Context: an optimization exercise on an open-source flow, tuned for small area, a short achievable clock period and few clock cycles. The choices shown serve that exercise and are no tape-out recipe. The RTL was checked by simulation tests, not by an equivalence proof against the original design. The series may have gaps, and a smaller design here may also do less where the tests do not look. No activity file was given, so power comes from the tool's default toggle rates.

`config.mk`:
```
export PLATFORM = sky130hd
export DESIGN_NAME = riscv_core
export DESIGN_NICKNAME = riscv_core
export VERILOG_FILES = /design/flow/design.v
export SDC_FILE = /design/flow/constraint.sdc
export NUM_CORES = 8
export LEC_CHECK = 0
export CAP_MARGIN = 20
export CORE_MARGIN = 2
export CORE_UTILIZATION = 40
export SETUP_SLACK_MARGIN = 0.3
export SLEW_MARGIN = 20
```
`constraint.sdc`:
```
create_clock -name core_clock -period 10.0 [get_ports {clk_i}]
set_input_delay 2.0000 -clock core_clock [delete_from_list [all_inputs] [get_ports {clk_i}]]
set_output_delay 2.0000 -clock core_clock [all_outputs]
set_load 0.01 [all_outputs]
```
`design.v`:
```
`timescale 1ns / 1ps
module reg_file (
    input  logic        clk_i,
    input  logic        reset_i,
    input  logic [4:0]  ra1_i,
    input  logic [4:0]  ra2_i,
    output logic [31:0] rd1_o,
    output logic [31:0] rd2_o,
    input  logic        we_i,
    input  logic [4:0]  wa_i,
    input  logic [31:0] wd_i
);
    logic [31:1][31:0] regs;
    logic [31:0]       wd_g;
    assign wd_g = reset_i ? 32'd0 : wd_i;
    genvar i;
    generate
        for (i = 1; i < 32; i = i + 1) begin : g_reg
            logic en;
            assign en = reset_i | (we_i & (wa_i == i));
            always_ff @(posedge clk_i) begin
                if (en) regs[i] <= wd_g;
            end
        end
    endgenerate
    always_comb begin
        rd1_o = 32'd0;
        rd2_o = 32'd0;
        for (int k = 1; k < 32; k = k + 1) begin
            rd1_o = rd1_o | (regs[k] & {32{ra1_i == k[4:0]}});
            rd2_o = rd2_o | (regs[k] & {32{ra2_i == k[4:0]}});
        end
    end
endmodule
`timescale 1ns / 1ps
module riscv_core (
    input  logic        clk_i,
    input  logic        reset_i,
    output logic [31:0] pc_fi_o,
    input  logic [31:0] instr_fi_i,
    output logic [31:0] alu_result_mem_o,
    output logic [31:0] write_data_mem_o,
    output logic [2:0]  width_src_mem_o,
    output logic        mem_write_mem_o,
    input  logic [31:0] read_data_mem_i
);
    logic [31:2] pc_q;
    logic        ex_valid_q;
    logic [31:0] ex_a_q;
    logic [31:0] ex_b_q;
    logic [11:0] ex_imm_q;
    logic [31:2] ex_alt_q;       
    logic [4:0]  ex_rd_q;
    logic        ex_we_q;        
    logic        ex_fa_q;        
    logic        ex_fb_q;        
    logic        ex_use_imm_q;
    logic [2:0]  ex_alu_f3_q;
    logic        ex_sub_q;
    logic        ex_sra_q;
    logic        ex_sel_alt_q;
    logic        ex_csr_q;
    logic        ex_csr_300_q;
    logic        ex_csr_7c0_q;
    logic        ex_br_q;
    logic        ex_pred_q;
    logic        ex_jalr_q;
    logic        ex_load_q;
    logic        ex_store_q;
    logic [2:0]  ex_f3_q;
    logic [31:0] mem_res_q;
    logic [31:0] mem_sd_q;
    logic [2:0]  mem_f3_q;
    logic        mem_store_q;
    logic        mem_load_q;
    logic        mem_we_q;
    logic [4:0]  mem_rd_q;
    logic [31:0] csr_300_q;
    logic [31:0] csr_7c0_q;
    logic [31:0] ld_data;
    logic [31:0] wb_data;
    assign alu_result_mem_o = mem_res_q;
    assign write_data_mem_o = mem_sd_q;
    assign width_src_mem_o  = {mem_f3_q[2], mem_f3_q[0], ~mem_f3_q[1] & ~mem_f3_q[0]};
    assign mem_write_mem_o  = mem_store_q;
    always_comb begin
        ld_data = read_data_mem_i;
        if (~mem_f3_q[2]) begin
            if (mem_f3_q[1:0] == 2'b00)      ld_data[31:8]  = {24{read_data_mem_i[7]}};
            else if (mem_f3_q[1:0] == 2'b01) ld_data[31:16] = {16{read_data_mem_i[15]}};
        end
    end
    assign wb_data = mem_load_q ? ld_data : mem_res_q;
    logic [31:0] ins;
    assign ins = instr_fi_i;
    assign pc_fi_o = {pc_q, 2'b00};
    logic b6, b5, b4, b3, b2;
    assign {b6, b5, b4, b3, b2} = ins[6:2];
    logic d_sys, d_jal, d_jalr, d_br, d_lui, d_auipc, d_load, d_store, d_opimm, d_op;
    assign d_sys   =  b6 &  b4;
    assign d_jal   =  b6 &  b3;
    assign d_jalr  =  b6 & ~b3 &  b2;
    assign d_br    =  b6 & ~b4 & ~b2;
    assign d_lui   = ~b6 &  b2 &  b5;
    assign d_auipc = ~b6 &  b2 & ~b5;
    assign d_load  = ~b6 & ~b4 & ~b5;
    assign d_store = ~b6 & ~b4 &  b5;
    assign d_opimm = ~b6 &  b4 & ~b2 & ~b5;
    assign d_op    = ~b6 &  b4 & ~b2 &  b5;
    logic [4:0] rs1, rs2, rd;
    logic [2:0] f3;
    assign rs1 = ins[19:15];
    assign rs2 = ins[24:20];
    assign rd  = ins[11:7];
    assign f3  = ins[14:12];
    logic uses_rs1, uses_rs2, writes_rd;
    assign uses_rs1  = d_jalr | d_br | d_load | d_store | d_opimm | d_op | (d_sys & ~f3[2]);
    assign uses_rs2  = d_br | d_store | d_op;
    assign writes_rd = ~(d_br | d_store) & (rd != 5'd0);
    logic [31:2] timm;
    logic [31:2] target;
    logic [31:2] pc_plus4;
    logic        pred;
    always_comb begin
        if (~b6)        timm = ins[31:12] << 10;                                         
        else if (b3)    timm = {{11{ins[31]}}, ins[31], ins[19:12], ins[20], ins[30:22]};  
        else            timm = {{19{ins[31]}}, ins[31], ins[7], ins[30:25], ins[11:9]};    
    end
    assign target   = pc_q + timm;
    assign pc_plus4 = pc_q + 30'd1;
    assign pred     = d_jal | (d_br & ins[31]);
    logic [31:0] rf_rd1, rf_rd2;
    reg_file u_reg_file (
        .clk_i   (clk_i),
        .reset_i (reset_i),
        .ra1_i   (rs1),
        .ra2_i   (rs2),
        .rd1_o   (rf_rd1),
        .rd2_o   (rf_rd2),
        .we_i    (mem_we_q),
        .wa_i    (mem_rd_q),
        .wd_i    (wb_data)
    );
    logic [31:0] op_a, op_b;
    assign op_a = (mem_we_q && mem_rd_q == rs1) ? wb_data : rf_rd1;
    assign op_b = (mem_we_q && mem_rd_q == rs2) ? wb_data : rf_rd2;
    logic stall;
    assign stall = ex_valid_q & ex_load_q & ex_we_q &
                   ((uses_rs1 & (ex_rd_q == rs1)) | (uses_rs2 & (ex_rd_q == rs2)));
    logic [31:0] a, b, opb;
    assign a   = ex_fa_q ? mem_res_q : ex_a_q;
    assign b   = ex_fb_q ? mem_res_q : ex_b_q;
    assign opb = ex_use_imm_q ? {{20{ex_imm_q[11]}}, ex_imm_q} : b;
    logic [32:0] sum;
    assign sum = {1'b0, a} + {1'b0, opb ^ {32{ex_sub_q}}} + {32'd0, ex_sub_q};
    logic lt, ltu, eq;
    assign ltu = ~sum[32];
    assign lt  = (a[31] ^ opb[31]) ? a[31] : sum[31];
    assign eq  = (a == opb);
    logic [31:0] sh_in, sh_r, sh_out;
    logic        sh_left;
    assign sh_left = ~ex_alu_f3_q[2];
    always_comb begin
        for (int k = 0; k < 32; k = k + 1) sh_in[k] = sh_left ? a[31-k] : a[k];
    end
    logic [32:0] sh_x;
    assign sh_x = $signed({ex_sra_q & a[31], sh_in}) >>> opb[4:0];
    assign sh_r = sh_x[31:0];
    always_comb begin
        for (int k = 0; k < 32; k = k + 1) sh_out[k] = sh_left ? sh_r[31-k] : sh_r[k];
    end
    logic [31:0] alu_out;
    always_comb begin
        case (ex_alu_f3_q)
            3'b000:  alu_out = sum[31:0];
            3'b001:  alu_out = sh_out;
            3'b010:  alu_out = {31'd0, lt};
            3'b011:  alu_out = {31'd0, ltu};
            3'b100:  alu_out = a ^ opb;
            3'b101:  alu_out = sh_out;
            3'b110:  alu_out = a | opb;
            default: alu_out = a & opb;
        endcase
    end
    logic [31:0] csr_old, csr_src, csr_new;
    assign csr_old = ({32{ex_csr_300_q}} & csr_300_q) | ({32{ex_csr_7c0_q}} & csr_7c0_q);
    assign csr_src = ex_f3_q[2] ? {27'd0, ex_imm_q[4:0]} : a;
    always_comb begin
        case (ex_f3_q[1:0])
            2'b01:   csr_new = csr_src;
            2'b10:   csr_new = csr_old | csr_src;
            default: csr_new = csr_old & ~csr_src;
        endcase
    end
    always_ff @(posedge clk_i) begin
        if (reset_i) begin
            csr_300_q <= 32'd0;
            csr_7c0_q <= 32'd0;
        end else if (ex_valid_q & ex_csr_q) begin
            if (ex_csr_300_q) csr_300_q <= csr_new;
            if (ex_csr_7c0_q) csr_7c0_q <= csr_new;
        end
    end
    logic [31:0] ex_res;
    always_comb begin
        if (ex_sel_alt_q)  ex_res = {ex_alt_q, 2'b00};
        else if (ex_csr_q) ex_res = csr_old;
        else               ex_res = alu_out;
    end
    logic cond, taken, redirect;
    logic [31:2] redirect_pc;
    assign cond        = ex_f3_q[2] ? (ex_f3_q[1] ? ltu : lt) : eq;
    assign taken       = cond ^ ex_f3_q[0];
    assign redirect    = ex_valid_q & (ex_jalr_q | (ex_br_q & (taken ^ ex_pred_q)));
    assign redirect_pc = ex_jalr_q ? sum[31:2] : ex_alt_q;
    always_ff @(posedge clk_i) begin
        if (reset_i)       pc_q <= 30'd0;
        else if (redirect) pc_q <= redirect_pc;
        else if (stall)    pc_q <= pc_q;
        else if (pred)     pc_q <= target;
        else               pc_q <= pc_plus4;
    end
    logic fd_go;
    assign fd_go = ~redirect & ~stall;
    always_ff @(posedge clk_i) begin
        if (reset_i) ex_valid_q <= 1'b0;
        else         ex_valid_q <= fd_go;
    end
    always_ff @(posedge clk_i) begin
        ex_a_q       <= op_a;
        ex_b_q       <= op_b;
        ex_imm_q     <= d_sys   ? {7'd0, rs1} :
                        d_store ? {ins[31:25], ins[11:7]} : ins[31:20];
        ex_alt_q     <= d_lui ? ins[31:12] << 10 :
                        (d_auipc | (d_br & ~ins[31])) ? target : pc_plus4;
        ex_rd_q      <= rd;
        ex_we_q      <= writes_rd;
        ex_fa_q      <= ex_valid_q & ex_we_q & (ex_rd_q == rs1);
        ex_fb_q      <= ex_valid_q & ex_we_q & (ex_rd_q == rs2);
        ex_use_imm_q <= ~(d_op | d_br);
        ex_alu_f3_q  <= (d_op | d_opimm) ? f3 : 3'b000;
        ex_sub_q     <= d_br | ((d_op | d_opimm) & (f3 == 3'b010 || f3 == 3'b011)) |
                        (d_op & ins[30] & (f3 == 3'b000));
        ex_sra_q     <= ins[30];
        ex_sel_alt_q <= d_jal | d_jalr | d_lui | d_auipc;
        ex_csr_q     <= d_sys;
        ex_csr_300_q <= d_sys & (ins[31:20] == 12'h300);
        ex_csr_7c0_q <= d_sys & (ins[31:20] == 12'h7C0);
        ex_br_q      <= d_br;
        ex_pred_q    <= pred;
        ex_jalr_q    <= d_jalr;
        ex_load_q    <= d_load;
        ex_store_q   <= d_store;
        ex_f3_q      <= f3;
    end
    always_ff @(posedge clk_i) begin
        if (reset_i) begin
            mem_store_q <= 1'b0;
            mem_we_q    <= 1'b0;
        end else begin
            mem_store_q <= ex_valid_q & ex_store_q;
            mem_we_q    <= ex_valid_q & ex_we_q;
        end
    end
    always_ff @(posedge clk_i) begin
        mem_res_q  <= ex_res;
        mem_sd_q   <= b;
        mem_f3_q   <= ex_f3_q;
        mem_load_q <= ex_load_q;
        mem_rd_q   <= ex_rd_q;
    end
endmodule
```
`run.sh`:
```
#!/bin/bash
# synth_recipe.tcl (not shown) runs the flow's synth.tcl, then flattens the netlist and writes it again
# the make line also repeats each setting of config.mk as NAME=value (left out here)
make -C /OpenROAD-flow-scripts/flow DESIGN_CONFIG=/design/flow/config.mk WORK_HOME=/design/flow/orfs CLKGATE_MAP_FILE= SYNTH_SCRIPT=/design/flow/synth_recipe.tcl finish
```
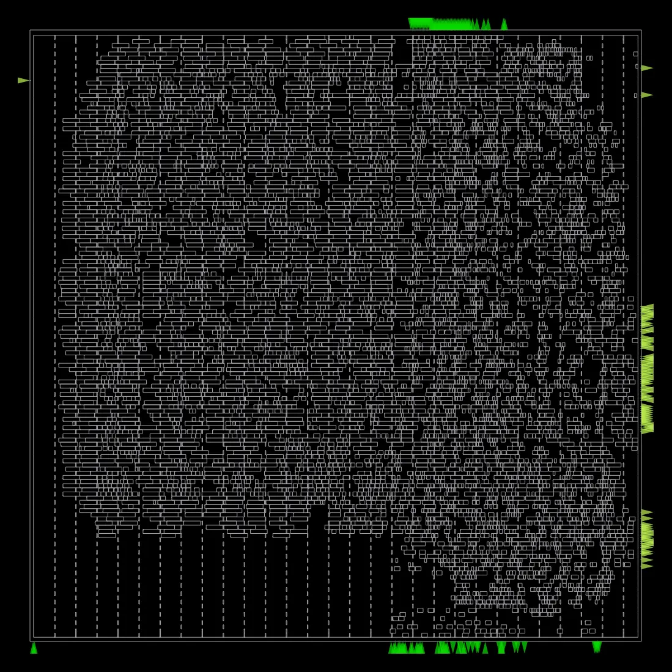
Fig. 1. Cell placement (run 1).
core outline area: 156000 µm²
fillers: 14008
Core Rows: 145
Tap Count: 2058
Post-Layout Cell Count: 7724

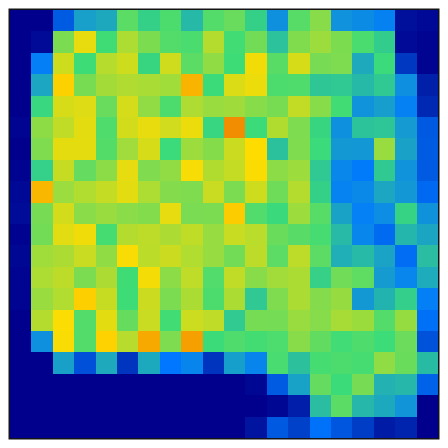
Fig. 2. Cell area per tile (run 1).
20 x 20 tiles, from dark blue (low) to red (high), 0 to 100% covered.
The mean over all tiles is 44%. The fullest tile reaches 84%. 15% of the tiles are nearly empty. 2.2% of the tiles are over 75% full.

==> flow_metrics.py, run 1 <==
metrics = {
    "clock_network": {
        "clockBufferDepth": 3,
        "cts_made_buffers": 143,
        "cts_tree": "yes",
        "root_buffer": "clkbuf_16",
        "cts.reportedPaths.clkPinSlew_ns": 0.06,
        "ctsHtreeMaxLevel": 4,
        "ctsResizeCount": 0,
        "post_cts_buffers": 0,
        "insertion_delay_ns": 0.82,
        "cts_sinks": 1294,
        "hold_buffers": 0,
    },
    "synthesis": {
        "synth_top_area_frac": 0.473,
        "seq_area_frac_synth": 0.569,
        "synth-main-ff-cell": "edfxtp_1",
        "synth_xor_area_frac": 0.0181,
        "synth.area.mux_share": 0.0454,
        "ys_seq_elements": 1294,
        "synth_area_leader_cell": "edfxtp_1",
        "synth_area_leaders": "edfxtp_1 47%, dfxtp_1 9.6%, a22oi_1 5.1%",
        "synth_most_common_cell": "edfxtp_1",
        "netlist_area_um2": 62900,
        "synth_adder_area_share": 0.0259,
        "synth_simple_gate_area_share": 0.0936,
        "synth_compound_area_frac": 0.215,
        "synthTopCellsByCount": "992 x edfxtp_1, 429 x a22oi_1, 392 x nor2_1",
        "ys_types": 95,
        "avgSynthCellArea_um2": 11.6,
        "synth_edf_count": 992,
        "synth_cells": 5422,
        "yosysWarningCount": 2,
        "ys_async_sr_fraction": 0,
        "synth_top_family_by_area": "compound AO/OA/AOI/OAI gates",
    },
    "layout": {
        "largest_reg_flops": 992,
        "area_delta_synth_final_pct": 15.8,
        "top_register": "u_reg_file.regs",
        "final_nets": 5742,
        "drive_above_1_share": 0.126,
    },
    "worst_setup_path": {
        "cp_slowest_stage_delay_ns": 1.02,
        "worst-path-max-fanout": 32,
        "r2r_slack_ns": 3.86,
        "worstSetupPathType": "reg2reg",
        "crit_chain": "buf_4 > mux2i_1 > inv_1 > ha_1 > and3_1 > and2_1 > a221oi_1 > o211ai_2 > a31oi_2 > o32a_1 > a211oi_2 > a21o_1 > o21ai_2 > o221ai_1",
        "critPathBufInv": 2,
        "reg2reg_from": "ex_fa_q",
        "reg2reg_depth": 14,
        "critPathCapture": "pc_q[2]",
        "cp.arrival_ns": 6.79,
        "cp.depth": 14,
        "worstSetupStartpoint": "ex_fa_q",
        "cp.required_ns": 10.65,
        "timing.rr.end": "pc_q[2]",
        "critPathTopFamily": "compound AO/OA/AOI/OAI gates",
        "cp_slowest_cell": "mux2i_1",
        "start_kind": "register",
        "endpoint_kind": "register",
    },
    "pwr": {
        "ir_drop_uv": 192,
        "pwr_density_cell_nw_per_um2": 227,
        "total_power_w": 0.0165,
        "power_leakage_nw": 25.9,
    },
    "sta": {
        "tns_ns": 0,
        "tightest_slew_ns": 1.30,
        "min_period_ns": 6.14,
        "hold_viol": 0,
        "relSlewSlack": 0.129,
        "fin_ws_ns": 3.86,
        "setup_viol": 0,
        "holdWs_ns": 0.352,
        "skew_ns": 0.0559,
        "max_freq_mhz": 163,
        "final_max_slew_viol_count": 0,
        "rsz0062_at_grt": "false",
        "period_share": 0.614,
    },
    "die": {
        "start_util": 0.403,
        "io_pins": 166,
        "die_h_um": 401,
        "die_x_um": 401,
        "die_area_um2": 161000,
    },
    "routing": {
        "top_layer": "met5",
        "wl_per_cell_um": 42.0,
        "wl_met3_um": 49600,
        "drc_errors": 0,
        "drtIter0Drc": 12287,
        "vias_per_cell": 7.33,
        "drtPass1Iterations": 13,
        "ant_nets": 0,
        "vias": 56587,
        "routed_wirelength_um": 325000,
        "m1WireLength_um": 108000,
        "wl_met2_um": 134000,
    },
    "global_routing": {
        "antenna_found_initial": 8,
        "grt_max_degree": 86,
        "grt.total_usage": 0.389,
        "grt_pass1_vias": 52585,
        "grt_pass1_wl_um": 436000,
        "grt.overflow.total": 0,
    },
    "place": {
        "port_buffers": 161,
        "gp_congestion": 1.05,
        "place_inst": 7459,
        "dpl_worst_slack_ns": 3.41,
        "hpwl_um": 196000,
    },
    "worst_hold_path": {
        "min_path_type": "reg2reg",
    },
    "status": {
        "status": "complete, no violations",
    },
    "run": {
        "maxCapViolCount": 0,
    },
}
Testbench counts for the RTL of run 1, summed over its fixed seeds: cycles 65,971.
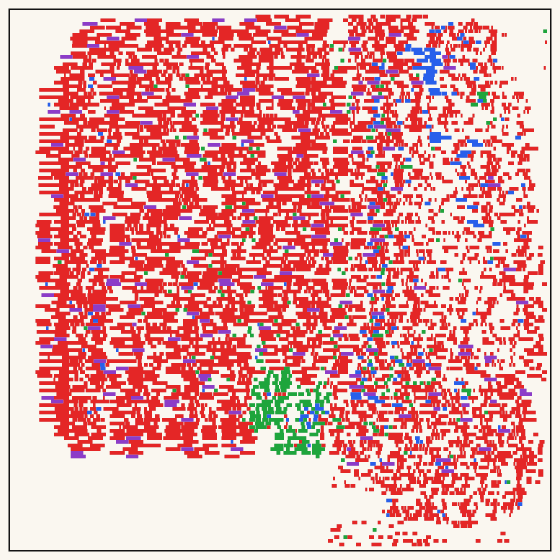
Fig. 3. Drive-strength map (run 1).
_3 and _4 cells: in green, cells 324, share 5.7%. _0 and _1 cells: in red, cells 4946, share 87%. _6 and larger: in purple, cells 181, share 3.2%. _2 cells: in blue, cells 207, share 3.7%.

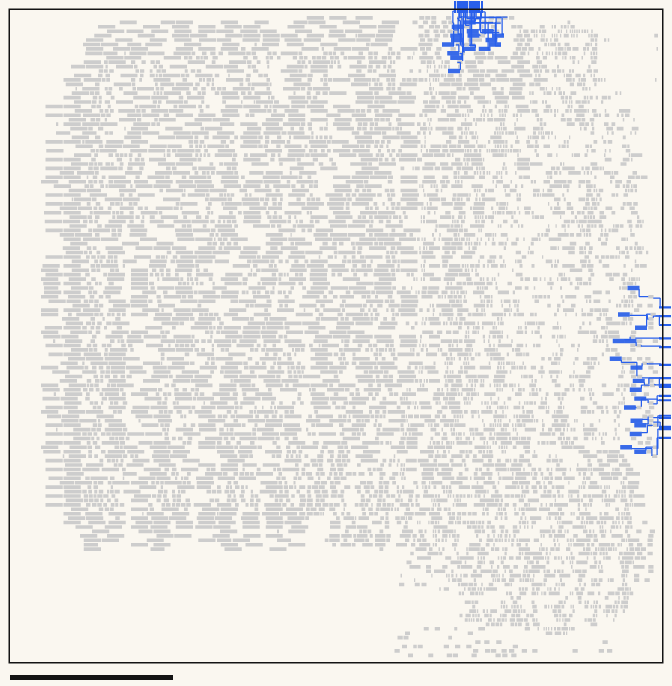
Fig. 4. I/O nets highlighted (run 1).
The bar under the picture is 100 µm long.
write_data_mem_o: in blue, bits 32, direction output, edge 16 north, 16 east, end cells 32, buffers 32, wire 732 µm.

-- run 1: power breakdown --
part	switching (W)	leakage (nW)	internal (W)
Sequential	0.000615	12.7	0.00668
Combinational	0.00263	10.9	0.00118
Clock	0.00236	2.34	0.00308
Total	0.00560	25.9	0.0109
-- run 1: final cells by class --
| class | instances | area [µm²] | area share |
|---|---|---|---|
| Antenna cell | 8 | 20.0 | 0.000275 |
| Clock buffer | 175 | 3880 | 0.0533 |
| Clock inverter | 81 | 875 | 0.0120 |
| Inverter | 130 | 490 | 0.00673 |
| Multi-Input combinational cell | 3601 | 25900 | 0.356 |
| Sequential cell | 1294 | 35800 | 0.492 |
| Tap cell | 2058 | 2570 | 0.0353 |
| Timing Repair Buffer | 377 | 3230 | 0.0443 |
-- run 1: routing by layer --
layer,global-route usage,vias to the layer above
met3,0.150,1721
met5,0.00446,-
met4,0.297,16
met2,0.567,5822
li1,-,21845
met1,0.463,27183
-- run 1: how the worst min path moves through the flow --
stage	startpoint	endpoint	slack, ns	cells past startpoint
6_report	ex_load_q	mem_load_q	0.35	0
5_1_grt	ex_load_q	mem_load_q	0.35	0
4_1_cts	ex_load_q	mem_load_q	0.35	0
3_5_place_dp	ex_load_q	mem_load_q	0.34	0
3_3_place_gp	ex_load_q	mem_load_q	0.34	0
2_1_floorplan	ex_load_q	mem_load_q	0.33	0
-- run 1: through the flow --
step	utilization	area, µm²
after global placement	0.435	68000
after floorplan	-	62900
after global routing	0.466	72800
final	0.466	72900
after CTS	0.466	72700
after detailed placement	0.435	68000
-- run 1: cells in the final DEF (no fill, tap or decap), drive strengths merged, types with 14 or more instances in the layout --
master / instances
a31oi: 19
o211ai: 34
clkdlybuf4s50: 160
clkbuf: 176
nor3: 96
nor4: 19
nand2: 356
xnor2: 85
a21oi: 312
a21o: 40
clkinv: 58
o21a: 15
nand3: 110
mux2i: 134
a222oi: 64
mux4: 30
nor2b: 39
a22oi: 429
mux2: 72
inv: 138
xor2: 45
dfxtp: 302
edfxtp: 992
nand4: 145
a211oi: 40
buf: 216
a22o: 263
and3: 24
o21ai: 169
o22ai: 30
and2: 21
a221oi: 276
nand2b: 19
o221ai: 25
or2: 14
o21bai: 25
ha: 127
nor2: 392
--- run 2 (changed files replaced; the others as in run 1) ---
removed: run.sh
==> design.v <==
`timescale 1ns / 1ps
module reg_file (
    input  logic        clk_i,
    input  logic        reset_i,
    input  logic [4:0]  ra1_i,
    input  logic [4:0]  ra2_i,
    output logic [31:0] rd1_o,
    output logic [31:0] rd2_o,
    input  logic        we_i,
    input  logic [4:0]  wa_i,
    input  logic [31:0] wd_i
);
    logic [31:1][31:0] regs;
    logic [31:0]       wd_g;
    assign wd_g = reset_i ? 32'd0 : wd_i;
    genvar i;
    generate
        for (i = 1; i < 32; i = i + 1) begin : g_reg
            logic en;
            assign en = reset_i | (we_i & (wa_i == i));
            always_ff @(posedge clk_i) begin
                if (en) regs[i] <= wd_g;
            end
        end
    endgenerate
    always_comb begin
        rd1_o = 32'd0;
        rd2_o = 32'd0;
        for (int k = 1; k < 32; k = k + 1) begin
            rd1_o = rd1_o | (regs[k] & {32{ra1_i == k[4:0]}});
            rd2_o = rd2_o | (regs[k] & {32{ra2_i == k[4:0]}});
        end
    end
endmodule
`timescale 1ns / 1ps
module riscv_core (
    input  logic        clk_i,
    input  logic        reset_i,
    output logic [31:0] pc_fi_o,
    input  logic [31:0] instr_fi_i,
    output logic [31:0] alu_result_mem_o,
    output logic [31:0] write_data_mem_o,
    output logic [2:0]  width_src_mem_o,
    output logic        mem_write_mem_o,
    input  logic [31:0] read_data_mem_i
);
    logic [31:2] pc_q;
    logic        ex_valid_q;
    logic [31:0] ex_a_q;         
    logic [31:0] ex_b_q;         
    logic [31:0] ex_sd_q;        
    logic [31:2] ex_alt_q;       
    logic        ex_adj_p1_q;    
    logic        ex_adj_m1_q;    
    logic [4:0]  ex_rd_q;
    logic        ex_we_q;        
    logic        ex_sub_q;
    logic        ex_sra_q;
    logic        ex_shl_q;       
    logic        ex_csr_q;
    logic        ex_csr_300_q;
    logic        ex_csr_7c0_q;
    logic        ex_br_q;
    logic        ex_pred_q;
    logic        ex_jump_q;      
    logic        ex_load_q;
    logic        ex_store_q;
    logic [2:0]  ex_f3_q;
    logic        ex_r_sum_q, ex_r_sh_q, ex_r_slt_q, ex_r_sltu_q;
    logic        ex_r_xor_q, ex_r_or_q, ex_r_and_q, ex_r_alt_q, ex_r_csr_q;
    logic [31:0] mem_res_q;
    logic [31:0] mem_sd_q;
    logic [2:0]  mem_f3_q;
    logic        mem_store_q;
    logic        mem_load_q;
    logic        mem_we_q;
    logic [4:0]  mem_rd_q;
    logic [31:0] csr_300_q;
    logic [31:0] csr_7c0_q;
    logic [31:0] ld_data;
    logic [31:0] wb_data;
    assign alu_result_mem_o = mem_res_q;
    assign write_data_mem_o = mem_sd_q;
    assign width_src_mem_o  = {mem_f3_q[2], mem_f3_q[0], ~mem_f3_q[1] & ~mem_f3_q[0]};
    assign mem_write_mem_o  = mem_store_q;
    always_comb begin
        ld_data = read_data_mem_i;
        if (~mem_f3_q[2]) begin
            if (mem_f3_q[1:0] == 2'b00)      ld_data[31:8]  = {24{read_data_mem_i[7]}};
            else if (mem_f3_q[1:0] == 2'b01) ld_data[31:16] = {16{read_data_mem_i[15]}};
        end
    end
    assign wb_data = mem_load_q ? ld_data : mem_res_q;
    logic [31:0] a, b;
    assign a = ex_a_q;
    assign b = ex_b_q;
    logic [32:0] sum;
    assign sum = {1'b0, a} + {1'b0, b ^ {32{ex_sub_q}}} + {32'd0, ex_sub_q};
    logic lt, ltu, eq, lt_low;
    assign lt_low = a[30:0] < b[30:0];
    assign ltu    = (a[31] ^ b[31]) ? b[31] : lt_low;
    assign lt     = (a[31] ^ b[31]) ? a[31] : lt_low;
    assign eq     = (a == b);
    logic [31:0] sh_in, sh_r, sh_out;
    logic [32:0] sh_x;
    always_comb begin
        for (int k = 0; k < 32; k = k + 1) sh_in[k] = ex_shl_q ? a[31-k] : a[k];
    end
    assign sh_x = $signed({ex_sra_q & a[31], sh_in}) >>> b[4:0];
    assign sh_r = sh_x[31:0];
    always_comb begin
        for (int k = 0; k < 32; k = k + 1) sh_out[k] = ex_shl_q ? sh_r[31-k] : sh_r[k];
    end
    logic [31:0] csr_old, csr_src, csr_new, csr_wd;
    logic        csr_we;
    assign csr_old = ({32{ex_csr_300_q}} & csr_300_q) | ({32{ex_csr_7c0_q}} & csr_7c0_q);
    assign csr_src = ex_f3_q[2] ? b : a;
    always_comb begin
        case (ex_f3_q[1:0])
            2'b01:   csr_new = csr_src;
            2'b10:   csr_new = csr_old | csr_src;
            default: csr_new = csr_old & ~csr_src;
        endcase
    end
    assign csr_wd = reset_i ? 32'd0 : csr_new;
    assign csr_we = ex_valid_q & ex_csr_q;
    always_ff @(posedge clk_i) begin
        if (reset_i | (csr_we & ex_csr_300_q)) csr_300_q <= csr_wd;
    end
    always_ff @(posedge clk_i) begin
        if (reset_i | (csr_we & ex_csr_7c0_q)) csr_7c0_q <= csr_wd;
    end
    logic [31:0] ex_res;
    assign ex_res = ({32{ex_r_sum_q}}  & sum[31:0])          |
                    ({32{ex_r_sh_q}}   & sh_out)             |
                    ({32{ex_r_slt_q}}  & {31'd0, lt})        |
                    ({32{ex_r_sltu_q}} & {31'd0, ltu})       |
                    ({32{ex_r_xor_q}}  & (a ^ b))            |
                    ({32{ex_r_or_q}}   & (a | b))            |
                    ({32{ex_r_and_q}}  & (a & b))            |
                    ({32{ex_r_alt_q}}  & {ex_alt_q, 2'b00})  |
                    ({32{ex_r_csr_q}}  & csr_old);
    logic cond, taken, redirect;
    logic [31:2] redirect_pc;
    assign cond        = ex_f3_q[2] ? (ex_f3_q[1] ? ltu : lt) : eq;
    assign taken       = cond ^ ex_f3_q[0];
    assign redirect    = ex_valid_q & (ex_jump_q | (ex_br_q & (taken ^ ex_pred_q)));
    logic [31:12] alt_hi_p1, alt_hi_m1;
    logic [31:2]  alt_full;
    assign alt_hi_p1 = ex_alt_q[31:12] + 20'd1;
    assign alt_hi_m1 = ex_alt_q[31:12] - 20'd1;
    assign alt_full  = {({20{ex_adj_p1_q}} & alt_hi_p1) |
                        ({20{ex_adj_m1_q}} & alt_hi_m1) |
                        ({20{~ex_adj_p1_q & ~ex_adj_m1_q}} & ex_alt_q[31:12]),
                        ex_alt_q[11:2]};
    assign redirect_pc = ex_jump_q ? sum[31:2] : alt_full;
    logic [31:0] ins;
    assign ins = instr_fi_i;
    assign pc_fi_o = {pc_q, 2'b00};
    logic b6, b5, b4, b3, b2;
    assign {b6, b5, b4, b3, b2} = ins[6:2];
    logic d_sys, d_jal, d_jalr, d_br, d_lui, d_auipc, d_load, d_store, d_opimm, d_op;
    assign d_sys   =  b6 &  b4;
    assign d_jal   =  b6 &  b3;
    assign d_jalr  =  b6 & ~b3 &  b2;
    assign d_br    =  b6 & ~b4 & ~b2;
    assign d_lui   = ~b6 &  b2 &  b5;
    assign d_auipc = ~b6 &  b2 & ~b5;
    assign d_load  = ~b6 & ~b4 & ~b5;
    assign d_store = ~b6 & ~b4 &  b5;
    assign d_opimm = ~b6 &  b4 & ~b2 & ~b5;
    assign d_op    = ~b6 &  b4 & ~b2 &  b5;
    logic [4:0] rs1, rs2, rd;
    logic [2:0] f3;
    assign rs1 = ins[19:15];
    assign rs2 = ins[24:20];
    assign rd  = ins[11:7];
    assign f3  = ins[14:12];
    logic uses_rs1, uses_rs2, b_is_rs2, writes_rd;
    assign uses_rs1  = d_jalr | d_br | d_load | d_store | d_opimm | d_op | (d_sys & ~f3[2]);
    assign uses_rs2  = d_br | d_store | d_op;
    assign b_is_rs2  = d_br | d_op;
    assign writes_rd = ~(d_br | d_store) & (rd != 5'd0);
    logic        s, c;
    logic [11:2] imm_lo;
    logic [10:0] t_lo;
    logic        jal_short, near;
    assign s         = ins[31];
    assign imm_lo    = ins[3] ? {ins[20], ins[30:22]} : {ins[7], ins[30:25], ins[11:9]};
    assign t_lo      = {1'b0, pc_q[11:2]} + {1'b0, imm_lo};
    assign c         = t_lo[10];
    assign jal_short = (ins[19:12] == {8{s}});
    assign near      = (c == s);
    logic [31:2] target_near;
    logic [31:2] pc_plus4;
    assign target_near = {pc_q[31:12], t_lo[9:0]};
    assign pc_plus4    = pc_q + 30'd1;
    logic pred_br, pred;
    assign pred_br = ins[31] | ins[12];
    assign pred    = near & ((d_jal & jal_short) | (d_br & pred_br));
    logic [31:0] rf_rd1, rf_rd2;
    reg_file u_reg_file (
        .clk_i   (clk_i),
        .reset_i (reset_i),
        .ra1_i   (rs1),
        .ra2_i   (rs2),
        .rd1_o   (rf_rd1),
        .rd2_o   (rf_rd2),
        .we_i    (mem_we_q),
        .wa_i    (mem_rd_q),
        .wd_i    (wb_data)
    );
    logic [31:0] imm_b;
    always_comb begin
        if (d_lui | d_auipc) imm_b = {ins[31:12], 12'd0};
        else if (d_jal)      imm_b = {{12{ins[31]}}, ins[19:12], ins[20], ins[30:21], 1'b0};
        else if (d_store)    imm_b = {{20{ins[31]}}, ins[31:25], ins[11:7]};
        else if (d_sys)      imm_b = {27'd0, rs1};
        else                 imm_b = {{20{ins[31]}}, ins[31:20]};
    end
    logic ex_fwd_ok;
    assign ex_fwd_ok = ex_valid_q & ex_we_q;
    logic sa_ex, sa_mem, sa_rf, sa_pc;
    logic sb_ex, sb_mem, sb_rf, sb_imm;
    logic sd_ex, sd_mem, sd_rf;
    logic m_ex1, m_ex2, m_mem1, m_mem2;
    assign m_ex1  = ex_fwd_ok & (ex_rd_q == rs1);
    assign m_ex2  = ex_fwd_ok & (ex_rd_q == rs2);
    assign m_mem1 = mem_we_q & (mem_rd_q == rs1);
    assign m_mem2 = mem_we_q & (mem_rd_q == rs2);
    logic a_is_rs1;
    assign a_is_rs1 = ~(d_lui | d_auipc | d_jal);
    assign sa_pc  = d_auipc | d_jal;
    assign sa_ex  = a_is_rs1 & m_ex1;
    assign sa_mem = a_is_rs1 & ~m_ex1 & m_mem1;
    assign sa_rf  = a_is_rs1 & ~m_ex1 & ~m_mem1;
    assign sb_imm = ~b_is_rs2;
    assign sb_ex  = b_is_rs2 & m_ex2;
    assign sb_mem = b_is_rs2 & ~m_ex2 & m_mem2;
    assign sb_rf  = b_is_rs2 & ~m_ex2 & ~m_mem2;
    assign sd_ex  = m_ex2;
    assign sd_mem = ~m_ex2 & m_mem2;
    assign sd_rf  = ~m_ex2 & ~m_mem2;
    logic [31:0] op_a, op_b, op_sd;
    assign op_a  = ({32{sa_ex}}  & ex_res)  | ({32{sa_mem}} & wb_data) |
                   ({32{sa_rf}}  & rf_rd1)  | ({32{sa_pc}}  & {pc_q, 2'b00});
    assign op_b  = ({32{sb_ex}}  & ex_res)  | ({32{sb_mem}} & wb_data) |
                   ({32{sb_rf}}  & rf_rd2)  | ({32{sb_imm}} & imm_b);
    assign op_sd = ({32{sd_ex}}  & ex_res)  | ({32{sd_mem}} & wb_data) |
                   ({32{sd_rf}}  & rf_rd2);
    logic stall;
    assign stall = ex_valid_q & ex_load_q & ex_we_q &
                   ((uses_rs1 & (ex_rd_q == rs1)) | (uses_rs2 & (ex_rd_q == rs2)));
    logic        take_target;
    logic [31:2] pc_other;
    assign take_target = pred & ~stall & ~redirect & ~reset_i;
    always_comb begin
        if (reset_i)       pc_other = 30'd0;
        else if (redirect) pc_other = redirect_pc;
        else if (stall)    pc_other = pc_q;
        else               pc_other = pc_plus4;
    end
    always_ff @(posedge clk_i) begin
        pc_q <= take_target ? target_near : pc_other;
    end
    always_ff @(posedge clk_i) begin
        if (reset_i) ex_valid_q <= 1'b0;
        else         ex_valid_q <= ~redirect & ~stall;
    end
    always_ff @(posedge clk_i) begin
        ex_a_q       <= op_a;
        ex_b_q       <= op_b;
        ex_sd_q      <= op_sd;
        ex_alt_q     <= (d_br & ~pred) ? target_near : pc_plus4;
        ex_adj_p1_q  <= d_br & ~pred & ~s &  c;
        ex_adj_m1_q  <= d_br & ~pred &  s & ~c;
        ex_rd_q      <= rd;
        ex_we_q      <= writes_rd;
        ex_sub_q     <= d_op & ins[30] & (f3 == 3'b000);
        ex_sra_q     <= ins[30];
        ex_shl_q     <= ~f3[2];
        ex_r_sum_q   <= ~(d_op | d_opimm) ? ~(d_jal | d_jalr | d_sys) : (f3 == 3'b000);
        ex_r_sh_q    <= (d_op | d_opimm) & (f3[1:0] == 2'b01);
        ex_r_slt_q   <= (d_op | d_opimm) & (f3 == 3'b010);
        ex_r_sltu_q  <= (d_op | d_opimm) & (f3 == 3'b011);
        ex_r_xor_q   <= (d_op | d_opimm) & (f3 == 3'b100);
        ex_r_or_q    <= (d_op | d_opimm) & (f3 == 3'b110);
        ex_r_and_q   <= (d_op | d_opimm) & (f3 == 3'b111);
        ex_r_alt_q   <= d_jal | d_jalr;
        ex_r_csr_q   <= d_sys;
        ex_csr_q     <= d_sys;
        ex_csr_300_q <= d_sys & (ins[31:20] == 12'h300);
        ex_csr_7c0_q <= d_sys & (ins[31:20] == 12'h7C0);
        ex_br_q      <= d_br;
        ex_pred_q    <= pred;
        ex_jump_q    <= d_jalr | (d_jal & ~pred);
        ex_load_q    <= d_load;
        ex_store_q   <= d_store;
        ex_f3_q      <= f3;
    end
    always_ff @(posedge clk_i) begin
        if (reset_i) begin
            mem_store_q <= 1'b0;
            mem_we_q    <= 1'b0;
        end else begin
            mem_store_q <= ex_valid_q & ex_store_q;
            mem_we_q    <= ex_valid_q & ex_we_q;
        end
    end
    always_ff @(posedge clk_i) begin
        mem_res_q  <= ex_res;
        mem_sd_q   <= ex_sd_q;
        mem_f3_q   <= ex_f3_q;
        mem_load_q <= ex_load_q;
        mem_rd_q   <= ex_rd_q;
    end
endmodule
==> flow/run.sh <==
#!/bin/bash
# Layout flow: the standard synthesis unchanged, then the standard ORFS
# steps with two differences: the port buffers are buf_4 cells (the default
# choice, clkdlybuf4s50_1, is a slow delay cell), and timing repair aims for
# 6 ns of setup slack at the design's 10 ns clock.
set -euo pipefail
bash standard.sh synth > synth.log 2>&1
bash standard.sh SETUP_SLACK_MARGIN=6 \
    "BUFFER_PORTS_ARGS=-buffer_cell sky130_fd_sc_hd__buf_4" \
    finish > layout.log 2>&1
==> standard.sh <==
#!/bin/bash
# synth_recipe.tcl (not shown) runs the flow's synth.tcl, then flattens the netlist and writes it again
# the make line also repeats each setting of config.mk as NAME=value (left out here)
make -C /OpenROAD-flow-scripts/flow DESIGN_CONFIG=/design/flow/config.mk WORK_HOME=/design/flow/orfs CLKGATE_MAP_FILE= SYNTH_SCRIPT=/design/flow/synth_recipe.tcl "${@:-finish}"
==> config.mk <==
export PLATFORM = sky130hd
export DESIGN_NAME = riscv_core
export DESIGN_NICKNAME = riscv_core
export VERILOG_FILES = /design/flow/design.v
export SDC_FILE = /design/flow/constraint.sdc
export NUM_CORES = 8
export LEC_CHECK = 0
export CAP_MARGIN = 20
export CORE_MARGIN = 2
export CORE_UTILIZATION = 70
export SETUP_SLACK_MARGIN = 5
export SLEW_MARGIN = 20
==> run 2 against run 1 <==
Net effect: synthesized area up 1.7%; synthesized cell count down 2.0%; the flow now stops in global routing.
==> flow_metrics.py, run 2 <==
metrics = {
    "status": {
        "status": "stopped before the end",
        "stop_stage": "global routing",
        "firstError": "[ERROR GRT-0232] Routing congestion too high. Check the congestion heatmap in the GUI.",
    },
    "place": {
        "gp_congestion": 1.11,
        "place_inst": 6449,
        "postPlaceCellArea_um2": 67400,
        "port_buffers": 161,
        "hpwl_um": 186000,
    },
    "die": {
        "io_pins": 166,
        "die_x_um": 306,
        "start_util": 0.709,
        "die_h_um": 306,
        "placementRows": 110,
    },
    "synthesis": {
        "netlist_area_um2": 64000,
        "synth_area_leaders": "edfxtp_1 51%, a22oi_1 7.8%, dfxtp_1 7.3%",
        "synth-main-ff-cell": "edfxtp_1",
        "synth_edf_count": 1086,
        "synth_cells": 5312,
        "seq_area_frac_synth": 0.582,
        "ys_seq_elements": 1318,
        "synthTopCellsByCount": "1086 x edfxtp_1, 662 x a22oi_1, 347 x nand2_1",
        "synth_area_leader_cell": "edfxtp_1",
        "avgSynthCellArea_um2": 12.1,
        "synth_top_area_frac": 0.509,
        "synth_most_common_cell": "edfxtp_1",
        "ys_async_sr_fraction": 0,
        "ys_types": 93,
        "yosysWarningCount": 2,
    },
    "clock_network": {
        "clockBufferDepth": 3,
        "root_buffer": "clkbuf_16",
        "cts_sinks": 1318,
        "ctsHtreeMaxLevel": 4,
        "cts_made_buffers": 130,
    },
    "global_routing": {
        "grt.total_usage": 0.851,
        "grt_max_degree": 60,
        "grt.overflow.total": 197,
    },
}
Testbench counts for the RTL of run 2, summed over its fixed seeds: cycles 64,714.
run 2: timing repair:
item                                    in CTS
setup buffers                              117
hold buffers                                 0
resized for setup                          318
hold endpoints to repair                     0
pin swaps                                   54
endpoints found under the setup margin     511
gates cloned                                 7
run 2: power groups by stage:
stage	Clock, W	Combinational, W	Sequential [W]
floorplan	0	0.00147	0.00727
CTS	0.00482	0.00285	0.00746
global placement	0	0.00266	0.00747
detailed placement	0	0.00270	0.00752
run 2: metal layers:
layer  GRT usage  overflow
met4       0.841        88
met5       0.548         2
met1       0.851        26
met3       0.767        11
met2       0.949        70
run 2: worst max path at each step:
stage / endpoint / slack [ns] / cells past startpoint
2_1_floorplan: pc_q[12] / 5.04 / 12
4_1_cts: pc_q[6] / 5.58 / 15
3_3_place_gp: pc_q[5] / 3.74 / 12
3_5_place_dp: pc_q[6] / 3.65 / 12
run 2: cells by family after synthesis:
group | Yosys count | share of synthesized area
multiplexers | 171 | 0.0363
buffers and inverters | 539 | 0.0341
adder cells (fa/ha/maj) | 143 | 0.0282
XOR/XNOR | 137 | 0.0187
AO/OA/AOI/OAI | 1805 | 0.212
AND/OR/NAND/NOR | 1198 | 0.0887
flip-flops | 1318 | 0.582
other | 1 | 0.0000586
run 2: per-stage QoR:
step                      worst slack, ns  total power (W)  hold WS [ns]
after floorplan                      5.04          0.00874         0.310
after global placement               3.74           0.0101         0.312
after detailed placement             3.65           0.0102         0.313
after CTS                            5.58           0.0151         0.314
==> run 2 -> run 3 <==
--- a/config.mk
+++ b/config.mk
@@ -9,3 +9,3 @@
 export CORE_MARGIN = 2
-export CORE_UTILIZATION = 70
+export CORE_UTILIZATION = 50
 export SETUP_SLACK_MARGIN = 5
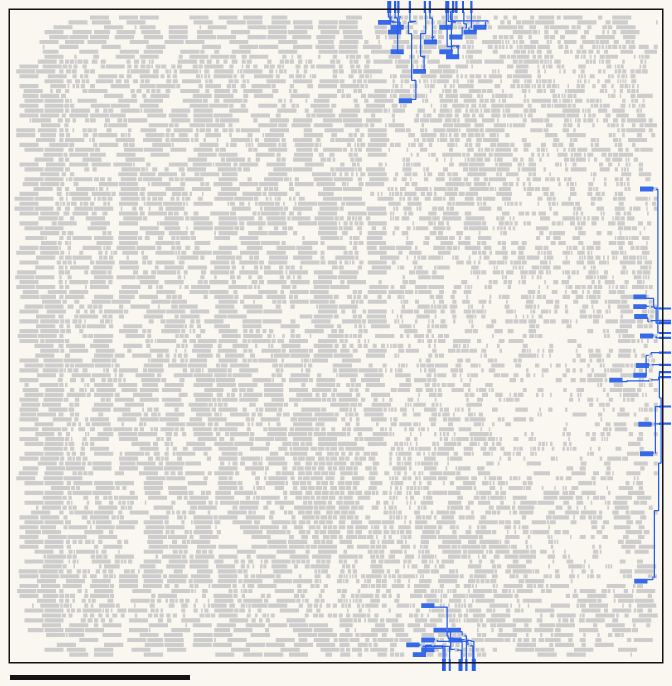
Fig. 5. I/O nets highlighted (run 3).
The bar under the picture is 100 µm long.
write_data_mem_o: in blue, bits 32, direction output, edge 13 north, 11 east, 8 south, end cells 32, buffers 32, wire 853 µm.

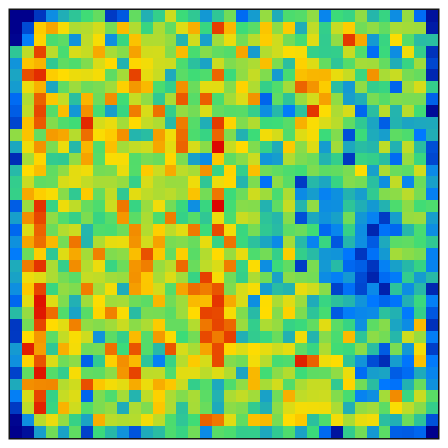
Fig. 6. Cell area per tile (run 3).
36 x 36 tiles, from dark blue (low) to red (high), 0 to 100% covered.
The fullest tile reaches 100%. 17% of the tiles are over 75% full. 0.50% of the tiles are nearly empty.

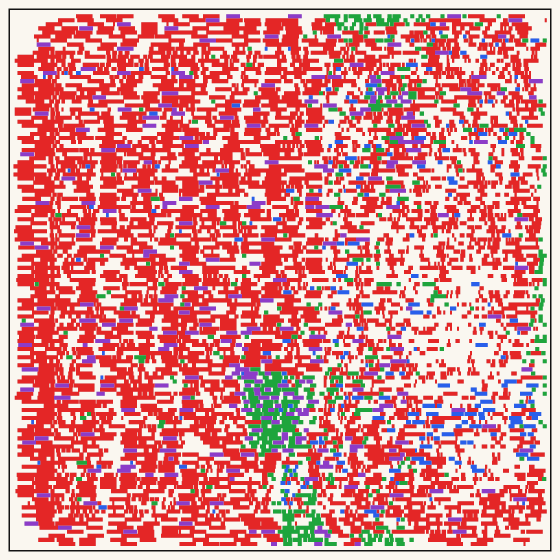
Fig. 7. Drive-strength map (run 3).
_2 cells: in blue, cells 233, share 4.1%. _0 and _1 cells: in red, cells 4580, share 81%. _6 and larger: in purple, cells 290, share 5.1%. _3 and _4 cells: in green, cells 571, share 10%.

==> run 3 against run 2 <==
Net effect: the run now finishes clean; synthesized area did not move; synthesized cell count unchanged.
==> flow_metrics.py, run 3 <==
metrics = {
    "synthesis": {
        "synth_top_area_frac": 0.509,
        "synth_edf_count": 1086,
        "ys_async_sr_fraction": 0,
        "synth-main-ff-cell": "edfxtp_1",
        "yosysWarningCount": 2,
        "ys_types": 93,
        "netlist_area_um2": 64000,
        "synth_area_leader_cell": "edfxtp_1",
        "synth_cells": 5312,
        "synth_area_leaders": "edfxtp_1 51%, a22oi_1 7.8%, dfxtp_1 7.3%",
        "synthTopCellsByCount": "1086 x edfxtp_1, 662 x a22oi_1, 347 x nand2_1",
        "synth_most_common_cell": "edfxtp_1",
        "avgSynthCellArea_um2": 12.1,
        "seq_area_frac_synth": 0.582,
        "ys_seq_elements": 1318,
    },
    "clock_network": {
        "ctsHtreeMaxLevel": 4,
        "cts_sinks": 1318,
        "clockBufferDepth": 3,
        "insertion_delay_ns": 0.82,
        "cts_tree": "yes",
        "cts_made_buffers": 140,
        "hold_buffers": 0,
        "cts.reportedPaths.clkPinSlew_ns": 0.06,
        "root_buffer": "clkbuf_16",
    },
    "layout": {
        "final_common_cell": "edfxtp_1",
        "largest_reg_flops": 992,
        "final_cell_mix": "1086 x edfxtp_1, 661 x a22oi_1, 378 x buf_4",
        "top_register": "u_reg_file.regs",
        "drive_above_1_share": 0.193,
        "final_nets": 5767,
        "final_util": 0.595,
        "area_delta_synth_final_pct": 18.4,
    },
    "worst_setup_path": {
        "crit_chain": "buf_12 > mux2_4 > ha_4 > inv_2 > fa_2 > nor2b_4 > o2111ai_2 > and3_4 > o31a_1 > xnor2_2 > nor3b_4 > buf_6 > buf_16 > mux2_4 > nand4_1 > o41ai_1",
        "worst-path-max-fanout": 4,
        "start_kind": "input port",
        "critPathTopFamily": "simple AND/OR/NAND/NOR gates",
        "cp_slowest_cell": "fa_2",
        "cpMostUsedCell": "mux2_4",
        "cp_slowest_stage_delay_ns": 0.38,
        "reg2reg_from": "ex_b_q[1]",
        "endpoint_kind": "register",
        "cp.required_ns": 10.52,
        "worstSetupStartpoint": "instr_fi_i[3]",
        "critPathBufInv": 4,
        "worstSetupPathType": "in2reg",
        "cp.arrival_ns": 4.95,
    },
    "sta": {
        "hold_viol": 0,
        "skew_ns": 0.0412,
        "period_share": 0.443,
        "tns_ns": 0,
        "tightest_slew_ns": 1.32,
        "setup_viol": 0,
        "rsz0062_at_grt": "true",
        "relSlewSlack": 0.112,
        "min_period_ns": 4.43,
        "max_freq_mhz": 226,
        "final_max_slew_viol_count": 0,
    },
    "die": {
        "die_x_um": 362,
        "placementRows": 131,
        "die_h_um": 362,
        "io_pins": 166,
        "die_area_um2": 131000,
        "core_um2": 127000,
        "start_util": 0.503,
    },
    "place": {
        "gp_congestion": 1.04,
        "port_buffers": 161,
        "hpwl_um": 202000,
    },
    "global_routing": {
        "grt_max_degree": 65,
        "grt.overflow.total": 0,
        "grt_pass1_vias": 53569,
        "grt_pass1_wl_um": 452000,
        "antenna_found_initial": 21,
        "grt.total_usage": 0.508,
    },
    "status": {
        "status": "complete, no violations",
    },
    "routing": {
        "ant_nets": 0,
        "drtPass1Iterations": 12,
        "wl_per_cell_um": 46.3,
        "drtIter0Drc": 12977,
        "vias": 58107,
        "routed_wirelength_um": 341000,
        "drc_errors": 0,
        "vias_per_cell": 7.90,
    },
    "pwr": {
        "ir_drop_uv": 192,
        "pwr_density_cell_nw_per_um2": 211,
        "power_leakage_nw": 28.2,
    },
    "run": {
        "maxCapViolCount": 0,
    },
    "worst_hold_path": {
        "min_path_type": "reg2reg",
        "hp-start": "ex_sd_q[27]",
    },
}
-- run 3: cell counts after synthesis --
Identical to the previous run, type by type.
-- run 3: routing by layer --
layer	vias to the layer above	part of all wire	track usage	routed length [µm]
met5	-	0.0014	0.00740	466
met4	24	0.11	0.433	38300
met3	2001	0.16	0.219	53100
met2	6232	0.41	0.728	141000
met1	27928	0.32	0.582	108000
li1	21922	-	-	-
-- run 3: cell families after synthesis --
family / after synthesis / synth area share
simple gates: 1198 / 0.0887
xor+xnor: 137 / 0.0187
mux: 171 / 0.0363
buf+inv: 539 / 0.0341
compound gates: 1805 / 0.212
flops: 1318 / 0.582
fa+ha+maj: 143 / 0.0282
other cells: 1 / 0.0000586
-- run 3: metrics by stage --
step	hold slack, ns	total power, W	cells	area [µm²]	setup WS (ns)
after floorplan	0.310	0.00874	5313	64400	5.04
after global placement	0.312	0.0103	6944	68100	3.81
after detailed placement	0.312	0.0103	6947	68200	3.83
after CTS	0.327	0.0156	7268	74100	5.68
after global routing	0.327	0.0163	7339	75800	5.49
final	0.326	0.0160	7357	75800	5.57
-- run 3: worst paths after layout --
kind | to | slack, ns | depth (start not counted)
max reg2reg | ex_b_q[4] | 5.92 | 9
min reg2reg | mem_sd_q[27] | 0.33 | 0
max | pc_q[11] | 5.57 | 16
min | mem_sd_q[27] | 0.33 | 0
-- run 3: area by class of cell --
type | count | area (µm²)
clock buffers | 172 | 3780
inverters | 149 | 573
multi-input cells | 3456 | 26400
diodes | 21 | 52.6
fillers | 10257 | 51600
clock inverters | 86 | 813
well taps | 1662 | 2080
repair buffers | 493 | 4760
flip-flops and latches | 1318 | 37300
-- run 3: what timing repair did --
action / CTS / global route
setup endpoints to repair: 204 / 161
gates resized for setup: 190 / 225
pin swaps: 36 / 45
gates cloned: 4 / 7
setup buffers: 59 / 60
-- run 3: power by group --
group          internal [W]  total (W)  switching, W
clock network       0.00298    0.00530       0.00232
registers           0.00683    0.00745      0.000615
logic              0.000996    0.00324       0.00224
Fig. 8: run 3, pin map
Pins as bars across the die edge, other pins in gray.
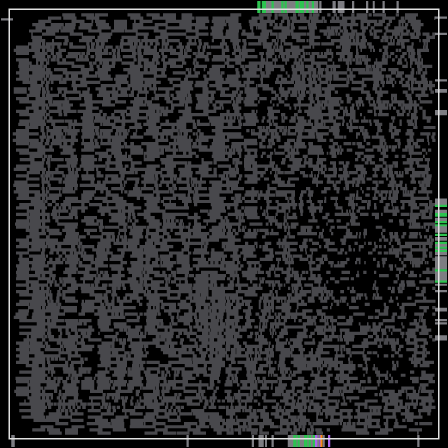

==> run 3 -> run 4 <==
--- a/design.v
+++ b/design.v
@@ -54,2 +54,3 @@
     logic        ex_adj_m1_q;    
+    logic        ex_cross_q;     
     logic [4:0]  ex_rd_q;
@@ -146,12 +147,14 @@
     assign taken       = cond ^ ex_f3_q[0];
-    assign redirect    = ex_valid_q & (ex_jump_q | (ex_br_q & (taken ^ ex_pred_q)));
-    logic [31:12] alt_hi_p1, alt_hi_m1;
-    logic [31:2]  alt_full;
-    assign alt_hi_p1 = ex_alt_q[31:12] + 20'd1;
-    assign alt_hi_m1 = ex_alt_q[31:12] - 20'd1;
-    assign alt_full  = {({20{ex_adj_p1_q}} & alt_hi_p1) |
-                        ({20{ex_adj_m1_q}} & alt_hi_m1) |
-                        ({20{~ex_adj_p1_q & ~ex_adj_m1_q}} & ex_alt_q[31:12]),
-                        ex_alt_q[11:2]};
-    assign redirect_pc = ex_jump_q ? sum[31:2] : alt_full;
+    assign redirect    = ex_valid_q & (ex_jump_q | (ex_br_q & (ex_pred_q ? (~taken | ex_cross_q) : taken)));
+    logic [31:2]  tgt_base;
+    logic [31:12] tgt_hi_p1, tgt_hi_m1;
+    logic [31:2]  tgt_full;
+    assign tgt_base  = ex_pred_q ? pc_q : ex_alt_q;
+    assign tgt_hi_p1 = tgt_base[31:12] + 20'd1;
+    assign tgt_hi_m1 = tgt_base[31:12] - 20'd1;
+    assign tgt_full  = {({20{ex_adj_p1_q}} & tgt_hi_p1) |
+                        ({20{ex_adj_m1_q}} & tgt_hi_m1) |
+                        ({20{~ex_adj_p1_q & ~ex_adj_m1_q}} & tgt_base[31:12]),
+                        tgt_base[11:2]};
+    assign redirect_pc = ex_jump_q ? sum[31:2] : (ex_pred_q & ~taken) ? ex_alt_q : tgt_full;
     logic [31:0] ins;
@@ -186,3 +189,3 @@
     logic [10:0] t_lo;
-    logic        jal_short, near;
+    logic        jal_short, pg_cross;
     assign s         = ins[31];
@@ -192,3 +195,3 @@
     assign jal_short = (ins[19:12] == {8{s}});
-    assign near      = (c == s);
+    assign pg_cross     = (c != s);
     logic [31:2] target_near;
@@ -199,3 +202,3 @@
     assign pred_br = ins[31] | ins[12];
-    assign pred    = near & ((d_jal & jal_short) | (d_br & pred_br));
+    assign pred    = (d_jal & jal_short) | (d_br & pred_br);
     logic [31:0] rf_rd1, rf_rd2;
@@ -254,12 +257,12 @@
     logic        take_target;
-    logic [31:2] pc_other;
+    logic sel_red, sel_hold, sel_seq;
     assign take_target = pred & ~stall & ~redirect & ~reset_i;
-    always_comb begin
-        if (reset_i)       pc_other = 30'd0;
-        else if (redirect) pc_other = redirect_pc;
-        else if (stall)    pc_other = pc_q;
-        else               pc_other = pc_plus4;
-    end
+    assign sel_red  = ~reset_i & redirect;
+    assign sel_hold = ~reset_i & ~redirect & stall;
+    assign sel_seq  = ~reset_i & ~redirect & ~stall & ~pred;
     always_ff @(posedge clk_i) begin
-        pc_q <= take_target ? target_near : pc_other;
+        pc_q <= ({30{sel_red}}     & redirect_pc) |
+                ({30{sel_hold}}    & pc_q)        |
+                ({30{take_target}} & target_near) |
+                ({30{sel_seq}}     & pc_plus4);
     end
@@ -274,4 +277,5 @@
         ex_alt_q     <= (d_br & ~pred) ? target_near : pc_plus4;
-        ex_adj_p1_q  <= d_br & ~pred & ~s &  c;
-        ex_adj_m1_q  <= d_br & ~pred &  s & ~c;
+        ex_adj_p1_q  <= ~s &  c;
+        ex_adj_m1_q  <=  s & ~c;
+        ex_cross_q   <= pg_cross;
         ex_rd_q      <= rd;
@@ -295,3 +299,3 @@
         ex_pred_q    <= pred;
-        ex_jump_q    <= d_jalr | (d_jal & ~pred);
+        ex_jump_q    <= d_jalr | (d_jal & ~(jal_short & ~pg_cross));
         ex_load_q    <= d_load;
--- a/config.mk
+++ b/config.mk
@@ -9,3 +9,4 @@
 export CORE_MARGIN = 2
-export CORE_UTILIZATION = 50
+export CORE_UTILIZATION = 60
+export CTS_BUF_LIST = sky130_fd_sc_hd__clkbuf_8
 export SETUP_SLACK_MARGIN = 5
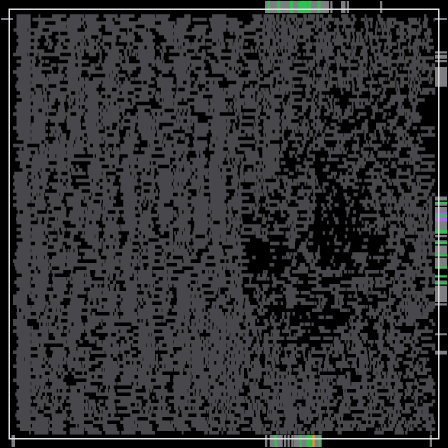
Fig. 9. Pin map (run 4).
Pins as bars across the die edge, other pins in gray.
write_data_mem_o: in green, pins 32, direction output, edge 15 north, 10 east, 7 south. width_src_mem_o: in purple, pins 3, direction output, edge east. mem_write_mem_o: in orange, pins 1, direction output, edge south.
All pins by edge: 66 east, 59 north, 40 south, 1 west.

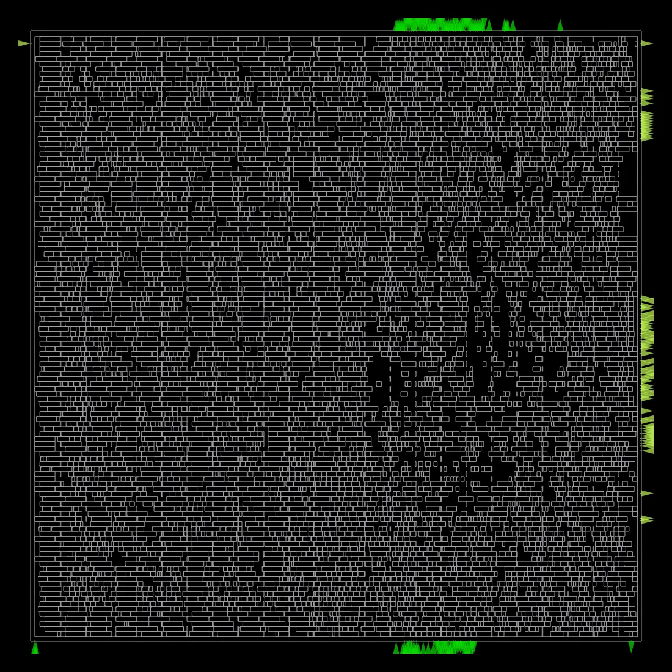
Fig. 10. Cell placement (run 4).
count of flip-flops and latches: 1319
Core Util, Final: 0.692
sequential portion of the cell area: 0.500
Tap Count: 1403

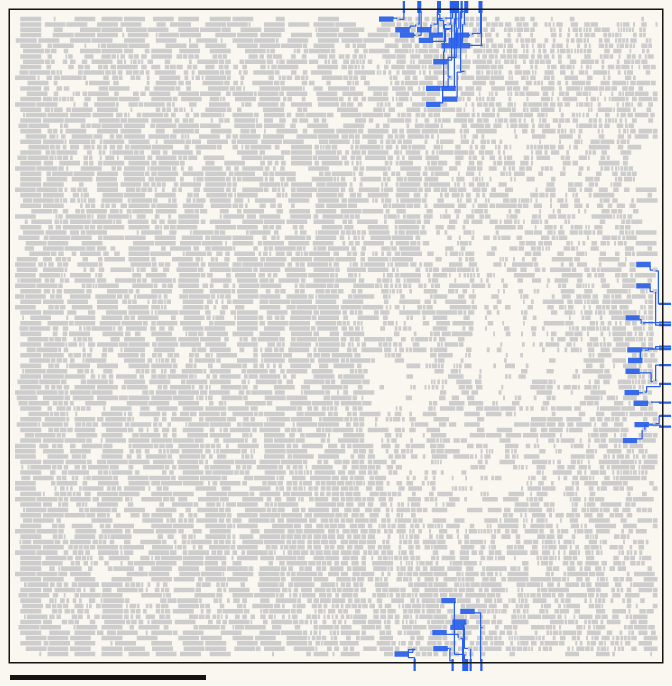
Fig. 11. I/O nets highlighted (run 4).
The bar under the picture is 100 µm long.
# port buffers: 161
Ports: 166

==> run 4 against run 3 <==
Net effect: critical path type unchanged; first-iteration DRC count is 10% higher; non-clock buffer count is 77 lower; sequential cell count is 1 higher; fmax is 5.0% higher; highest routed layer unchanged; via count is 3.6% higher; setup slack better by 0.21 ns; wire length is 7.5% lower; global-route usage is 4.5 points higher; total power is 3.3% lower; utilization is 9.7 points higher; largest power group unchanged; clock-buffer cell count is 49 higher.
==> flow_metrics.py, run 4 <==
metrics = {
    "worst_setup_path": {
        "cp.arrival_ns": 5.05,
        "r2r_slack_ns": 5.94,
        "critPathCapture": "ex_a_q[29]",
        "reg2reg_depth": 12,
        "reg2reg_from": "ex_a_q[29]",
        "endpoint_kind": "register",
        "start_kind": "input port",
        "timing.rr.end": "pc_q[15]",
        "worstSetupStartpoint": "instr_fi_i[17]",
        "worst-path-max-fanout": 21,
        "cp.required_ns": 10.83,
        "worstSetupPathType": "in2reg",
    },
    "routing": {
        "vias": 60209,
        "vias_per_cell": 8.26,
        "wl_per_cell_um": 43.2,
        "drc_errors": 0,
        "ant_nets": 0,
        "drtPass1Iterations": 13,
        "drtIter0Drc": 14329,
        "routed_wirelength_um": 315000,
    },
    "global_routing": {
        "grt.overflow.total": 0,
        "grt.total_usage": 0.552,
        "grt_pass1_vias": 55051,
        "antenna_found_initial": 22,
        "grt_pass1_wl_um": 425000,
        "grt_max_degree": 63,
    },
    "synthesis": {
        "synth_most_common_cell": "edfxtp_1",
        "synth_cells": 5481,
        "netlist_area_um2": 64700,
        "synth_top_area_frac": 0.490,
        "ys_seq_elements": 1319,
        "synthTopCellsByCount": "1056 x edfxtp_1, 671 x a22oi_1, 357 x nand2_1",
        "synth-main-ff-cell": "edfxtp_1",
        "synth_area_leaders": "edfxtp_1 49%, dfxtp_1 8.1%, a22oi_1 7.8%",
        "avgSynthCellArea_um2": 11.8,
        "synth_edf_count": 1056,
        "yosysWarningCount": 2,
        "ys_async_sr_fraction": 0,
        "ys_types": 92,
        "synth_area_leader_cell": "edfxtp_1",
        "seq_area_frac_synth": 0.571,
    },
    "pwr": {
        "power_leakage_nw": 27.9,
        "pwr_density_cell_nw_per_um2": 209,
        "ir_drop_uv": 169,
    },
    "die": {
        "die_area_um2": 110000,
        "core_um2": 107000,
        "die_h_um": 332,
        "die_x_um": 332,
        "placementRows": 120,
        "start_util": 0.604,
    },
    "clock_network": {
        "insertion_delay_ns": 0.97,
        "clockBufferDepth": 3,
        "cts_made_buffers": 204,
        "hold_buffers": 0,
        "cts_sinks": 1319,
        "root_buffer": "clkbuf_8",
        "ctsHtreeMaxLevel": 4,
        "cts.reportedPaths.clkPinSlew_ns": 0.06,
        "cts_tree": "yes",
    },
    "sta": {
        "rsz0062_at_grt": "true",
        "period_share": 0.421,
        "max_freq_mhz": 237,
        "skew_ns": 0.0921,
        "final_max_slew_viol_count": 0,
        "tns_ns": 0,
        "min_period_ns": 4.21,
        "fin_ws_ns": 5.79,
        "relSlewSlack": 0.122,
        "setup_viol": 0,
        "hold_viol": 0,
        "tightest_slew_ns": 1.32,
    },
    "layout": {
        "top_register": "u_reg_file.regs",
        "final_nets": 5907,
        "area_delta_synth_final_pct": 14.5,
        "largest_reg_flops": 992,
        "fin_area_um2": 74100,
        "drive_above_1_share": 0.178,
        "final_cell_mix": "1056 x edfxtp_1, 671 x a22oi_1, 346 x buf_4",
        "final_common_cell": "edfxtp_1",
    },
    "place": {
        "dpl_worst_slack_ns": 4.35,
        "hpwl_um": 180000,
        "postPlaceCellArea_um2": 68300,
        "gp_congestion": 1.03,
    },
    "run": {
        "maxCapViolCount": 0,
    },
    "status": {
        "status": "complete, no violations",
    },
    "worst_hold_path": {
        "min_path_type": "reg2reg",
    },
}
Testbench counts for the RTL of run 4, summed over its fixed seeds: cycles 64,714.
run 4: worst max-delay path, stage by stage:
cell and delay [ns]:
buf_4 0.18, or3_4 0.47, nor2_4 0.65, buf_4 0.63
a22o_1 0.23, a221oi_1 0.05, nand4_1 0.18, o21ai_1 0.34
o211ai_1 0.24
run 4: how the worst min path moves through the flow:
stage               slack [ns]  cells past startpoint            to   startpoint
detailed placement        0.31                      0  mem_sd_q[20]  ex_sd_q[20]
global placement          0.31                      0   mem_sd_q[5]   ex_sd_q[5]
floorplan                 0.31                      0   mem_sd_q[0]   ex_sd_q[0]
finish                    0.32                      0  mem_sd_q[15]  ex_sd_q[15]
CTS                       0.32                      0  mem_sd_q[13]  ex_sd_q[13]
global route              0.33                      0  mem_sd_q[25]  ex_sd_q[25]
run 4: cells by family (layout without fill, tap and decap cells):
kind of cell / count (synthesis) / after routing / synth area share
AOI/OAI and AO/OA: 1846 / 1846 / 0.213
DFF: 1319 / 1319 / 0.571
and+or+nand+nor: 1246 / 1246 / 0.0920
buffers and inverters: 566 / 954 / 0.0340
muxes: 206 / 206 / 0.0410
xor gates and xnor gates: 152 / 152 / 0.0206
adders and majority gates: 145 / 145 / 0.0283
other: 1 / 17 / 0.0000580
run 4: where the power goes:
part	internal, W	switching, W
Clock	0.00244	0.00229
Combinational	0.00101	0.00223
Sequential	0.00687	0.000615
Total	0.0103	0.00513
run 4: metal layers:
metal / global-route usage / vias to the layer above / routed length [µm]
met4: 0.462 / 36 / 36300
met5: 0.0122 / - / 774
met3: 0.290 / 2370 / 58200
met2: 0.755 / 7171 / 124000
met1: 0.637 / 28236 / 96200
li1: - / 22396 / -
run 4: area by class of cell:
type | instances | area, µm²
antenna | 15 | 37.5
timing repair buffer | 416 | 3570
clock buffer | 221 | 3040
tap | 1403 | 1760
inverter | 158 | 603
sequential | 1319 | 37000
fill | 7750 | 33000
clock inverter | 159 | 1140
multi-input combinational | 3597 | 26900
run 4: per-stage QoR:
step	hold WS (ns)	total power, W	std cells
after CTS	0.324	0.0151	7243
after detailed placement	0.312	0.0104	6821
after global placement	0.311	0.0104	6819
after floorplan	0.310	0.00892	5482
after global routing	0.329	0.0157	7275
final	0.322	0.0155	7288
run 4: repair_timing:
item | 4_1_cts | 5_1_grt
buffers inserted | 42 | 29
endpoints found under the setup margin | 365 | 661
pin swaps | 20 | 11
resized for setup | 110 | 124
hold endpoints to repair | 0 | 0
Fig. 12: run 4, drive-strength map
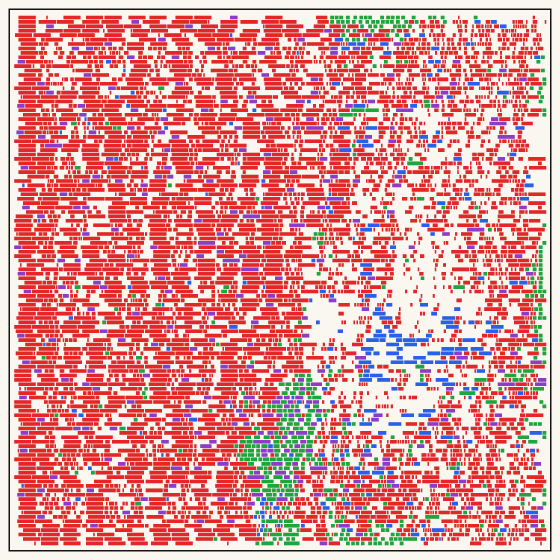

==> run 4 -> run 5 <==
--- a/design.v
+++ b/design.v
@@ -86,9 +86,9 @@
     assign mem_write_mem_o  = mem_store_q;
-    always_comb begin
-        ld_data = read_data_mem_i;
-        if (~mem_f3_q[2]) begin
-            if (mem_f3_q[1:0] == 2'b00)      ld_data[31:8]  = {24{read_data_mem_i[7]}};
-            else if (mem_f3_q[1:0] == 2'b01) ld_data[31:16] = {16{read_data_mem_i[15]}};
-        end
-    end
+    logic ld_byte, ld_half, ld_sign;
+    assign ld_byte = ~mem_f3_q[1] & ~mem_f3_q[0];
+    assign ld_half = ~mem_f3_q[1] &  mem_f3_q[0];
+    assign ld_sign = ~mem_f3_q[2] & (mem_f3_q[0] ? read_data_mem_i[15] : read_data_mem_i[7]);
+    assign ld_data[7:0]   = read_data_mem_i[7:0];
+    assign ld_data[15:8]  = ld_byte ? {8{ld_sign}} : read_data_mem_i[15:8];
+    assign ld_data[31:16] = (ld_byte | ld_half) ? {16{ld_sign}} : read_data_mem_i[31:16];
     assign wb_data = mem_load_q ? ld_data : mem_res_q;
@@ -186,16 +186,18 @@
     assign writes_rd = ~(d_br | d_store) & (rd != 5'd0);
-    logic        s, c;
-    logic [11:2] imm_lo;
-    logic [10:0] t_lo;
+    logic        s, c, c_b, c_j;
+    logic [10:0] t_lo_b, t_lo_j;
     logic        jal_short, pg_cross;
     assign s         = ins[31];
-    assign imm_lo    = ins[3] ? {ins[20], ins[30:22]} : {ins[7], ins[30:25], ins[11:9]};
-    assign t_lo      = {1'b0, pc_q[11:2]} + {1'b0, imm_lo};
-    assign c         = t_lo[10];
+    assign t_lo_b    = {1'b0, pc_q[11:2]} + {1'b0, ins[7], ins[30:25], ins[11:9]};
+    assign t_lo_j    = {1'b0, pc_q[11:2]} + {1'b0, ins[20], ins[30:22]};
+    assign c_b       = t_lo_b[10];
+    assign c_j       = t_lo_j[10];
+    assign c         = ins[3] ? c_j : c_b;
     assign jal_short = (ins[19:12] == {8{s}});
-    assign pg_cross     = (c != s);
-    logic [31:2] target_near;
+    assign pg_cross  = (c != s);
+    logic [31:2] target_b, target_j;
     logic [31:2] pc_plus4;
-    assign target_near = {pc_q[31:12], t_lo[9:0]};
-    assign pc_plus4    = pc_q + 30'd1;
+    assign target_b = {pc_q[31:12], t_lo_b[9:0]};
+    assign target_j = {pc_q[31:12], t_lo_j[9:0]};
+    assign pc_plus4 = pc_q + 30'd1;
     logic pred_br, pred;
@@ -257,3 +259,3 @@
     logic        take_target;
-    logic sel_red, sel_hold, sel_seq;
+    logic sel_red, sel_hold, sel_seq, sel_tgt_b, sel_tgt_j;
     assign take_target = pred & ~stall & ~redirect & ~reset_i;
@@ -262,2 +264,4 @@
     assign sel_seq  = ~reset_i & ~redirect & ~stall & ~pred;
+    assign sel_tgt_b = take_target & ~ins[3];
+    assign sel_tgt_j = take_target &  ins[3];
     always_ff @(posedge clk_i) begin
@@ -265,3 +269,4 @@
                 ({30{sel_hold}}    & pc_q)        |
-                ({30{take_target}} & target_near) |
+                ({30{sel_tgt_b}}   & target_b)    |
+                ({30{sel_tgt_j}}   & target_j)    |
                 ({30{sel_seq}}     & pc_plus4);
@@ -276,3 +281,3 @@
         ex_sd_q      <= op_sd;
-        ex_alt_q     <= (d_br & ~pred) ? target_near : pc_plus4;
+        ex_alt_q     <= (d_br & ~pred) ? target_b : pc_plus4;
         ex_adj_p1_q  <= ~s &  c;
--- a/flow/run.sh
+++ b/flow/run.sh
@@ -4,6 +4,6 @@
 # choice, clkdlybuf4s50_1, is a slow delay cell), and timing repair aims for
-# 6 ns of setup slack at the design's 10 ns clock.
+# 6.25 ns of setup slack at the design's 10 ns clock.
 set -euo pipefail
 bash standard.sh synth > synth.log 2>&1
-bash standard.sh SETUP_SLACK_MARGIN=6 \
+bash standard.sh SETUP_SLACK_MARGIN=6.25 \
     "BUFFER_PORTS_ARGS=-buffer_cell sky130_fd_sc_hd__buf_4" \
--- a/config.mk
+++ b/config.mk
@@ -9,5 +9,7 @@
 export CORE_MARGIN = 2
-export CORE_UTILIZATION = 60
-export CTS_BUF_LIST = sky130_fd_sc_hd__clkbuf_8
+export CORE_UTILIZATION = 55
+export CTS_CLUSTER_DIAMETER = 90
+export CTS_CLUSTER_SIZE = 22
 export SETUP_SLACK_MARGIN = 5
 export SLEW_MARGIN = 20
+export TNS_END_PERCENT = 0
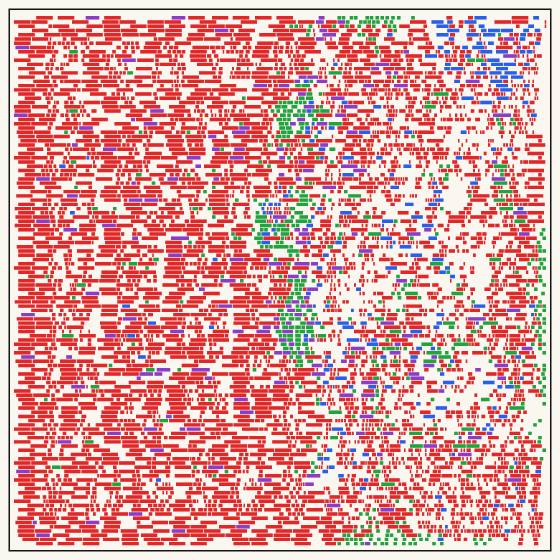
Fig. 13. Drive-strength map (run 5).
_6 and larger: in purple, cells 196, share 3.5%. _0 and _1 cells: in red, cells 4670, share 83%. _2 cells: in blue, cells 226, share 4.0%. _3 and _4 cells: in green, cells 543, share 9.6%.

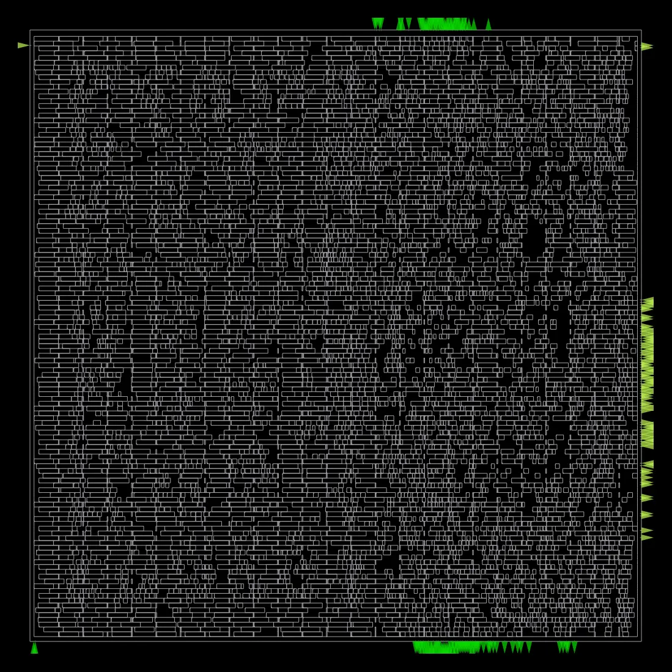
Fig. 14. Cell placement (run 5).
core outline area: 116000 µm²
Post-Layout Cell Count: 7176
sequential portion of the cell area: 0.506
fillers: 9279
Tap Count: 1524

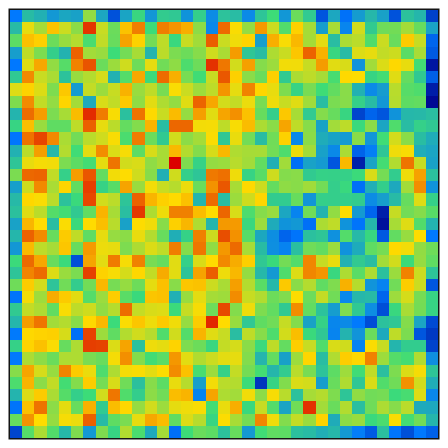
Fig. 15. Cell area per tile (run 5).
35 x 35 tiles, from dark blue (low) to red (high), 0 to 100% covered.
Core Util, Final: 0.630
initial core utilization: 0.555

==> run 5 against run 4 <==
Net effect: still clean; utilization down 6.2 points; cell area down 1.1%; combinational power about the same.
==> flow_metrics.py, run 5 <==
metrics = {
    "worst_setup_path": {
        "worstSetupPathType": "in2reg",
        "cp.required_ns": 10.66,
        "endpoint_kind": "register",
        "worst-path-max-fanout": 25,
        "cp.arrival_ns": 4.82,
        "start_kind": "input port",
    },
    "routing": {
        "ant_nets": 0,
        "drtPass1Iterations": 11,
        "drtIter0Drc": 12444,
        "drc_errors": 0,
        "vias": 58219,
        "wl_per_cell_um": 44.7,
        "routed_wirelength_um": 321000,
    },
    "synthesis": {
        "synth_cells": 5449,
        "netlist_area_um2": 64500,
        "synth_edf_count": 1056,
        "yosysWarningCount": 2,
        "synth_most_common_cell": "edfxtp_1",
        "synth_top_area_frac": 0.492,
        "ys_types": 94,
        "ys_seq_elements": 1319,
        "synth_area_leaders": "edfxtp_1 49%, dfxtp_1 8.2%, a22oi_1 8.0%",
        "synth-main-ff-cell": "edfxtp_1",
        "avgSynthCellArea_um2": 11.8,
        "ys_async_sr_fraction": 0,
        "synthTopCellsByCount": "1056 x edfxtp_1, 691 x a22oi_1, 358 x nand2_1",
        "seq_area_frac_synth": 0.574,
        "synth_area_leader_cell": "edfxtp_1",
    },
    "clock_network": {
        "ctsHtreeMaxLevel": 3,
        "cts.reportedPaths.clkPinSlew_ns": 0.09,
        "cts_sinks": 1319,
        "root_buffer": "clkbuf_16",
        "insertion_delay_ns": 0.74,
        "cts_made_buffers": 74,
        "clockBufferDepth": 3,
    },
    "pwr": {
        "pwr_density_cell_nw_per_um2": 191,
        "power_leakage_nw": 26.8,
        "total_power_w": 0.0140,
    },
    "run": {
        "maxCapViolCount": 0,
    },
    "global_routing": {
        "grt_pass1_wl_um": 430000,
        "grt.total_usage": 0.518,
        "grt_max_degree": 66,
        "grt.overflow.total": 0,
    },
    "sta": {
        "min_period_ns": 4.17,
        "tns_ns": 0,
        "skew_ns": 0.0318,
        "max_freq_mhz": 240,
        "hold_viol": 0,
        "setup_viol": 0,
        "tightest_slew_ns": 1.24,
        "period_share": 0.417,
        "rsz0062_at_grt": "true",
        "holdWs_ns": 0.332,
        "relSlewSlack": 0.165,
        "fin_ws_ns": 5.83,
        "final_max_slew_viol_count": 0,
    },
    "place": {
        "place_inst": 6932,
        "port_buffers": 161,
        "dpl_worst_slack_ns": 4.18,
        "hpwl_um": 194000,
        "postPlaceCellArea_um2": 68300,
        "gp_congestion": 1.05,
    },
    "die": {
        "io_pins": 166,
        "die_h_um": 346,
        "die_x_um": 346,
        "die_area_um2": 120000,
    },
    "layout": {
        "final_common_cell": "edfxtp_1",
        "drive_above_1_share": 0.171,
        "final_cell_mix": "1056 x edfxtp_1, 690 x a22oi_1, 385 x buf_4",
        "top_register": "u_reg_file.regs",
        "fin_area_um2": 73200,
        "final_nets": 5823,
        "area_delta_synth_final_pct": 13.6,
    },
    "worst_hold_path": {
        "min_path_type": "reg2reg",
    },
    "status": {
        "status": "complete, no violations",
    },
}
Testbench counts for the RTL of run 5, summed over its fixed seeds: cycles 64,714.
## run 5: changes by cell type after synthesis, sizes merged, moves of 26 or more
cell | previous run | this run
nand3 | 173 | 114
nor2 | 283 | 311
mux2 | 40 | 67
a221oi | 182 | 156
and2 | 38 | 12
o221ai | 16 | 42
## run 5: repair_timing
action | CTS | global route
resized for setup | 248 | 117
buffers inserted | 91 | 21
endpoints found under the setup margin | 951 | 549
hold buffers | 0 | 0
gates cloned | 5 | 3
pin swaps | 51 | 32
## run 5: power breakdown
group	switching, W	internal [W]	leakage, nW	total, W
combinational	0.00221	0.00103	12.7	0.00324
clock	0.00193	0.00140	1.05	0.00333
sequential	0.000608	0.00683	13.0	0.00744
## run 5: kinds of logic (layout without fill, tap and decap cells)
kind of cell / Yosys count / count (layout) / synth area share
AND/OR/NAND/NOR: 1212 / 1213 / 0.0890
XOR/XNOR: 165 / 165 / 0.0224
multiplexers: 221 / 221 / 0.0414
buffers and inverters: 548 / 732 / 0.0330
flip-flops: 1319 / 1319 / 0.574
adder cells (fa/ha/maj): 150 / 150 / 0.0295
other: 1 / 19 / 0.0000582
AO/OA/AOI/OAI: 1833 / 1833 / 0.211
## run 5: cell type report
cell class / count / area, µm²
inverters: 139 / 556
repair buffers: 489 / 4560
clock buffers: 86 / 1900
flip-flops and latches: 1319 / 37100
multi-input cells: 3584 / 27000
clock inverters: 18 / 262
well taps: 1524 / 1910
fillers: 9279 / 43000
diodes: 17 / 42.5
## run 5: worst paths after layout
check | from | to | slack (ns) | cells past startpoint
worst min register to register | ex_sd_q[13] | mem_sd_q[13] | 0.33 | 0
worst min-delay path | ex_sd_q[13] | mem_sd_q[13] | 0.33 | 0
worst max-delay path | instr_fi_i[16] | ex_a_q[30] | 5.83 | 11
worst max register to register | ex_sub_q | ex_sd_q[14] | 5.88 | 14
## run 5: metal layers
metal  part of all wire  GRT usage
met1               0.32      0.611
met2               0.41      0.732
met3               0.17      0.227
met4               0.11      0.416
met5            0.00082    0.00320
## run 5: critical path, stage by stage
cell      delay (ns)
buf_8           0.15
nand2b_4        0.22
nor2_4          0.43
buf_4           0.70
a22o_1          0.27
a221oi_1        0.06
nand4_1         0.17
nor3_1          0.09
mux2_2          0.28
nor2_1          0.25
a221o_1         0.16
Fig. 16: run 5, I/O nets highlighted
The bar under the picture is 100 µm long.
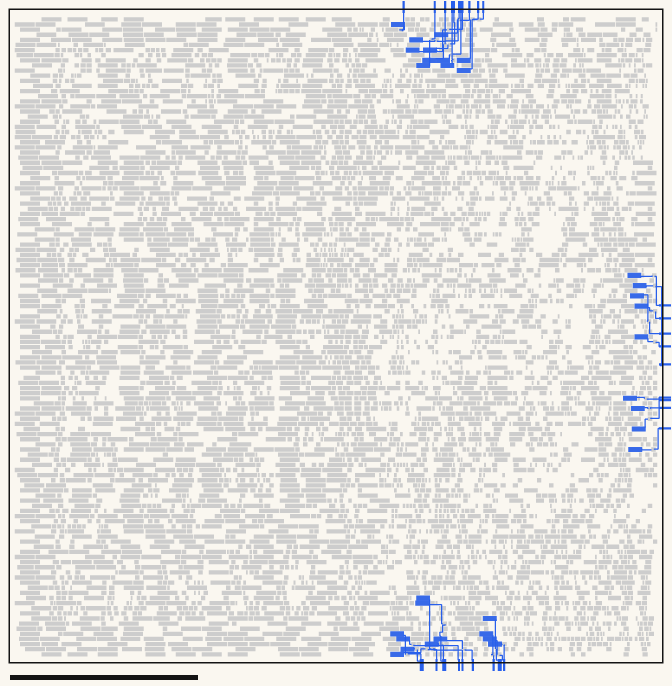

==> run 5 -> run 6 <==
--- a/design.v
+++ b/design.v
@@ -203,3 +203,6 @@
     logic pred_br, pred;
-    assign pred_br = ins[31] | ins[12];
+    logic same_rs;
+    assign same_rs = (rs1 == rs2);
+    assign pred_br = same_rs ? (f3 == 3'b000 || f3 == 3'b101 || f3 == 3'b111)
+                             : (ins[31] | ins[12]);
     assign pred    = (d_jal & jal_short) | (d_br & pred_br);
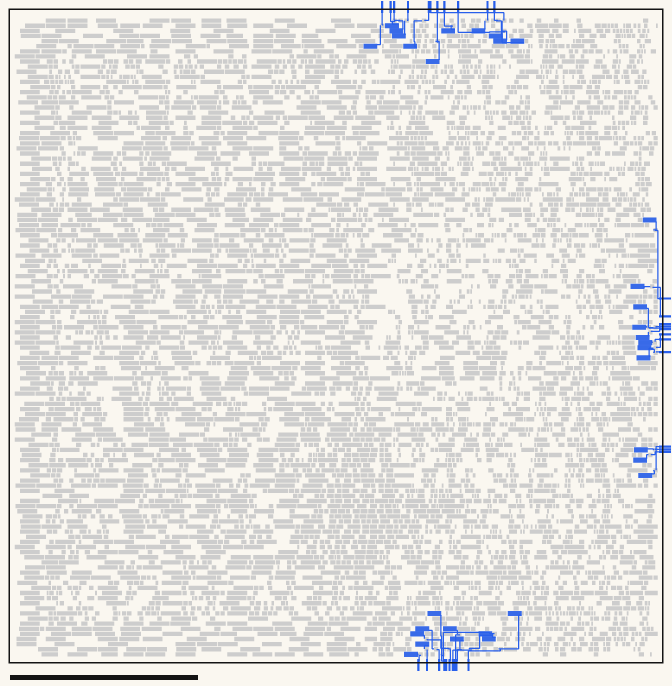
Fig. 17. I/O nets highlighted (run 6).
The bar under the picture is 100 µm long.
write_data_mem_o: in blue, bits 32, direction output, edge 11 east, 11 north, 10 south, end cells 32, buffers 32, wire 705 µm.

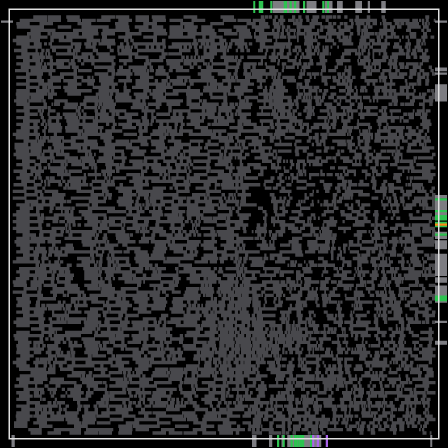
Fig. 18. Pin map (run 6).
Pins as bars across the die edge, other pins in gray.
width_src_mem_o: in purple, pins 3, direction output, edge south. mem_write_mem_o: in orange, pins 1, direction output, edge east. write_data_mem_o: in green, pins 32, direction output, edge 11 east, 11 north, 10 south.
All pins by edge: 70 east, 54 north, 41 south, 1 west.

==> run 6 against run 5 <==
Net effect: cell area is 1.1% lower; clock power hardly changed; global-route usage is 0.55 points lower; combinational power is 5% lower; synthesized cell count is 0.39% higher; fmax is 0.50% lower; non-clock buffer count is 61 lower; utilization is 0.86 points lower; register-to-register slack better by 0.04 ns; hold slack hardly changed; clock-buffer cell count is 3 higher; critical endpoint is now ex_b_q[7]; largest power group unchanged.
==> flow_metrics.py, run 6 <==
metrics = {
    "status": {
        "status": "complete, no violations",
    },
    "global_routing": {
        "grt.overflow.total": 0,
        "grt_pass1_vias": 53045,
        "grt_pass1_wl_um": 428000,
        "grt_max_degree": 59,
        "grt.total_usage": 0.512,
        "antenna_found_initial": 13,
    },
    "clock_network": {
        "insertion_delay_ns": 0.71,
        "hold_buffers": 0,
        "clockBufferDepth": 3,
        "root_buffer": "clkbuf_16",
        "cts_tree": "yes",
        "cts_made_buffers": 72,
        "cts.reportedPaths.clkPinSlew_ns": 0.09,
        "ctsHtreeMaxLevel": 3,
        "cts_sinks": 1319,
    },
    "place": {
        "hpwl_um": 181000,
        "gp_congestion": 1.08,
        "dpl_worst_slack_ns": 4.32,
        "port_buffers": 161,
    },
    "routing": {
        "vias": 57597,
        "wl_per_cell_um": 44.6,
        "ant_nets": 0,
        "drtPass1Iterations": 11,
        "drtIter0Drc": 12257,
        "routed_wirelength_um": 318000,
        "drc_errors": 0,
        "vias_per_cell": 8.08,
    },
    "pwr": {
        "total_power_w": 0.0138,
        "power_leakage_nw": 26.1,
        "pwr_density_cell_nw_per_um2": 190,
        "ir_drop_uv": 164,
    },
    "die": {
        "die_h_um": 347,
        "core_um2": 117000,
        "die_area_um2": 120000,
        "io_pins": 166,
        "start_util": 0.555,
        "die_x_um": 347,
    },
    "worst_setup_path": {
        "worst-path-max-fanout": 32,
        "reg2reg_from": "ex_b_q[1]",
        "cp.arrival_ns": 4.73,
        "start_kind": "input port",
        "reg2reg_depth": 12,
        "worstSetupPathType": "in2reg",
        "endpoint_kind": "register",
        "timing.rr.end": "ex_sd_q[24]",
        "cp.required_ns": 10.54,
        "r2r_slack_ns": 5.92,
    },
    "sta": {
        "rsz0062_at_grt": "true",
        "hold_viol": 0,
        "final_max_slew_viol_count": 0,
        "period_share": 0.419,
        "fin_ws_ns": 5.81,
        "setup_viol": 0,
        "tns_ns": 0,
        "max_freq_mhz": 239,
        "relSlewSlack": 0.147,
        "holdWs_ns": 0.333,
        "min_period_ns": 4.19,
        "skew_ns": 0.0338,
        "tightest_slew_ns": 1.28,
    },
    "layout": {
        "top_register": "u_reg_file.regs",
        "final_cell_mix": "1056 x edfxtp_1, 697 x a22oi_1, 357 x nand2_1",
        "area_delta_synth_final_pct": 11.9,
        "multiInputGateArea_um2": 27000,
        "regArea_um2": 37000,
        "final_common_cell": "edfxtp_1",
        "final_nets": 5781,
        "largest_reg_flops": 992,
        "drive_above_1_share": 0.157,
    },
    "run": {
        "maxCapViolCount": 0,
    },
    "worst_hold_path": {
        "hp-start": "ex_sd_q[5]",
        "min_to": "mem_sd_q[5]",
        "hold_depth": 0,
        "min_path_type": "reg2reg",
    },
    "synthesis": {
        "synthTopCellsByCount": "1056 x edfxtp_1, 698 x a22oi_1, 365 x nand2_1",
        "synth_most_common_cell": "edfxtp_1",
        "yosysWarningCount": 2,
        "synth_cells": 5470,
        "ys_async_sr_fraction": 0,
        "synth_area_leaders": "edfxtp_1 49%, dfxtp_1 8.1%, a22oi_1 8.1%",
        "synth-main-ff-cell": "edfxtp_1",
        "synth_edf_count": 1056,
        "seq_area_frac_synth": 0.571,
        "synth_area_leader_cell": "edfxtp_1",
        "ys_seq_elements": 1319,
        "netlist_area_um2": 64700,
        "avgSynthCellArea_um2": 11.8,
        "ys_types": 82,
        "synth_top_area_frac": 0.490,
    },
}
Testbench counts for the RTL of run 6, summed over its fixed seeds: cycles 64,162.
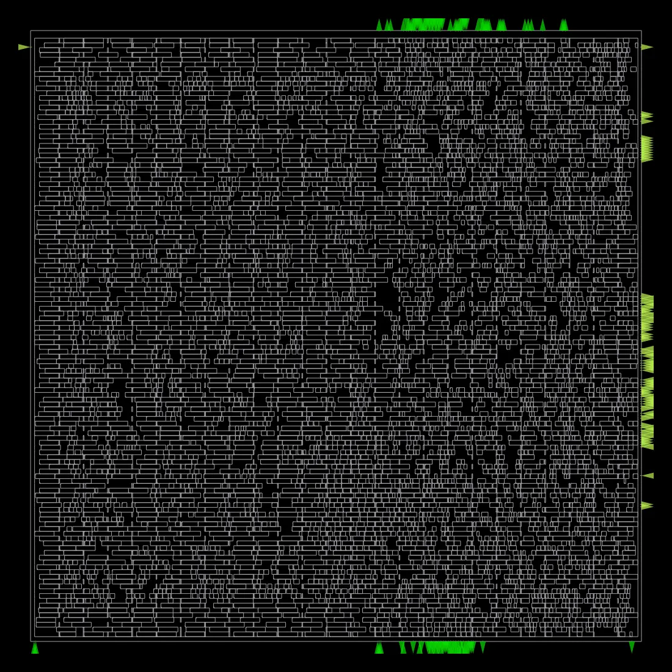
Fig. 19. Cell placement (run 6).
fillers: 9305
Post-Layout Cell Count: 7128
Core Util, Final: 0.622
Core Rows: 125
sequential portion of the cell area: 0.511

run 6: changes by cell type after synthesis, moves of 29 or more:
cell | previous run | this run
nand3_1 | 114 | 181
o221ai_1 | 42 | 13
nor2_1 | 310 | 272
nor3_1 | 114 | 74
nand4_1 | 133 | 96
o211a_1 | 33 | 2
run 6: report_power, final:
group	switching, W	internal, W
clock network	0.00189	0.00144
logic	0.00211	0.000973
registers	0.000533	0.00681
run 6: worst max path at each step:
stage / start / to / slack (ns) / cells past startpoint
after global placement: instr_fi_i[15] / ex_alt_q[26] / 4.34 / 11
final: instr_fi_i[20] / ex_b_q[7] / 5.81 / 11
after CTS: instr_fi_i[9] / ex_jump_q / 6.06 / 15
after floorplan: instr_fi_i[9] / ex_jump_q / 5.82 / 14
after global routing: instr_fi_i[17] / ex_a_q[9] / 5.84 / 11
after detailed placement: instr_fi_i[15] / ex_alt_q[26] / 4.32 / 11
run 6: logic make-up (layout without fill, tap and decap cells):
logic type,Yosys count,after routing,share of synthesized area
xor+xnor,158,158,0.0214
simple gates,1241,1242,0.0931
buf+inv,560,681,0.0337
fa+ha+maj,150,150,0.0293
mux,196,196,0.0396
compound gates,1845,1846,0.211
flops,1319,1319,0.571
other cells,1,12,0.0000579
run 6: final cells by class:
type	instances	area share
Inverter	150	0.00784
Clock inverter	14	0.00264
Multi-Input combinational cell	3594	0.372
Sequential cell	1319	0.511
Clock buffer	89	0.0268
Timing Repair Buffer	428	0.0531
Antenna cell	10	0.000345
Tap cell	1524	0.0263
run 6: what timing repair did:
item / CTS / global route
pin swaps: 39 / 6
cloned: 4 / 1
hold endpoints to repair: 0 / 0
setup buffers: 69 / 8
gates resized for setup: 227 / 20
endpoints found under the setup margin: 344 / 554
run 6: layer usage:
layer,global-route usage,vias up,part of all wire
met4,0.402,16,0.11
met3,0.223,1769,0.17
met1,0.619,27647,0.32
met5,0.0116,-,0.0015
li1,-,22014,-
met2,0.714,6151,0.40
run 6: stage by stage:
stage	util	instance area, µm²	cells
after global placement	0.588	68500	6932
final	0.622	72400	7128
after global routing	0.622	72400	7120
after CTS	0.620	72200	7108
after floorplan	-	64800	5471
after detailed placement	0.588	68500	6932
run 6: critical path: stages:
cell      delay [ns]
buf_6           0.22
nand2b_4        0.25
buf_12          0.15
nor2_4          0.04
buf_6           0.31
a22oi_1         0.27
and3_1          0.19
nand4_1         0.10
or4_4           0.53
a222oi_1        0.48
nand2_1         0.15
Fig. 20: run 6, drive-strength map
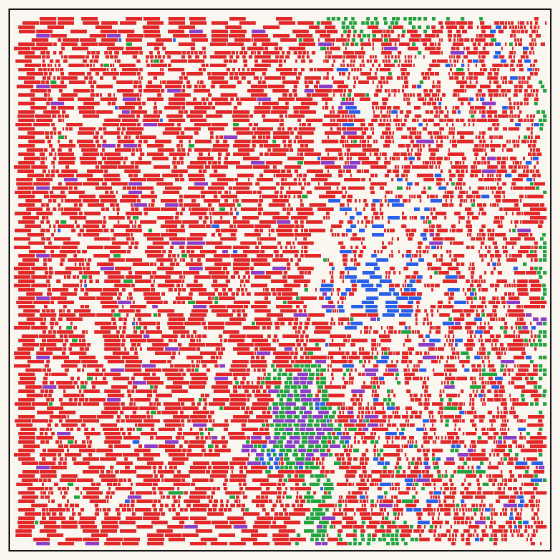

==> run 6 -> run 7 <==
--- a/design.v
+++ b/design.v
@@ -203,6 +203,13 @@
     logic pred_br, pred;
-    logic same_rs;
-    assign same_rs = (rs1 == rs2);
-    assign pred_br = same_rs ? (f3 == 3'b000 || f3 == 3'b101 || f3 == 3'b111)
-                             : (ins[31] | ins[12]);
+    logic        sum_zero;
+    logic [31:0] zt;
+    assign zt       = (ex_a_q ^ ex_b_q) ^ {ex_a_q[30:0] | ex_b_q[30:0], 1'b0};
+    assign sum_zero = ~|zt;
+    logic same_rs, early_ok;
+    assign same_rs  = (rs1 == rs2);
+    assign early_ok = ~f3[2] & ~f3[1] & (rs2 == 5'd0) & (ex_rd_q == rs1) &
+                      ex_valid_q & ex_we_q & ex_r_sum_q & ~ex_sub_q & ~ex_load_q;
+    assign pred_br  = early_ok ? (sum_zero ^ f3[0]) :
+                      same_rs  ? (f3 == 3'b000 || f3 == 3'b101 || f3 == 3'b111) :
+                                 (ins[31] | ins[12]);
     assign pred    = (d_jal & jal_short) | (d_br & pred_br);
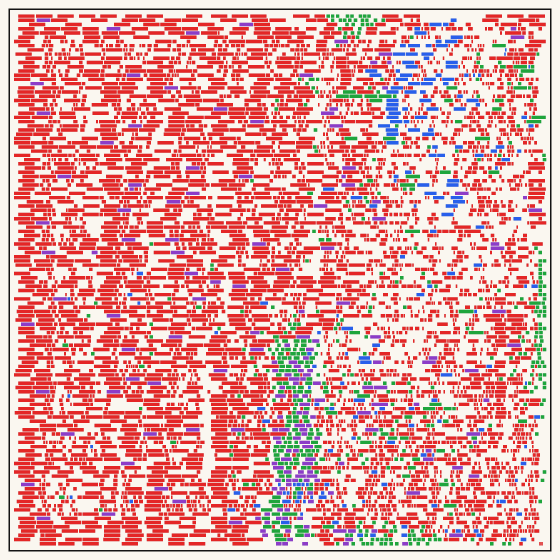
Fig. 21. Drive-strength map (run 7).
_0 and _1 cells: in red, cells 4785, share 84%. _6 and larger: in purple, cells 189, share 3.3%. _2 cells: in blue, cells 187, share 3.3%. _3 and _4 cells: in green, cells 505, share 8.9%.

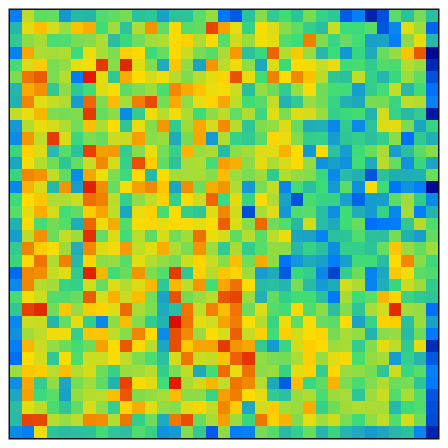
Fig. 22. Cell area per tile (run 7).
35 x 35 tiles, from dark blue (low) to red (high), 0 to 100% covered.
19% of the tiles are over 75% full. The mean over all tiles is 59%. 0.10% of the tiles are nearly empty.

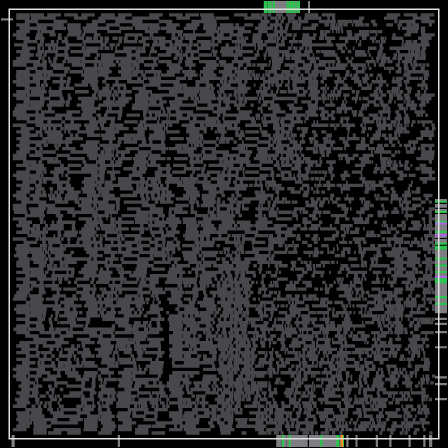
Fig. 23. Pin map (run 7).
Pins as bars across the die edge, other pins in gray.
mem_write_mem_o: in orange, pins 1, direction output, edge south. write_data_mem_o: in green, pins 32, direction output, edge 15 east, 11 north, 6 south. width_src_mem_o: in purple, pins 3, direction output, edge east.

==> run 7 against run 6 <==
Net effect: hold slack worse by 0.012 ns; critical path type unchanged; fmax fell by 3.9%; largest power group unchanged; final cell count increased by 1.2%; highest routed layer unchanged; first-iteration DRC count rose by 1.6%; sequential share of layout area shrank 0.49 points; largest cell class unchanged; clock power down 1%; sequential cell count unchanged; via count is 1.5% higher; synthesized area increased by 0.58%; still clean on timing, DRC and antenna; non-clock buffer count is 19 higher.
==> flow_metrics.py, run 7 <==
metrics = {
    "global_routing": {
        "busiest_layer": "met2",
        "grt.total_usage": 0.518,
        "antenna_found_initial": 20,
        "grt_max_degree": 54,
        "use_met3": 0.211,
        "use_met1": 0.624,
        "grt.met2_usage": 0.736,
        "grt.overflow.total": 0,
        "grt_pass1_wl_um": 433000,
        "grt_pass1_vias": 53359,
    },
    "synthesis": {
        "ys_types": 86,
        "netlist_area_um2": 65100,
        "synth_top_area_frac": 0.487,
        "seq_area_frac_synth": 0.568,
        "synth_most_common_cell": "edfxtp_1",
        "synth_area_leader_cell": "edfxtp_1",
        "yosysWarningCount": 2,
        "ys_seq_elements": 1319,
        "synth_edf_count": 1056,
        "ys_async_sr_fraction": 0,
        "synth_area_leaders": "edfxtp_1 49%, dfxtp_1 8.1%, a22oi_1 7.2%",
        "synthTopCellsByCount": "1056 x edfxtp_1, 625 x a22oi_1, 344 x nand2_1",
        "synth-main-ff-cell": "edfxtp_1",
        "synth_cells": 5525,
        "avgSynthCellArea_um2": 11.8,
    },
    "place": {
        "gp_congestion": 1.09,
        "postPlaceCellArea_um2": 68800,
        "port_buffers": 161,
        "place_inst": 7000,
        "hpwl_um": 187000,
    },
    "routing": {
        "vias_per_cell": 8.10,
        "drc_errors": 0,
        "vias": 58486,
        "routed_wirelength_um": 326000,
        "drtPass1Iterations": 13,
        "ant_nets": 0,
        "drtIter0Drc": 12453,
        "wl_per_cell_um": 45.2,
    },
    "worst_setup_path": {
        "critPathBufInv": 2,
        "critPathTopFamily": "buffers and inverters",
        "worstSetupPathType": "in2reg",
        "timing.rr.end": "pc_q[9]",
        "crit_chain": "buf_4 > nand3b_1 > nor2_4 > buf_4 > a22oi_1 > nand4_1 > nor3_1 > nand2_1 > nor2_1 > a211oi_1 > a21o_1",
        "cp_slowest_stage_delay_ns": 0.78,
        "r2r_slack_ns": 5.76,
        "start_kind": "input port",
        "cp.arrival_ns": 4.97,
        "reg2reg_depth": 13,
        "worst-path-max-fanout": 32,
        "cpMostUsedCell": "buf_4",
        "cp.depth": 11,
        "cp.required_ns": 10.61,
        "reg2reg_from": "ex_a_q[29]",
        "endpoint_kind": "register",
        "cp_slowest_cell": "buf_4",
    },
    "clock_network": {
        "clockBufferDepth": 3,
        "cts_sinks": 1319,
        "cts_tree": "yes",
        "insertion_delay_ns": 0.72,
        "cts.reportedPaths.clkPinSlew_ns": 0.10,
        "ctsHtreeMaxLevel": 3,
        "root_buffer": "clkbuf_16",
        "cts_made_buffers": 73,
    },
    "worst_hold_path": {
        "hp-start": "ex_sd_q[23]",
        "min_to": "mem_sd_q[23]",
        "min_path_type": "reg2reg",
        "hold_depth": 0,
    },
    "sta": {
        "period_share": 0.436,
        "skew_ns": 0.0316,
        "rsz0062_at_grt": "true",
        "setup_viol": 0,
        "tns_ns": 0,
        "hold_viol": 0,
        "relSlewSlack": 0.0763,
        "tightest_slew_ns": 1.37,
        "max_freq_mhz": 230,
        "final_max_slew_viol_count": 0,
        "min_period_ns": 4.36,
    },
    "layout": {
        "largest_reg_flops": 992,
        "fin_area_um2": 73200,
        "final_util": 0.622,
        "final_cells": 7217,
        "final_nets": 5856,
        "top_register": "u_reg_file.regs",
        "area_delta_synth_final_pct": 12.5,
        "drive_above_1_share": 0.155,
        "final_cell_mix": "1056 x edfxtp_1, 624 x a22oi_1, 348 x buf_4",
        "final_common_cell": "edfxtp_1",
    },
    "die": {
        "die_area_um2": 121000,
        "io_pins": 166,
        "placementRows": 126,
        "die_h_um": 348,
        "core_um2": 118000,
        "start_util": 0.553,
        "die_x_um": 348,
    },
    "run": {
        "maxCapViolCount": 0,
    },
    "pwr": {
        "power_leakage_nw": 26.8,
        "pwr_density_cell_nw_per_um2": 192,
        "ir_drop_uv": 180,
    },
    "status": {
        "status": "complete, no violations",
    },
}
Testbench counts for the RTL of run 7, summed over its fixed seeds: cycles 63,155.
-- run 7: worst register-to-register path, stage by stage, from the launching register on --
cell	delay, ns
dfxtp_4	0.36
buf_6	0.13
inv_2	0.05
ha_4	0.23
or4_4	0.55
or4b_4	0.56
a211oi_4	0.31
a211oi_4	0.14
o221ai_4	0.47
mux2i_4	0.47
buf_6	0.18
mux2_4	0.29
mux2i_1	0.24
o221ai_1	0.14
-- run 7: worst max path at each step --
stage / from / to / slack (ns)
after floorplan: mem_rd_q[1] / u_reg_file.regs[544] / 5.34
after CTS: instr_fi_i[14] / ex_alt_q[17] / 5.80
after detailed placement: ex_a_q[27] / pc_q[30] / 4.21
after global placement: ex_a_q[27] / pc_q[30] / 4.22
final: instr_fi_i[24] / ex_sd_q[23] / 5.64
after global routing: ex_a_q[29] / pc_q[9] / 5.76
-- run 7: per-layer routing --
metal  vias to the layer above  part of all wire
met4                        32              0.11
li1                      22212                 -
met3                      1896              0.17
met5                         -            0.0031
met2                      6444              0.40
met1                     27902              0.32
-- run 7: kinds of logic after synthesis --
group,after synthesis,synth area share
other cells,1,0.0000576
compound gates,1844,0.211
mux,191,0.0398
fa+ha+maj,150,0.0292
xor+xnor,195,0.0262
flops,1319,0.568
buf+inv,563,0.0333
simple gates,1262,0.0927
-- run 7: area by class of cell --
class / count / area [µm²]
Multi-Input combinational cell: 3644 / 27500
Sequential cell: 1319 / 37000
Antenna cell: 15 / 37.5
Inverter: 155 / 601
Fill cell: 9293 / 44600
Clock buffer: 87 / 1910
Timing Repair Buffer: 447 / 3980
Clock inverter: 14 / 196
Tap cell: 1536 / 1920
-- run 7: metrics by stage --
step           setup WS [ns]  hold slack (ns)  power, W
2_1_floorplan           5.34            0.310   0.00889
3_3_place_gp            4.22            0.312    0.0105
3_5_place_dp            4.21            0.312    0.0105
4_1_cts                 5.80            0.327    0.0137
5_1_grt                 5.76            0.325    0.0143
6_report                5.64            0.321    0.0141
-- run 7: what timing repair did --
item | in CTS | in global routing
pin swaps | 27 | 26
gates resized for setup | 156 | 153
gates cloned | 0 | 5
endpoints found under the setup margin | 1394 | 1324
setup buffers | 58 | 38
hold buffers | 0 | 0
hold endpoints to repair | 0 | 0
-- run 7: where the power goes --
| part | internal, W | switching, W |
|---|---|---|
| Clock | 0.00140 | 0.00189 |
| Sequential | 0.00683 | 0.000562 |
| Combinational | 0.00107 | 0.00233 |
Fig. 24: run 7, cell placement
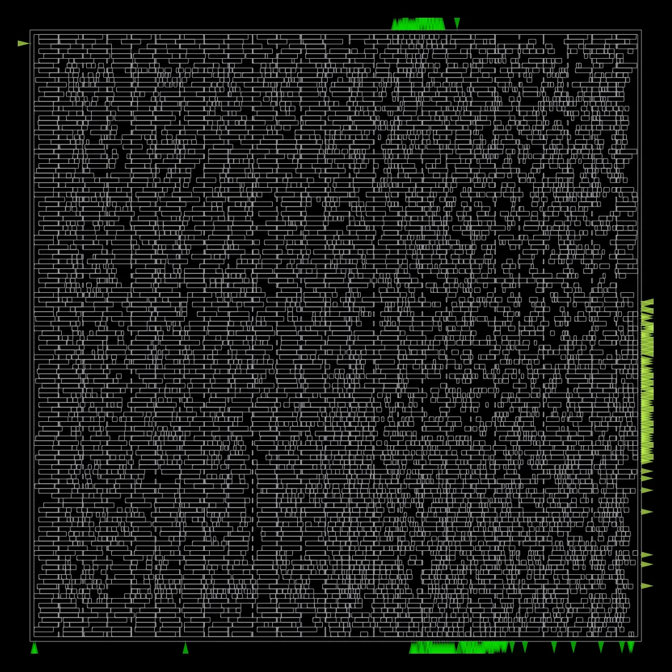

==> run 7 -> run 8 <==
--- a/design.v
+++ b/design.v
@@ -66,2 +66,6 @@
     logic        ex_jump_q;      
+    logic        ex_bht_upd_q;   
+    logic [1:0]  ex_bht_idx_q;
+    logic [1:0]  ex_bht_cnt_q;
+    logic        ex_static_q;
     logic        ex_load_q;
@@ -211,5 +215,9 @@
                       ex_valid_q & ex_we_q & ex_r_sum_q & ~ex_sub_q & ~ex_load_q;
-    assign pred_br  = early_ok ? (sum_zero ^ f3[0]) :
-                      same_rs  ? (f3 == 3'b000 || f3 == 3'b101 || f3 == 3'b111) :
-                                 (ins[31] | ins[12]);
+    logic [3:0][1:0] bht;
+    logic [1:0]      bht_cnt;
+    logic            static_br;
+    assign bht_cnt   = bht[pc_q[3:2]];
+    assign static_br = same_rs ? (f3 == 3'b000 || f3 == 3'b101 || f3 == 3'b111)
+                               : (ins[31] | ins[12]);
+    assign pred_br   = early_ok ? (sum_zero ^ f3[0]) : (static_br ^ bht_cnt[1]);
     assign pred    = (d_jal & jal_short) | (d_br & pred_br);
@@ -283,2 +291,16 @@
     end
+    logic [1:0] bht_new, bht_wd;
+    logic       bht_up;
+    assign bht_up  = taken ^ ex_static_q;
+    assign bht_new = bht_up ? ((ex_bht_cnt_q == 2'b11) ? 2'b11 : ex_bht_cnt_q + 2'd1)
+                            : ((ex_bht_cnt_q == 2'b00) ? 2'b00 : ex_bht_cnt_q - 2'd1);
+    assign bht_wd  = reset_i ? 2'b00 : bht_new;
+    genvar gb;
+    generate
+        for (gb = 0; gb < 4; gb = gb + 1) begin : g_bht
+            always_ff @(posedge clk_i) begin
+                if (reset_i | (ex_valid_q & ex_bht_upd_q & (ex_bht_idx_q == gb))) bht[gb] <= bht_wd;
+            end
+        end
+    endgenerate
     always_ff @(posedge clk_i) begin
@@ -314,2 +336,6 @@
         ex_pred_q    <= pred;
+        ex_bht_upd_q <= d_br & ~early_ok;
+        ex_bht_idx_q <= pc_q[3:2];
+        ex_bht_cnt_q <= bht_cnt;
+        ex_static_q  <= static_br;
         ex_jump_q    <= d_jalr | (d_jal & ~(jal_short & ~pg_cross));
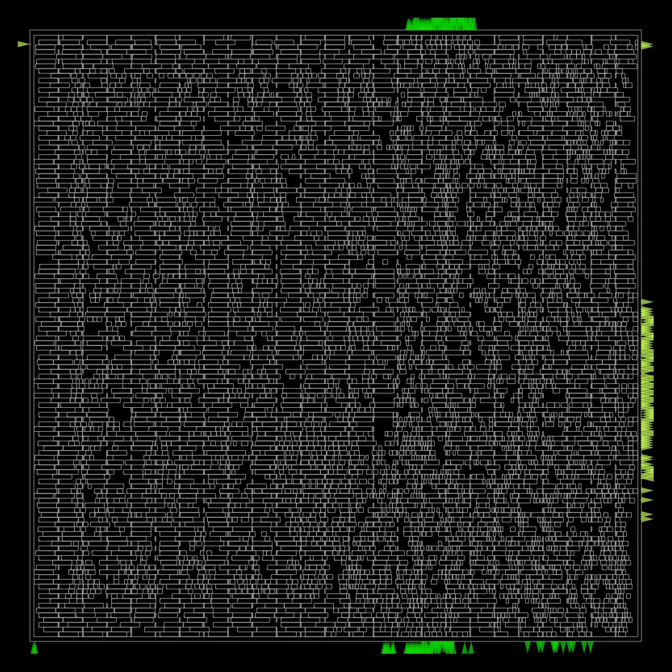
Fig. 25. Cell placement (run 8).
Tap Count: 1536
core outline area: 118000 µm²
Core Util, Final: 0.631
Post-Layout Cell Count: 7226

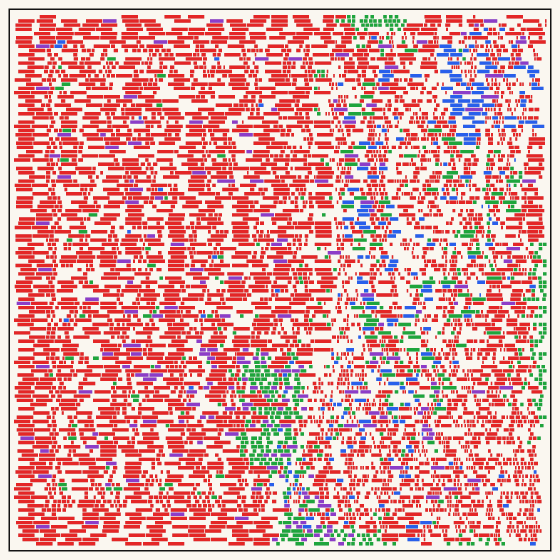
Fig. 26. Drive-strength map (run 8).
_2 cells: in blue, cells 239, share 4.2%. _3 and _4 cells: in green, cells 580, share 10%. _6 and larger: in purple, cells 208, share 3.7%. _0 and _1 cells: in red, cells 4635, share 82%.

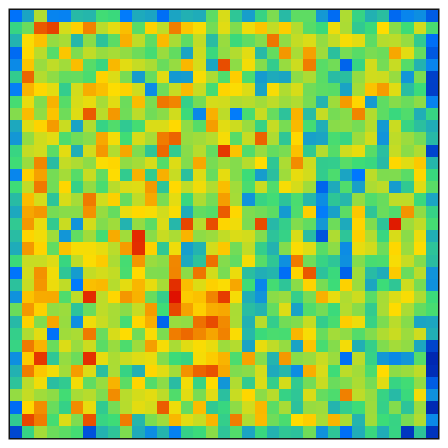
Fig. 27. Cell area per tile (run 8).
35 x 35 tiles, from dark blue (low) to red (high), 0 to 100% covered.
initial core utilization: 0.553

==> run 8 against run 7 <==
Net effect: still clean on timing, DRC and antenna; setup slack better by 0.10 ns; fmax increased by 2.4%; synthesized cell count fell by 0.96%.
==> flow_metrics.py, run 8 <==
metrics = {
    "global_routing": {
        "grt_max_degree": 62,
        "grt.overflow.total": 0,
        "grt_pass1_wl_um": 434000,
        "grt_pass1_vias": 53522,
        "antenna_found_initial": 22,
        "grt.total_usage": 0.518,
    },
    "synthesis": {
        "seq_area_frac_synth": 0.572,
        "synthTopCellsByCount": "1064 x edfxtp_1, 434 x a22oi_1, 348 x clkbuf_1",
        "synth_area_leader_cell": "edfxtp_1",
        "avgSynthCellArea_um2": 11.9,
        "synth_most_common_cell": "edfxtp_1",
        "ys_types": 77,
        "ys_async_sr_fraction": 0,
        "synth-main-ff-cell": "edfxtp_1",
        "synth_cells": 5472,
        "synth_edf_count": 1064,
        "synth_top_area_frac": 0.490,
        "netlist_area_um2": 65200,
        "yosysWarningCount": 2,
    },
    "routing": {
        "drtIter0Drc": 13061,
        "drc_errors": 0,
        "drtPass1Iterations": 14,
        "ant_nets": 0,
        "routed_wirelength_um": 323000,
        "wl_per_cell_um": 44.6,
        "vias_per_cell": 8.12,
        "vias": 58698,
    },
    "pwr": {
        "pwr_density_cell_nw_per_um2": 194,
        "power_leakage_nw": 27.3,
        "ir_drop_uv": 199,
        "total_power_w": 0.0145,
    },
    "die": {
        "die_h_um": 348,
        "placementRows": 126,
        "die_x_um": 348,
        "die_area_um2": 121000,
        "io_pins": 166,
    },
    "place": {
        "hpwl_um": 191000,
        "gp_congestion": 1.04,
        "port_buffers": 161,
    },
    "sta": {
        "skew_ns": 0.0398,
        "setup_viol": 0,
        "tightest_slew_ns": 1.28,
        "hold_viol": 0,
        "holdWs_ns": 0.318,
        "max_freq_mhz": 235,
        "tns_ns": 0,
        "period_share": 0.425,
        "relSlewSlack": 0.137,
        "rsz0062_at_grt": "true",
        "final_max_slew_viol_count": 0,
        "min_period_ns": 4.25,
    },
    "clock_network": {
        "cts_sinks": 1333,
        "hold_buffers": 0,
        "insertion_delay_ns": 0.71,
        "ctsHtreeMaxLevel": 3,
        "cts_tree": "yes",
        "root_buffer": "clkbuf_16",
        "cts.reportedPaths.clkPinSlew_ns": 0.10,
    },
    "worst_setup_path": {
        "crit_chain": "inv_2 > ha_4 > nor4_4 > nand4_1 > buf_4 > nor4_4 > mux2_4 > a221oi_4 > buf_6 > and4_4 > o31ai_4 > buf_6 > buf_12 > nor2_4 > nand2_1 > o211ai_1",
        "cp_slowest_stage_delay_ns": 0.66,
        "worstSetupPathType": "reg2reg",
        "cp.arrival_ns": 4.86,
        "worst-path-max-fanout": 9,
        "r2r_slack_ns": 5.75,
        "endpoint_kind": "register",
        "start_kind": "register",
        "cp_slowest_cell": "nor4_4",
        "cp.required_ns": 10.61,
    },
    "layout": {
        "final_common_cell": "edfxtp_1",
        "area_delta_synth_final_pct": 14.1,
        "final_cell_mix": "1064 x edfxtp_1, 432 x a22oi_1, 379 x buf_4",
        "top_register": "u_reg_file.regs",
        "drive_above_1_share": 0.181,
        "largest_reg_flops": 992,
        "final_nets": 5849,
    },
    "worst_hold_path": {
        "min_path_type": "reg2reg",
    },
    "status": {
        "status": "complete, no violations",
    },
    "run": {
        "maxCapViolCount": 0,
    },
}
Testbench counts for the RTL of run 8, summed over its fixed seeds: cycles 62,146.
## run 8: cell types whose count changed after synthesis, moves of 18 or more
| cell | delta |
|---|---|
| nand2_1 | -70 |
| a22oi_1 | -191 |
| nor4_1 | -18 |
| a221oi_1 | +112 |
| a21o_1 | +20 |
| clkbuf_1 | +19 |
| a22o_1 | +95 |
| a21oi_1 | +18 |
| nand3_1 | +31 |
## run 8: timing repair
item                        CTS  global route
cloned                        7             3
resized for setup           420            35
setup buffers                95            26
pin swaps                    62            13
setup endpoints to repair  1173          1109
## run 8: critical path: cells and delay by family, from the launching register on
family	cells	cell delay, ns
compound gates	3	0.58
fa+ha+maj	1	0.26
buf+inv	5	0.70
flops	1	0.42
mux	1	0.37
simple gates	6	1.79
## run 8: final cells by class
type	instances	area, µm²
antenna	28	70.1
clock buffer	92	1960
clock inverter	12	149
fill	9233	43500
inverter	150	608
multi-input combinational	3579	27700
sequential	1333	37500
tap	1536	1920
timing repair buffer	496	4600
## run 8: path summary, 6_finish.rpt
check              start           end  cells past startpoint
min reg2reg  ex_sd_q[21]  mem_sd_q[21]                      0
max reg2reg   ex_b_q[26]       pc_q[6]                     16
min          ex_sd_q[21]  mem_sd_q[21]                      0
max           ex_b_q[26]       pc_q[6]                     16
## run 8: per-layer routing
layer / share of wire / GRT usage
met1: 0.32 / 0.616
met2: 0.40 / 0.725
met4: 0.11 / 0.422
met5: 0.00080 / 0.00440
met3: 0.17 / 0.226
## run 8: cell families after synthesis
| group | synth area share |
|---|---|
| adders and majority gates | 0.0291 |
| and+or+nand+nor | 0.0881 |
| xor gates and xnor gates | 0.0239 |
| DFF | 0.572 |
| muxes | 0.0394 |
| buffers and inverters | 0.0331 |
| other | 0.0000575 |
| AOI/OAI and AO/OA | 0.214 |
## run 8: stage by stage
step | utilization | std cells | area [µm²] | setup slack, ns
global route | 0.631 | 7203 | 74400 | 5.67
floorplan | - | 5473 | 65300 | 5.35
global placement | 0.586 | 6963 | 69100 | 4.14
CTS | 0.628 | 7169 | 74000 | 6.05
finish | 0.631 | 7226 | 74500 | 5.75
detailed placement | 0.586 | 6963 | 69100 | 4.07
## run 8: where the power goes
group | total, W | internal [W] | switching [W] | leakage (nW)
logic | 0.00362 | 0.00120 | 0.00242 | 13.1
registers | 0.00753 | 0.00693 | 0.000603 | 13.2
clock network | 0.00331 | 0.00141 | 0.00189 | 1.03
total | 0.0145 | 0.00954 | 0.00492 | 27.3
Fig. 28: run 8, I/O nets highlighted
The bar under the picture is 100 µm long.
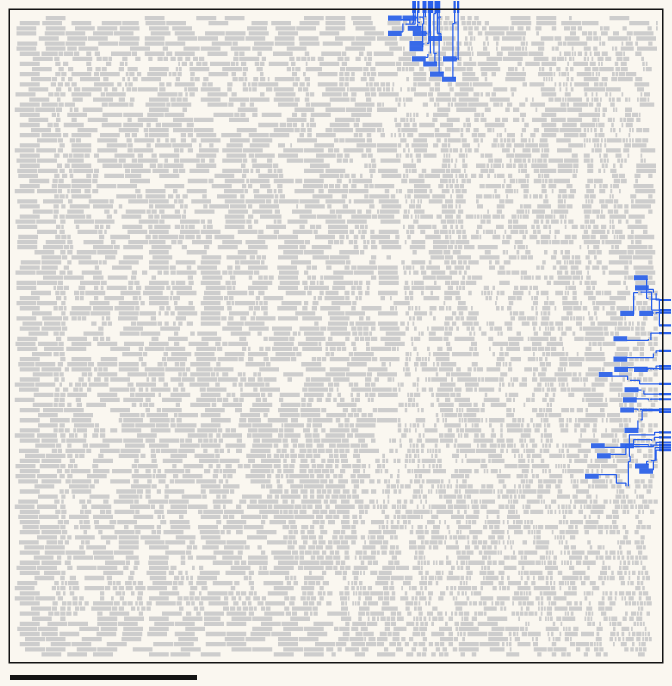

==> run 8 -> run 9 <==
--- a/flow/run.sh
+++ b/flow/run.sh
@@ -4,6 +4,6 @@
 # choice, clkdlybuf4s50_1, is a slow delay cell), and timing repair aims for
-# 6.25 ns of setup slack at the design's 10 ns clock.
+# 6.5 ns of setup slack at the design's 10 ns clock.
 set -euo pipefail
 bash standard.sh synth > synth.log 2>&1
-bash standard.sh SETUP_SLACK_MARGIN=6.25 \
+bash standard.sh SETUP_SLACK_MARGIN=6.5 \
     "BUFFER_PORTS_ARGS=-buffer_cell sky130_fd_sc_hd__buf_4" \
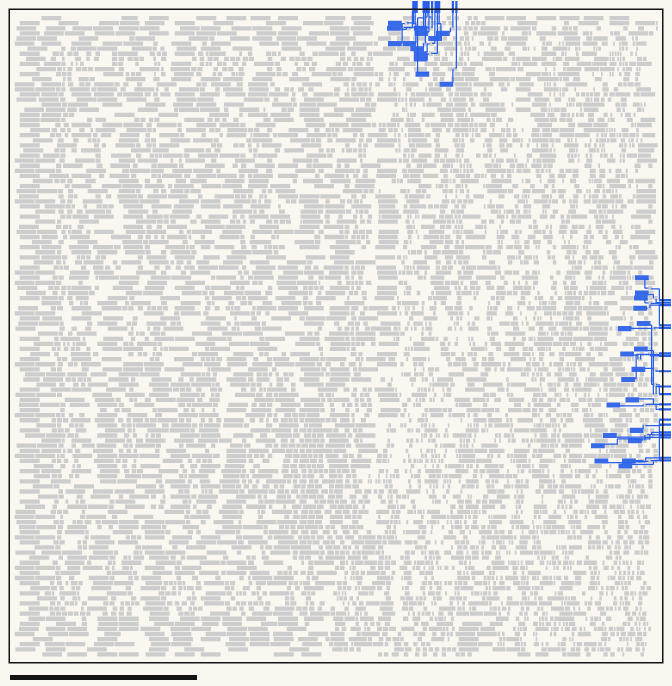
Fig. 29. I/O nets highlighted (run 9).
The bar under the picture is 100 µm long.

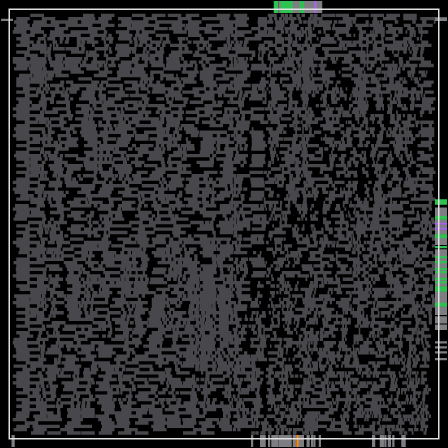
Fig. 30. Pin map (run 9).
Pins as bars across the die edge, other pins in gray.
write_data_mem_o: in green, pins 32, direction output, edge 19 east, 13 north. mem_write_mem_o: in orange, pins 1, direction output, edge south. width_src_mem_o: in purple, pins 3, direction output, edge 2 east, 1 north.

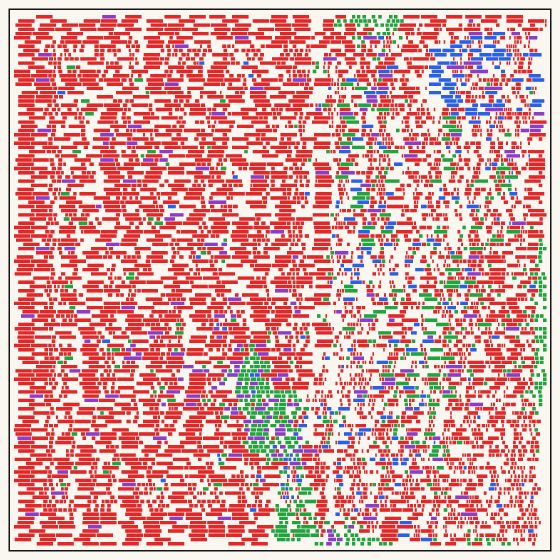
Fig. 31. Drive-strength map (run 9).
_6 and larger: in purple, cells 201, share 3.5%. _3 and _4 cells: in green, cells 623, share 11%. _2 cells: in blue, cells 229, share 4.0%. _0 and _1 cells: in red, cells 4610, share 81%.

==> run 9 against run 8 <==
Net effect: setup slack improved by 0.057 ns; combinational power increased by 1%; die area unchanged; via count about the same; clock-buffer cell count decreased by 5; cell area increased by 0.41%; synthesized area unchanged; non-clock buffer count increased by 3; wire length increased by 0.19%; largest cell class unchanged; highest routed layer unchanged.
==> flow_metrics.py, run 9 <==
metrics = {
    "worst_setup_path": {
        "reg2reg_from": "ex_sub_q",
        "crit_chain": "buf_12 > xor2_1 > ha_1 > o21ai_0 > a221oi_1 > o211ai_1 > buf_4 > o31ai_4 > buf_4 > nand3_1 > nand2_1 > xor2_1 > a221oi_2 > a21oi_1",
        "cp_slowest_cell": "xor2_1",
        "critPathBufInv": 3,
        "start_kind": "register",
        "worstSetupPathType": "reg2reg",
    },
    "synthesis": {
        "synth-main-ff-cell": "edfxtp_1",
        "synth_top_area_frac": 0.490,
        "yosysWarningCount": 2,
        "synthTopCellsByCount": "1064 x edfxtp_1, 434 x a22oi_1, 348 x clkbuf_1",
        "synth_most_common_cell": "edfxtp_1",
        "avgSynthCellArea_um2": 11.9,
        "ys_types": 77,
        "synth_edf_count": 1064,
    },
    "global_routing": {
        "antenna_found_initial": 19,
        "grt_pass1_wl_um": 433000,
        "grt_max_degree": 62,
        "grt.overflow.total": 0,
    },
    "pwr": {
        "power_leakage_nw": 27.4,
    },
    "clock_network": {
        "cts_made_buffers": 75,
        "insertion_delay_ns": 0.74,
    },
    "routing": {
        "vias_per_cell": 8.14,
        "drtPass1Iterations": 11,
        "ant_nets": 0,
    },
    "worst_hold_path": {
        "hp-start": "ex_sd_q[10]",
    },
    "die": {
        "io_pins": 166,
        "start_util": 0.553,
    },
    "sta": {
        "setup_viol": 0,
        "final_max_slew_viol_count": 0,
        "holdWs_ns": 0.325,
        "hold_viol": 0,
    },
    "layout": {
        "final_common_cell": "edfxtp_1",
        "final_nets": 5853,
        "area_delta_synth_final_pct": 14.6,
        "final_cell_mix": "1064 x edfxtp_1, 430 x a22oi_1, 394 x buf_4",
        "top_register": "u_reg_file.regs",
    },
    "status": {
        "status": "complete, no violations",
    },
}
run 9: cell counts after synthesis:
Identical to the previous run, type by type.
run 9: power breakdown:
group          internal, W  switching (W)  total, W
registers          0.00693       0.000605   0.00753
logic              0.00122        0.00245   0.00367
clock network      0.00147        0.00194   0.00340
total              0.00962        0.00500    0.0146
run 9: final cells by class:
type,count,area [µm²]
repair buffers,499,4630
flip-flops and latches,1333,37500
clock inverters,16,275
fillers,9274,43200
diodes,14,35.0
well taps,1536,1920
inverters,150,626
multi-input cells,3578,27800
clock buffers,87,1950
run 9: repair_timing:
| item | 4_1_cts | 5_1_grt |
|---|---|---|
| setup buffers | 114 | 17 |
| gates cloned | 8 | 0 |
| resized for setup | 422 | 40 |
| pin swaps | 74 | 13 |
| setup endpoints to repair | 528 | 501 |
run 9: kinds of logic after synthesis:
logic type | synth area share
compound gates | 0.214
xor+xnor | 0.0239
fa+ha+maj | 0.0291
buf+inv | 0.0331
flops | 0.572
mux | 0.0394
other cells | 0.0000575
simple gates | 0.0881
run 9: routing by layer:
metal | track usage | wire length [µm] | up-vias
li1 | - | - | 22248
met1 | 0.609 | 102000 | 28194
met2 | 0.734 | 131000 | 6395
met3 | 0.229 | 55000 | 1892
met4 | 0.411 | 35200 | 18
met5 | 0.00120 | 206 | -
run 9: final timing paths:
check            endpoint  slack (ns)  depth (start not counted)
max           ex_sd_q[21]        5.80                         14
min          mem_sd_q[10]        0.33                          0
max reg2reg   ex_sd_q[21]        5.80                         14
min reg2reg  mem_sd_q[10]        0.33                          0
run 9: stage by stage:
step	worst slack (ns)	cell area (µm²)	cells	power, W
finish	5.80	74800	7213	0.0146
global route	5.82	74700	7199	0.0148
CTS	6.10	74400	7181	0.0142
detailed placement	4.17	69200	6956	0.0107
global placement	4.19	69200	6955	0.0107
floorplan	5.96	65600	5473	0.00905
run 9: worst reg2reg max path: cells and delay by family (launching register included):
family / cells / cell delay [ns]
AO/OA/AOI/OAI: 6 / 1.62
XOR/XNOR: 2 / 0.82
adder cells (fa/ha/maj): 1 / 0.43
buffers and inverters: 3 / 0.63
flip-flops: 1 / 0.38
AND/OR/NAND/NOR: 2 / 0.17

==> gallery <==
Pin map.
Pins as bars across the die edge, other pins in gray.
image #1
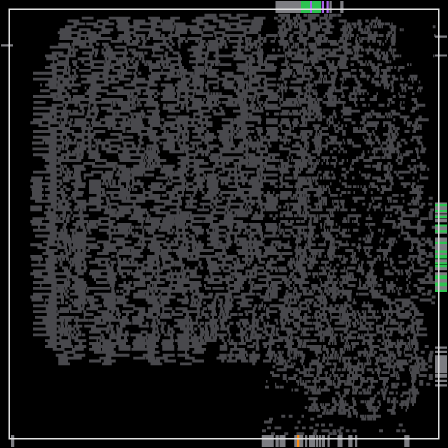
image #2
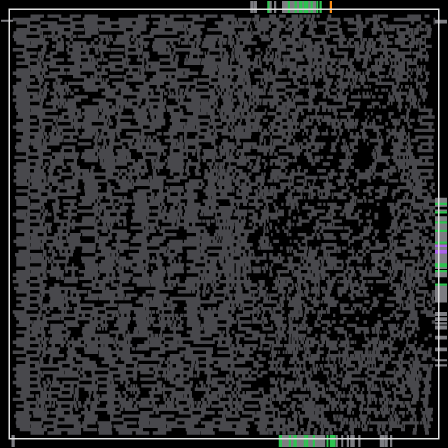
image #3
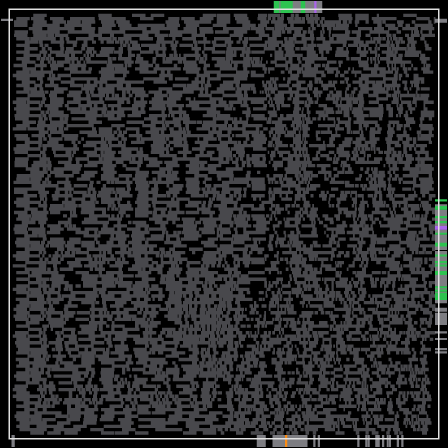
| from | picture |
|---|---|
| run 1 | image #1 |
| run 8 | image #3 |
| run 5 | image #2 |


==> gallery <==
Cell area per tile.
(a)
35 x 35 tiles, from dark blue (low) to red (high), 0 to 100% covered.
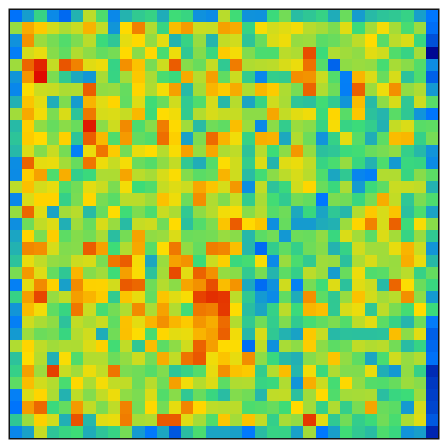
(b)
33 x 33 tiles, from dark blue (low) to red (high), 0 to 100% covered.
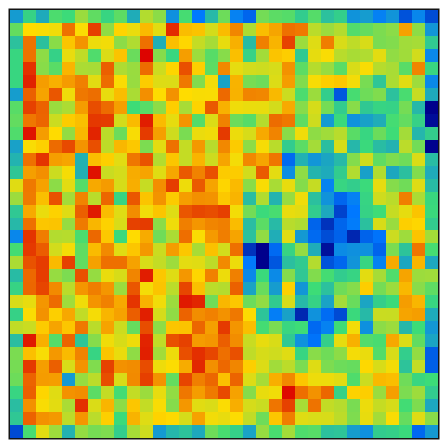
(c)
35 x 35 tiles, from dark blue (low) to red (high), 0 to 100% covered.
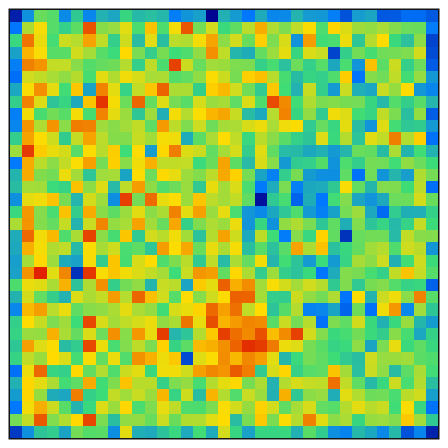
(c) is run 6.
(b) is run 4.
(a) is run 9.

Key to (a):
0.10% of the tiles are nearly empty. The mean over all tiles is 60%. 19% of the tiles are over 75% full. The fullest tile reaches 99%.

[separate check: timing with driven ports]
In the flow no input, the clock included, has a driving cell. The finished layouts below were timed again as built, in two steps. Step 1 sets driving cells, clkbuf_16 on the clock port and buf_2 on the other inputs (assumed; they add their load-dependent delay and slew). Step 2 times the ports against the registers' clock, not the clock port: input delays grow and output delays shrink by t, the midpoint of the rising clock arrivals with the driver on. a / b / c = no drivers / after step 1 / after step 2; a / b = the first two.
run	t (ns)	setup slack, ns	worst setup path after step 2	clock arrival spread, ns	slew at the worst register clock pin (ns)
run 1	0.879	3.861 / 3.861 / 3.188	input to register	0.060 / 0.060	0.09 / 0.09
run 3	0.883	5.574 / 5.600 / 4.718	input to register	0.046 / 0.045	0.07 / 0.07
run 4	0.997	5.787 / 5.742 / 4.745	input to register	0.096 / 0.096	0.08 / 0.08
run 5	0.792	5.832 / 5.817 / 5.024	input to register	0.041 / 0.041	0.11 / 0.11
run 6	0.764	5.811 / 5.684 / 4.920	input to register	0.035 / 0.035	0.10 / 0.10
run 7	0.775	5.643 / 5.671 / 4.896	input to register	0.037 / 0.036	0.11 / 0.11
run 8	0.770	5.747 / 5.747 / 5.043	input to register	0.045 / 0.045	0.11 / 0.11
run 9	0.793	5.804 / 5.780 / 4.987	input to register	0.059 / 0.060	0.10 / 0.10
After both steps setup and hold are still met in every run listed. The setup slack of run 4, which loses most, moves by -0.045 ns with the drivers and by -1.042 ns with both steps.
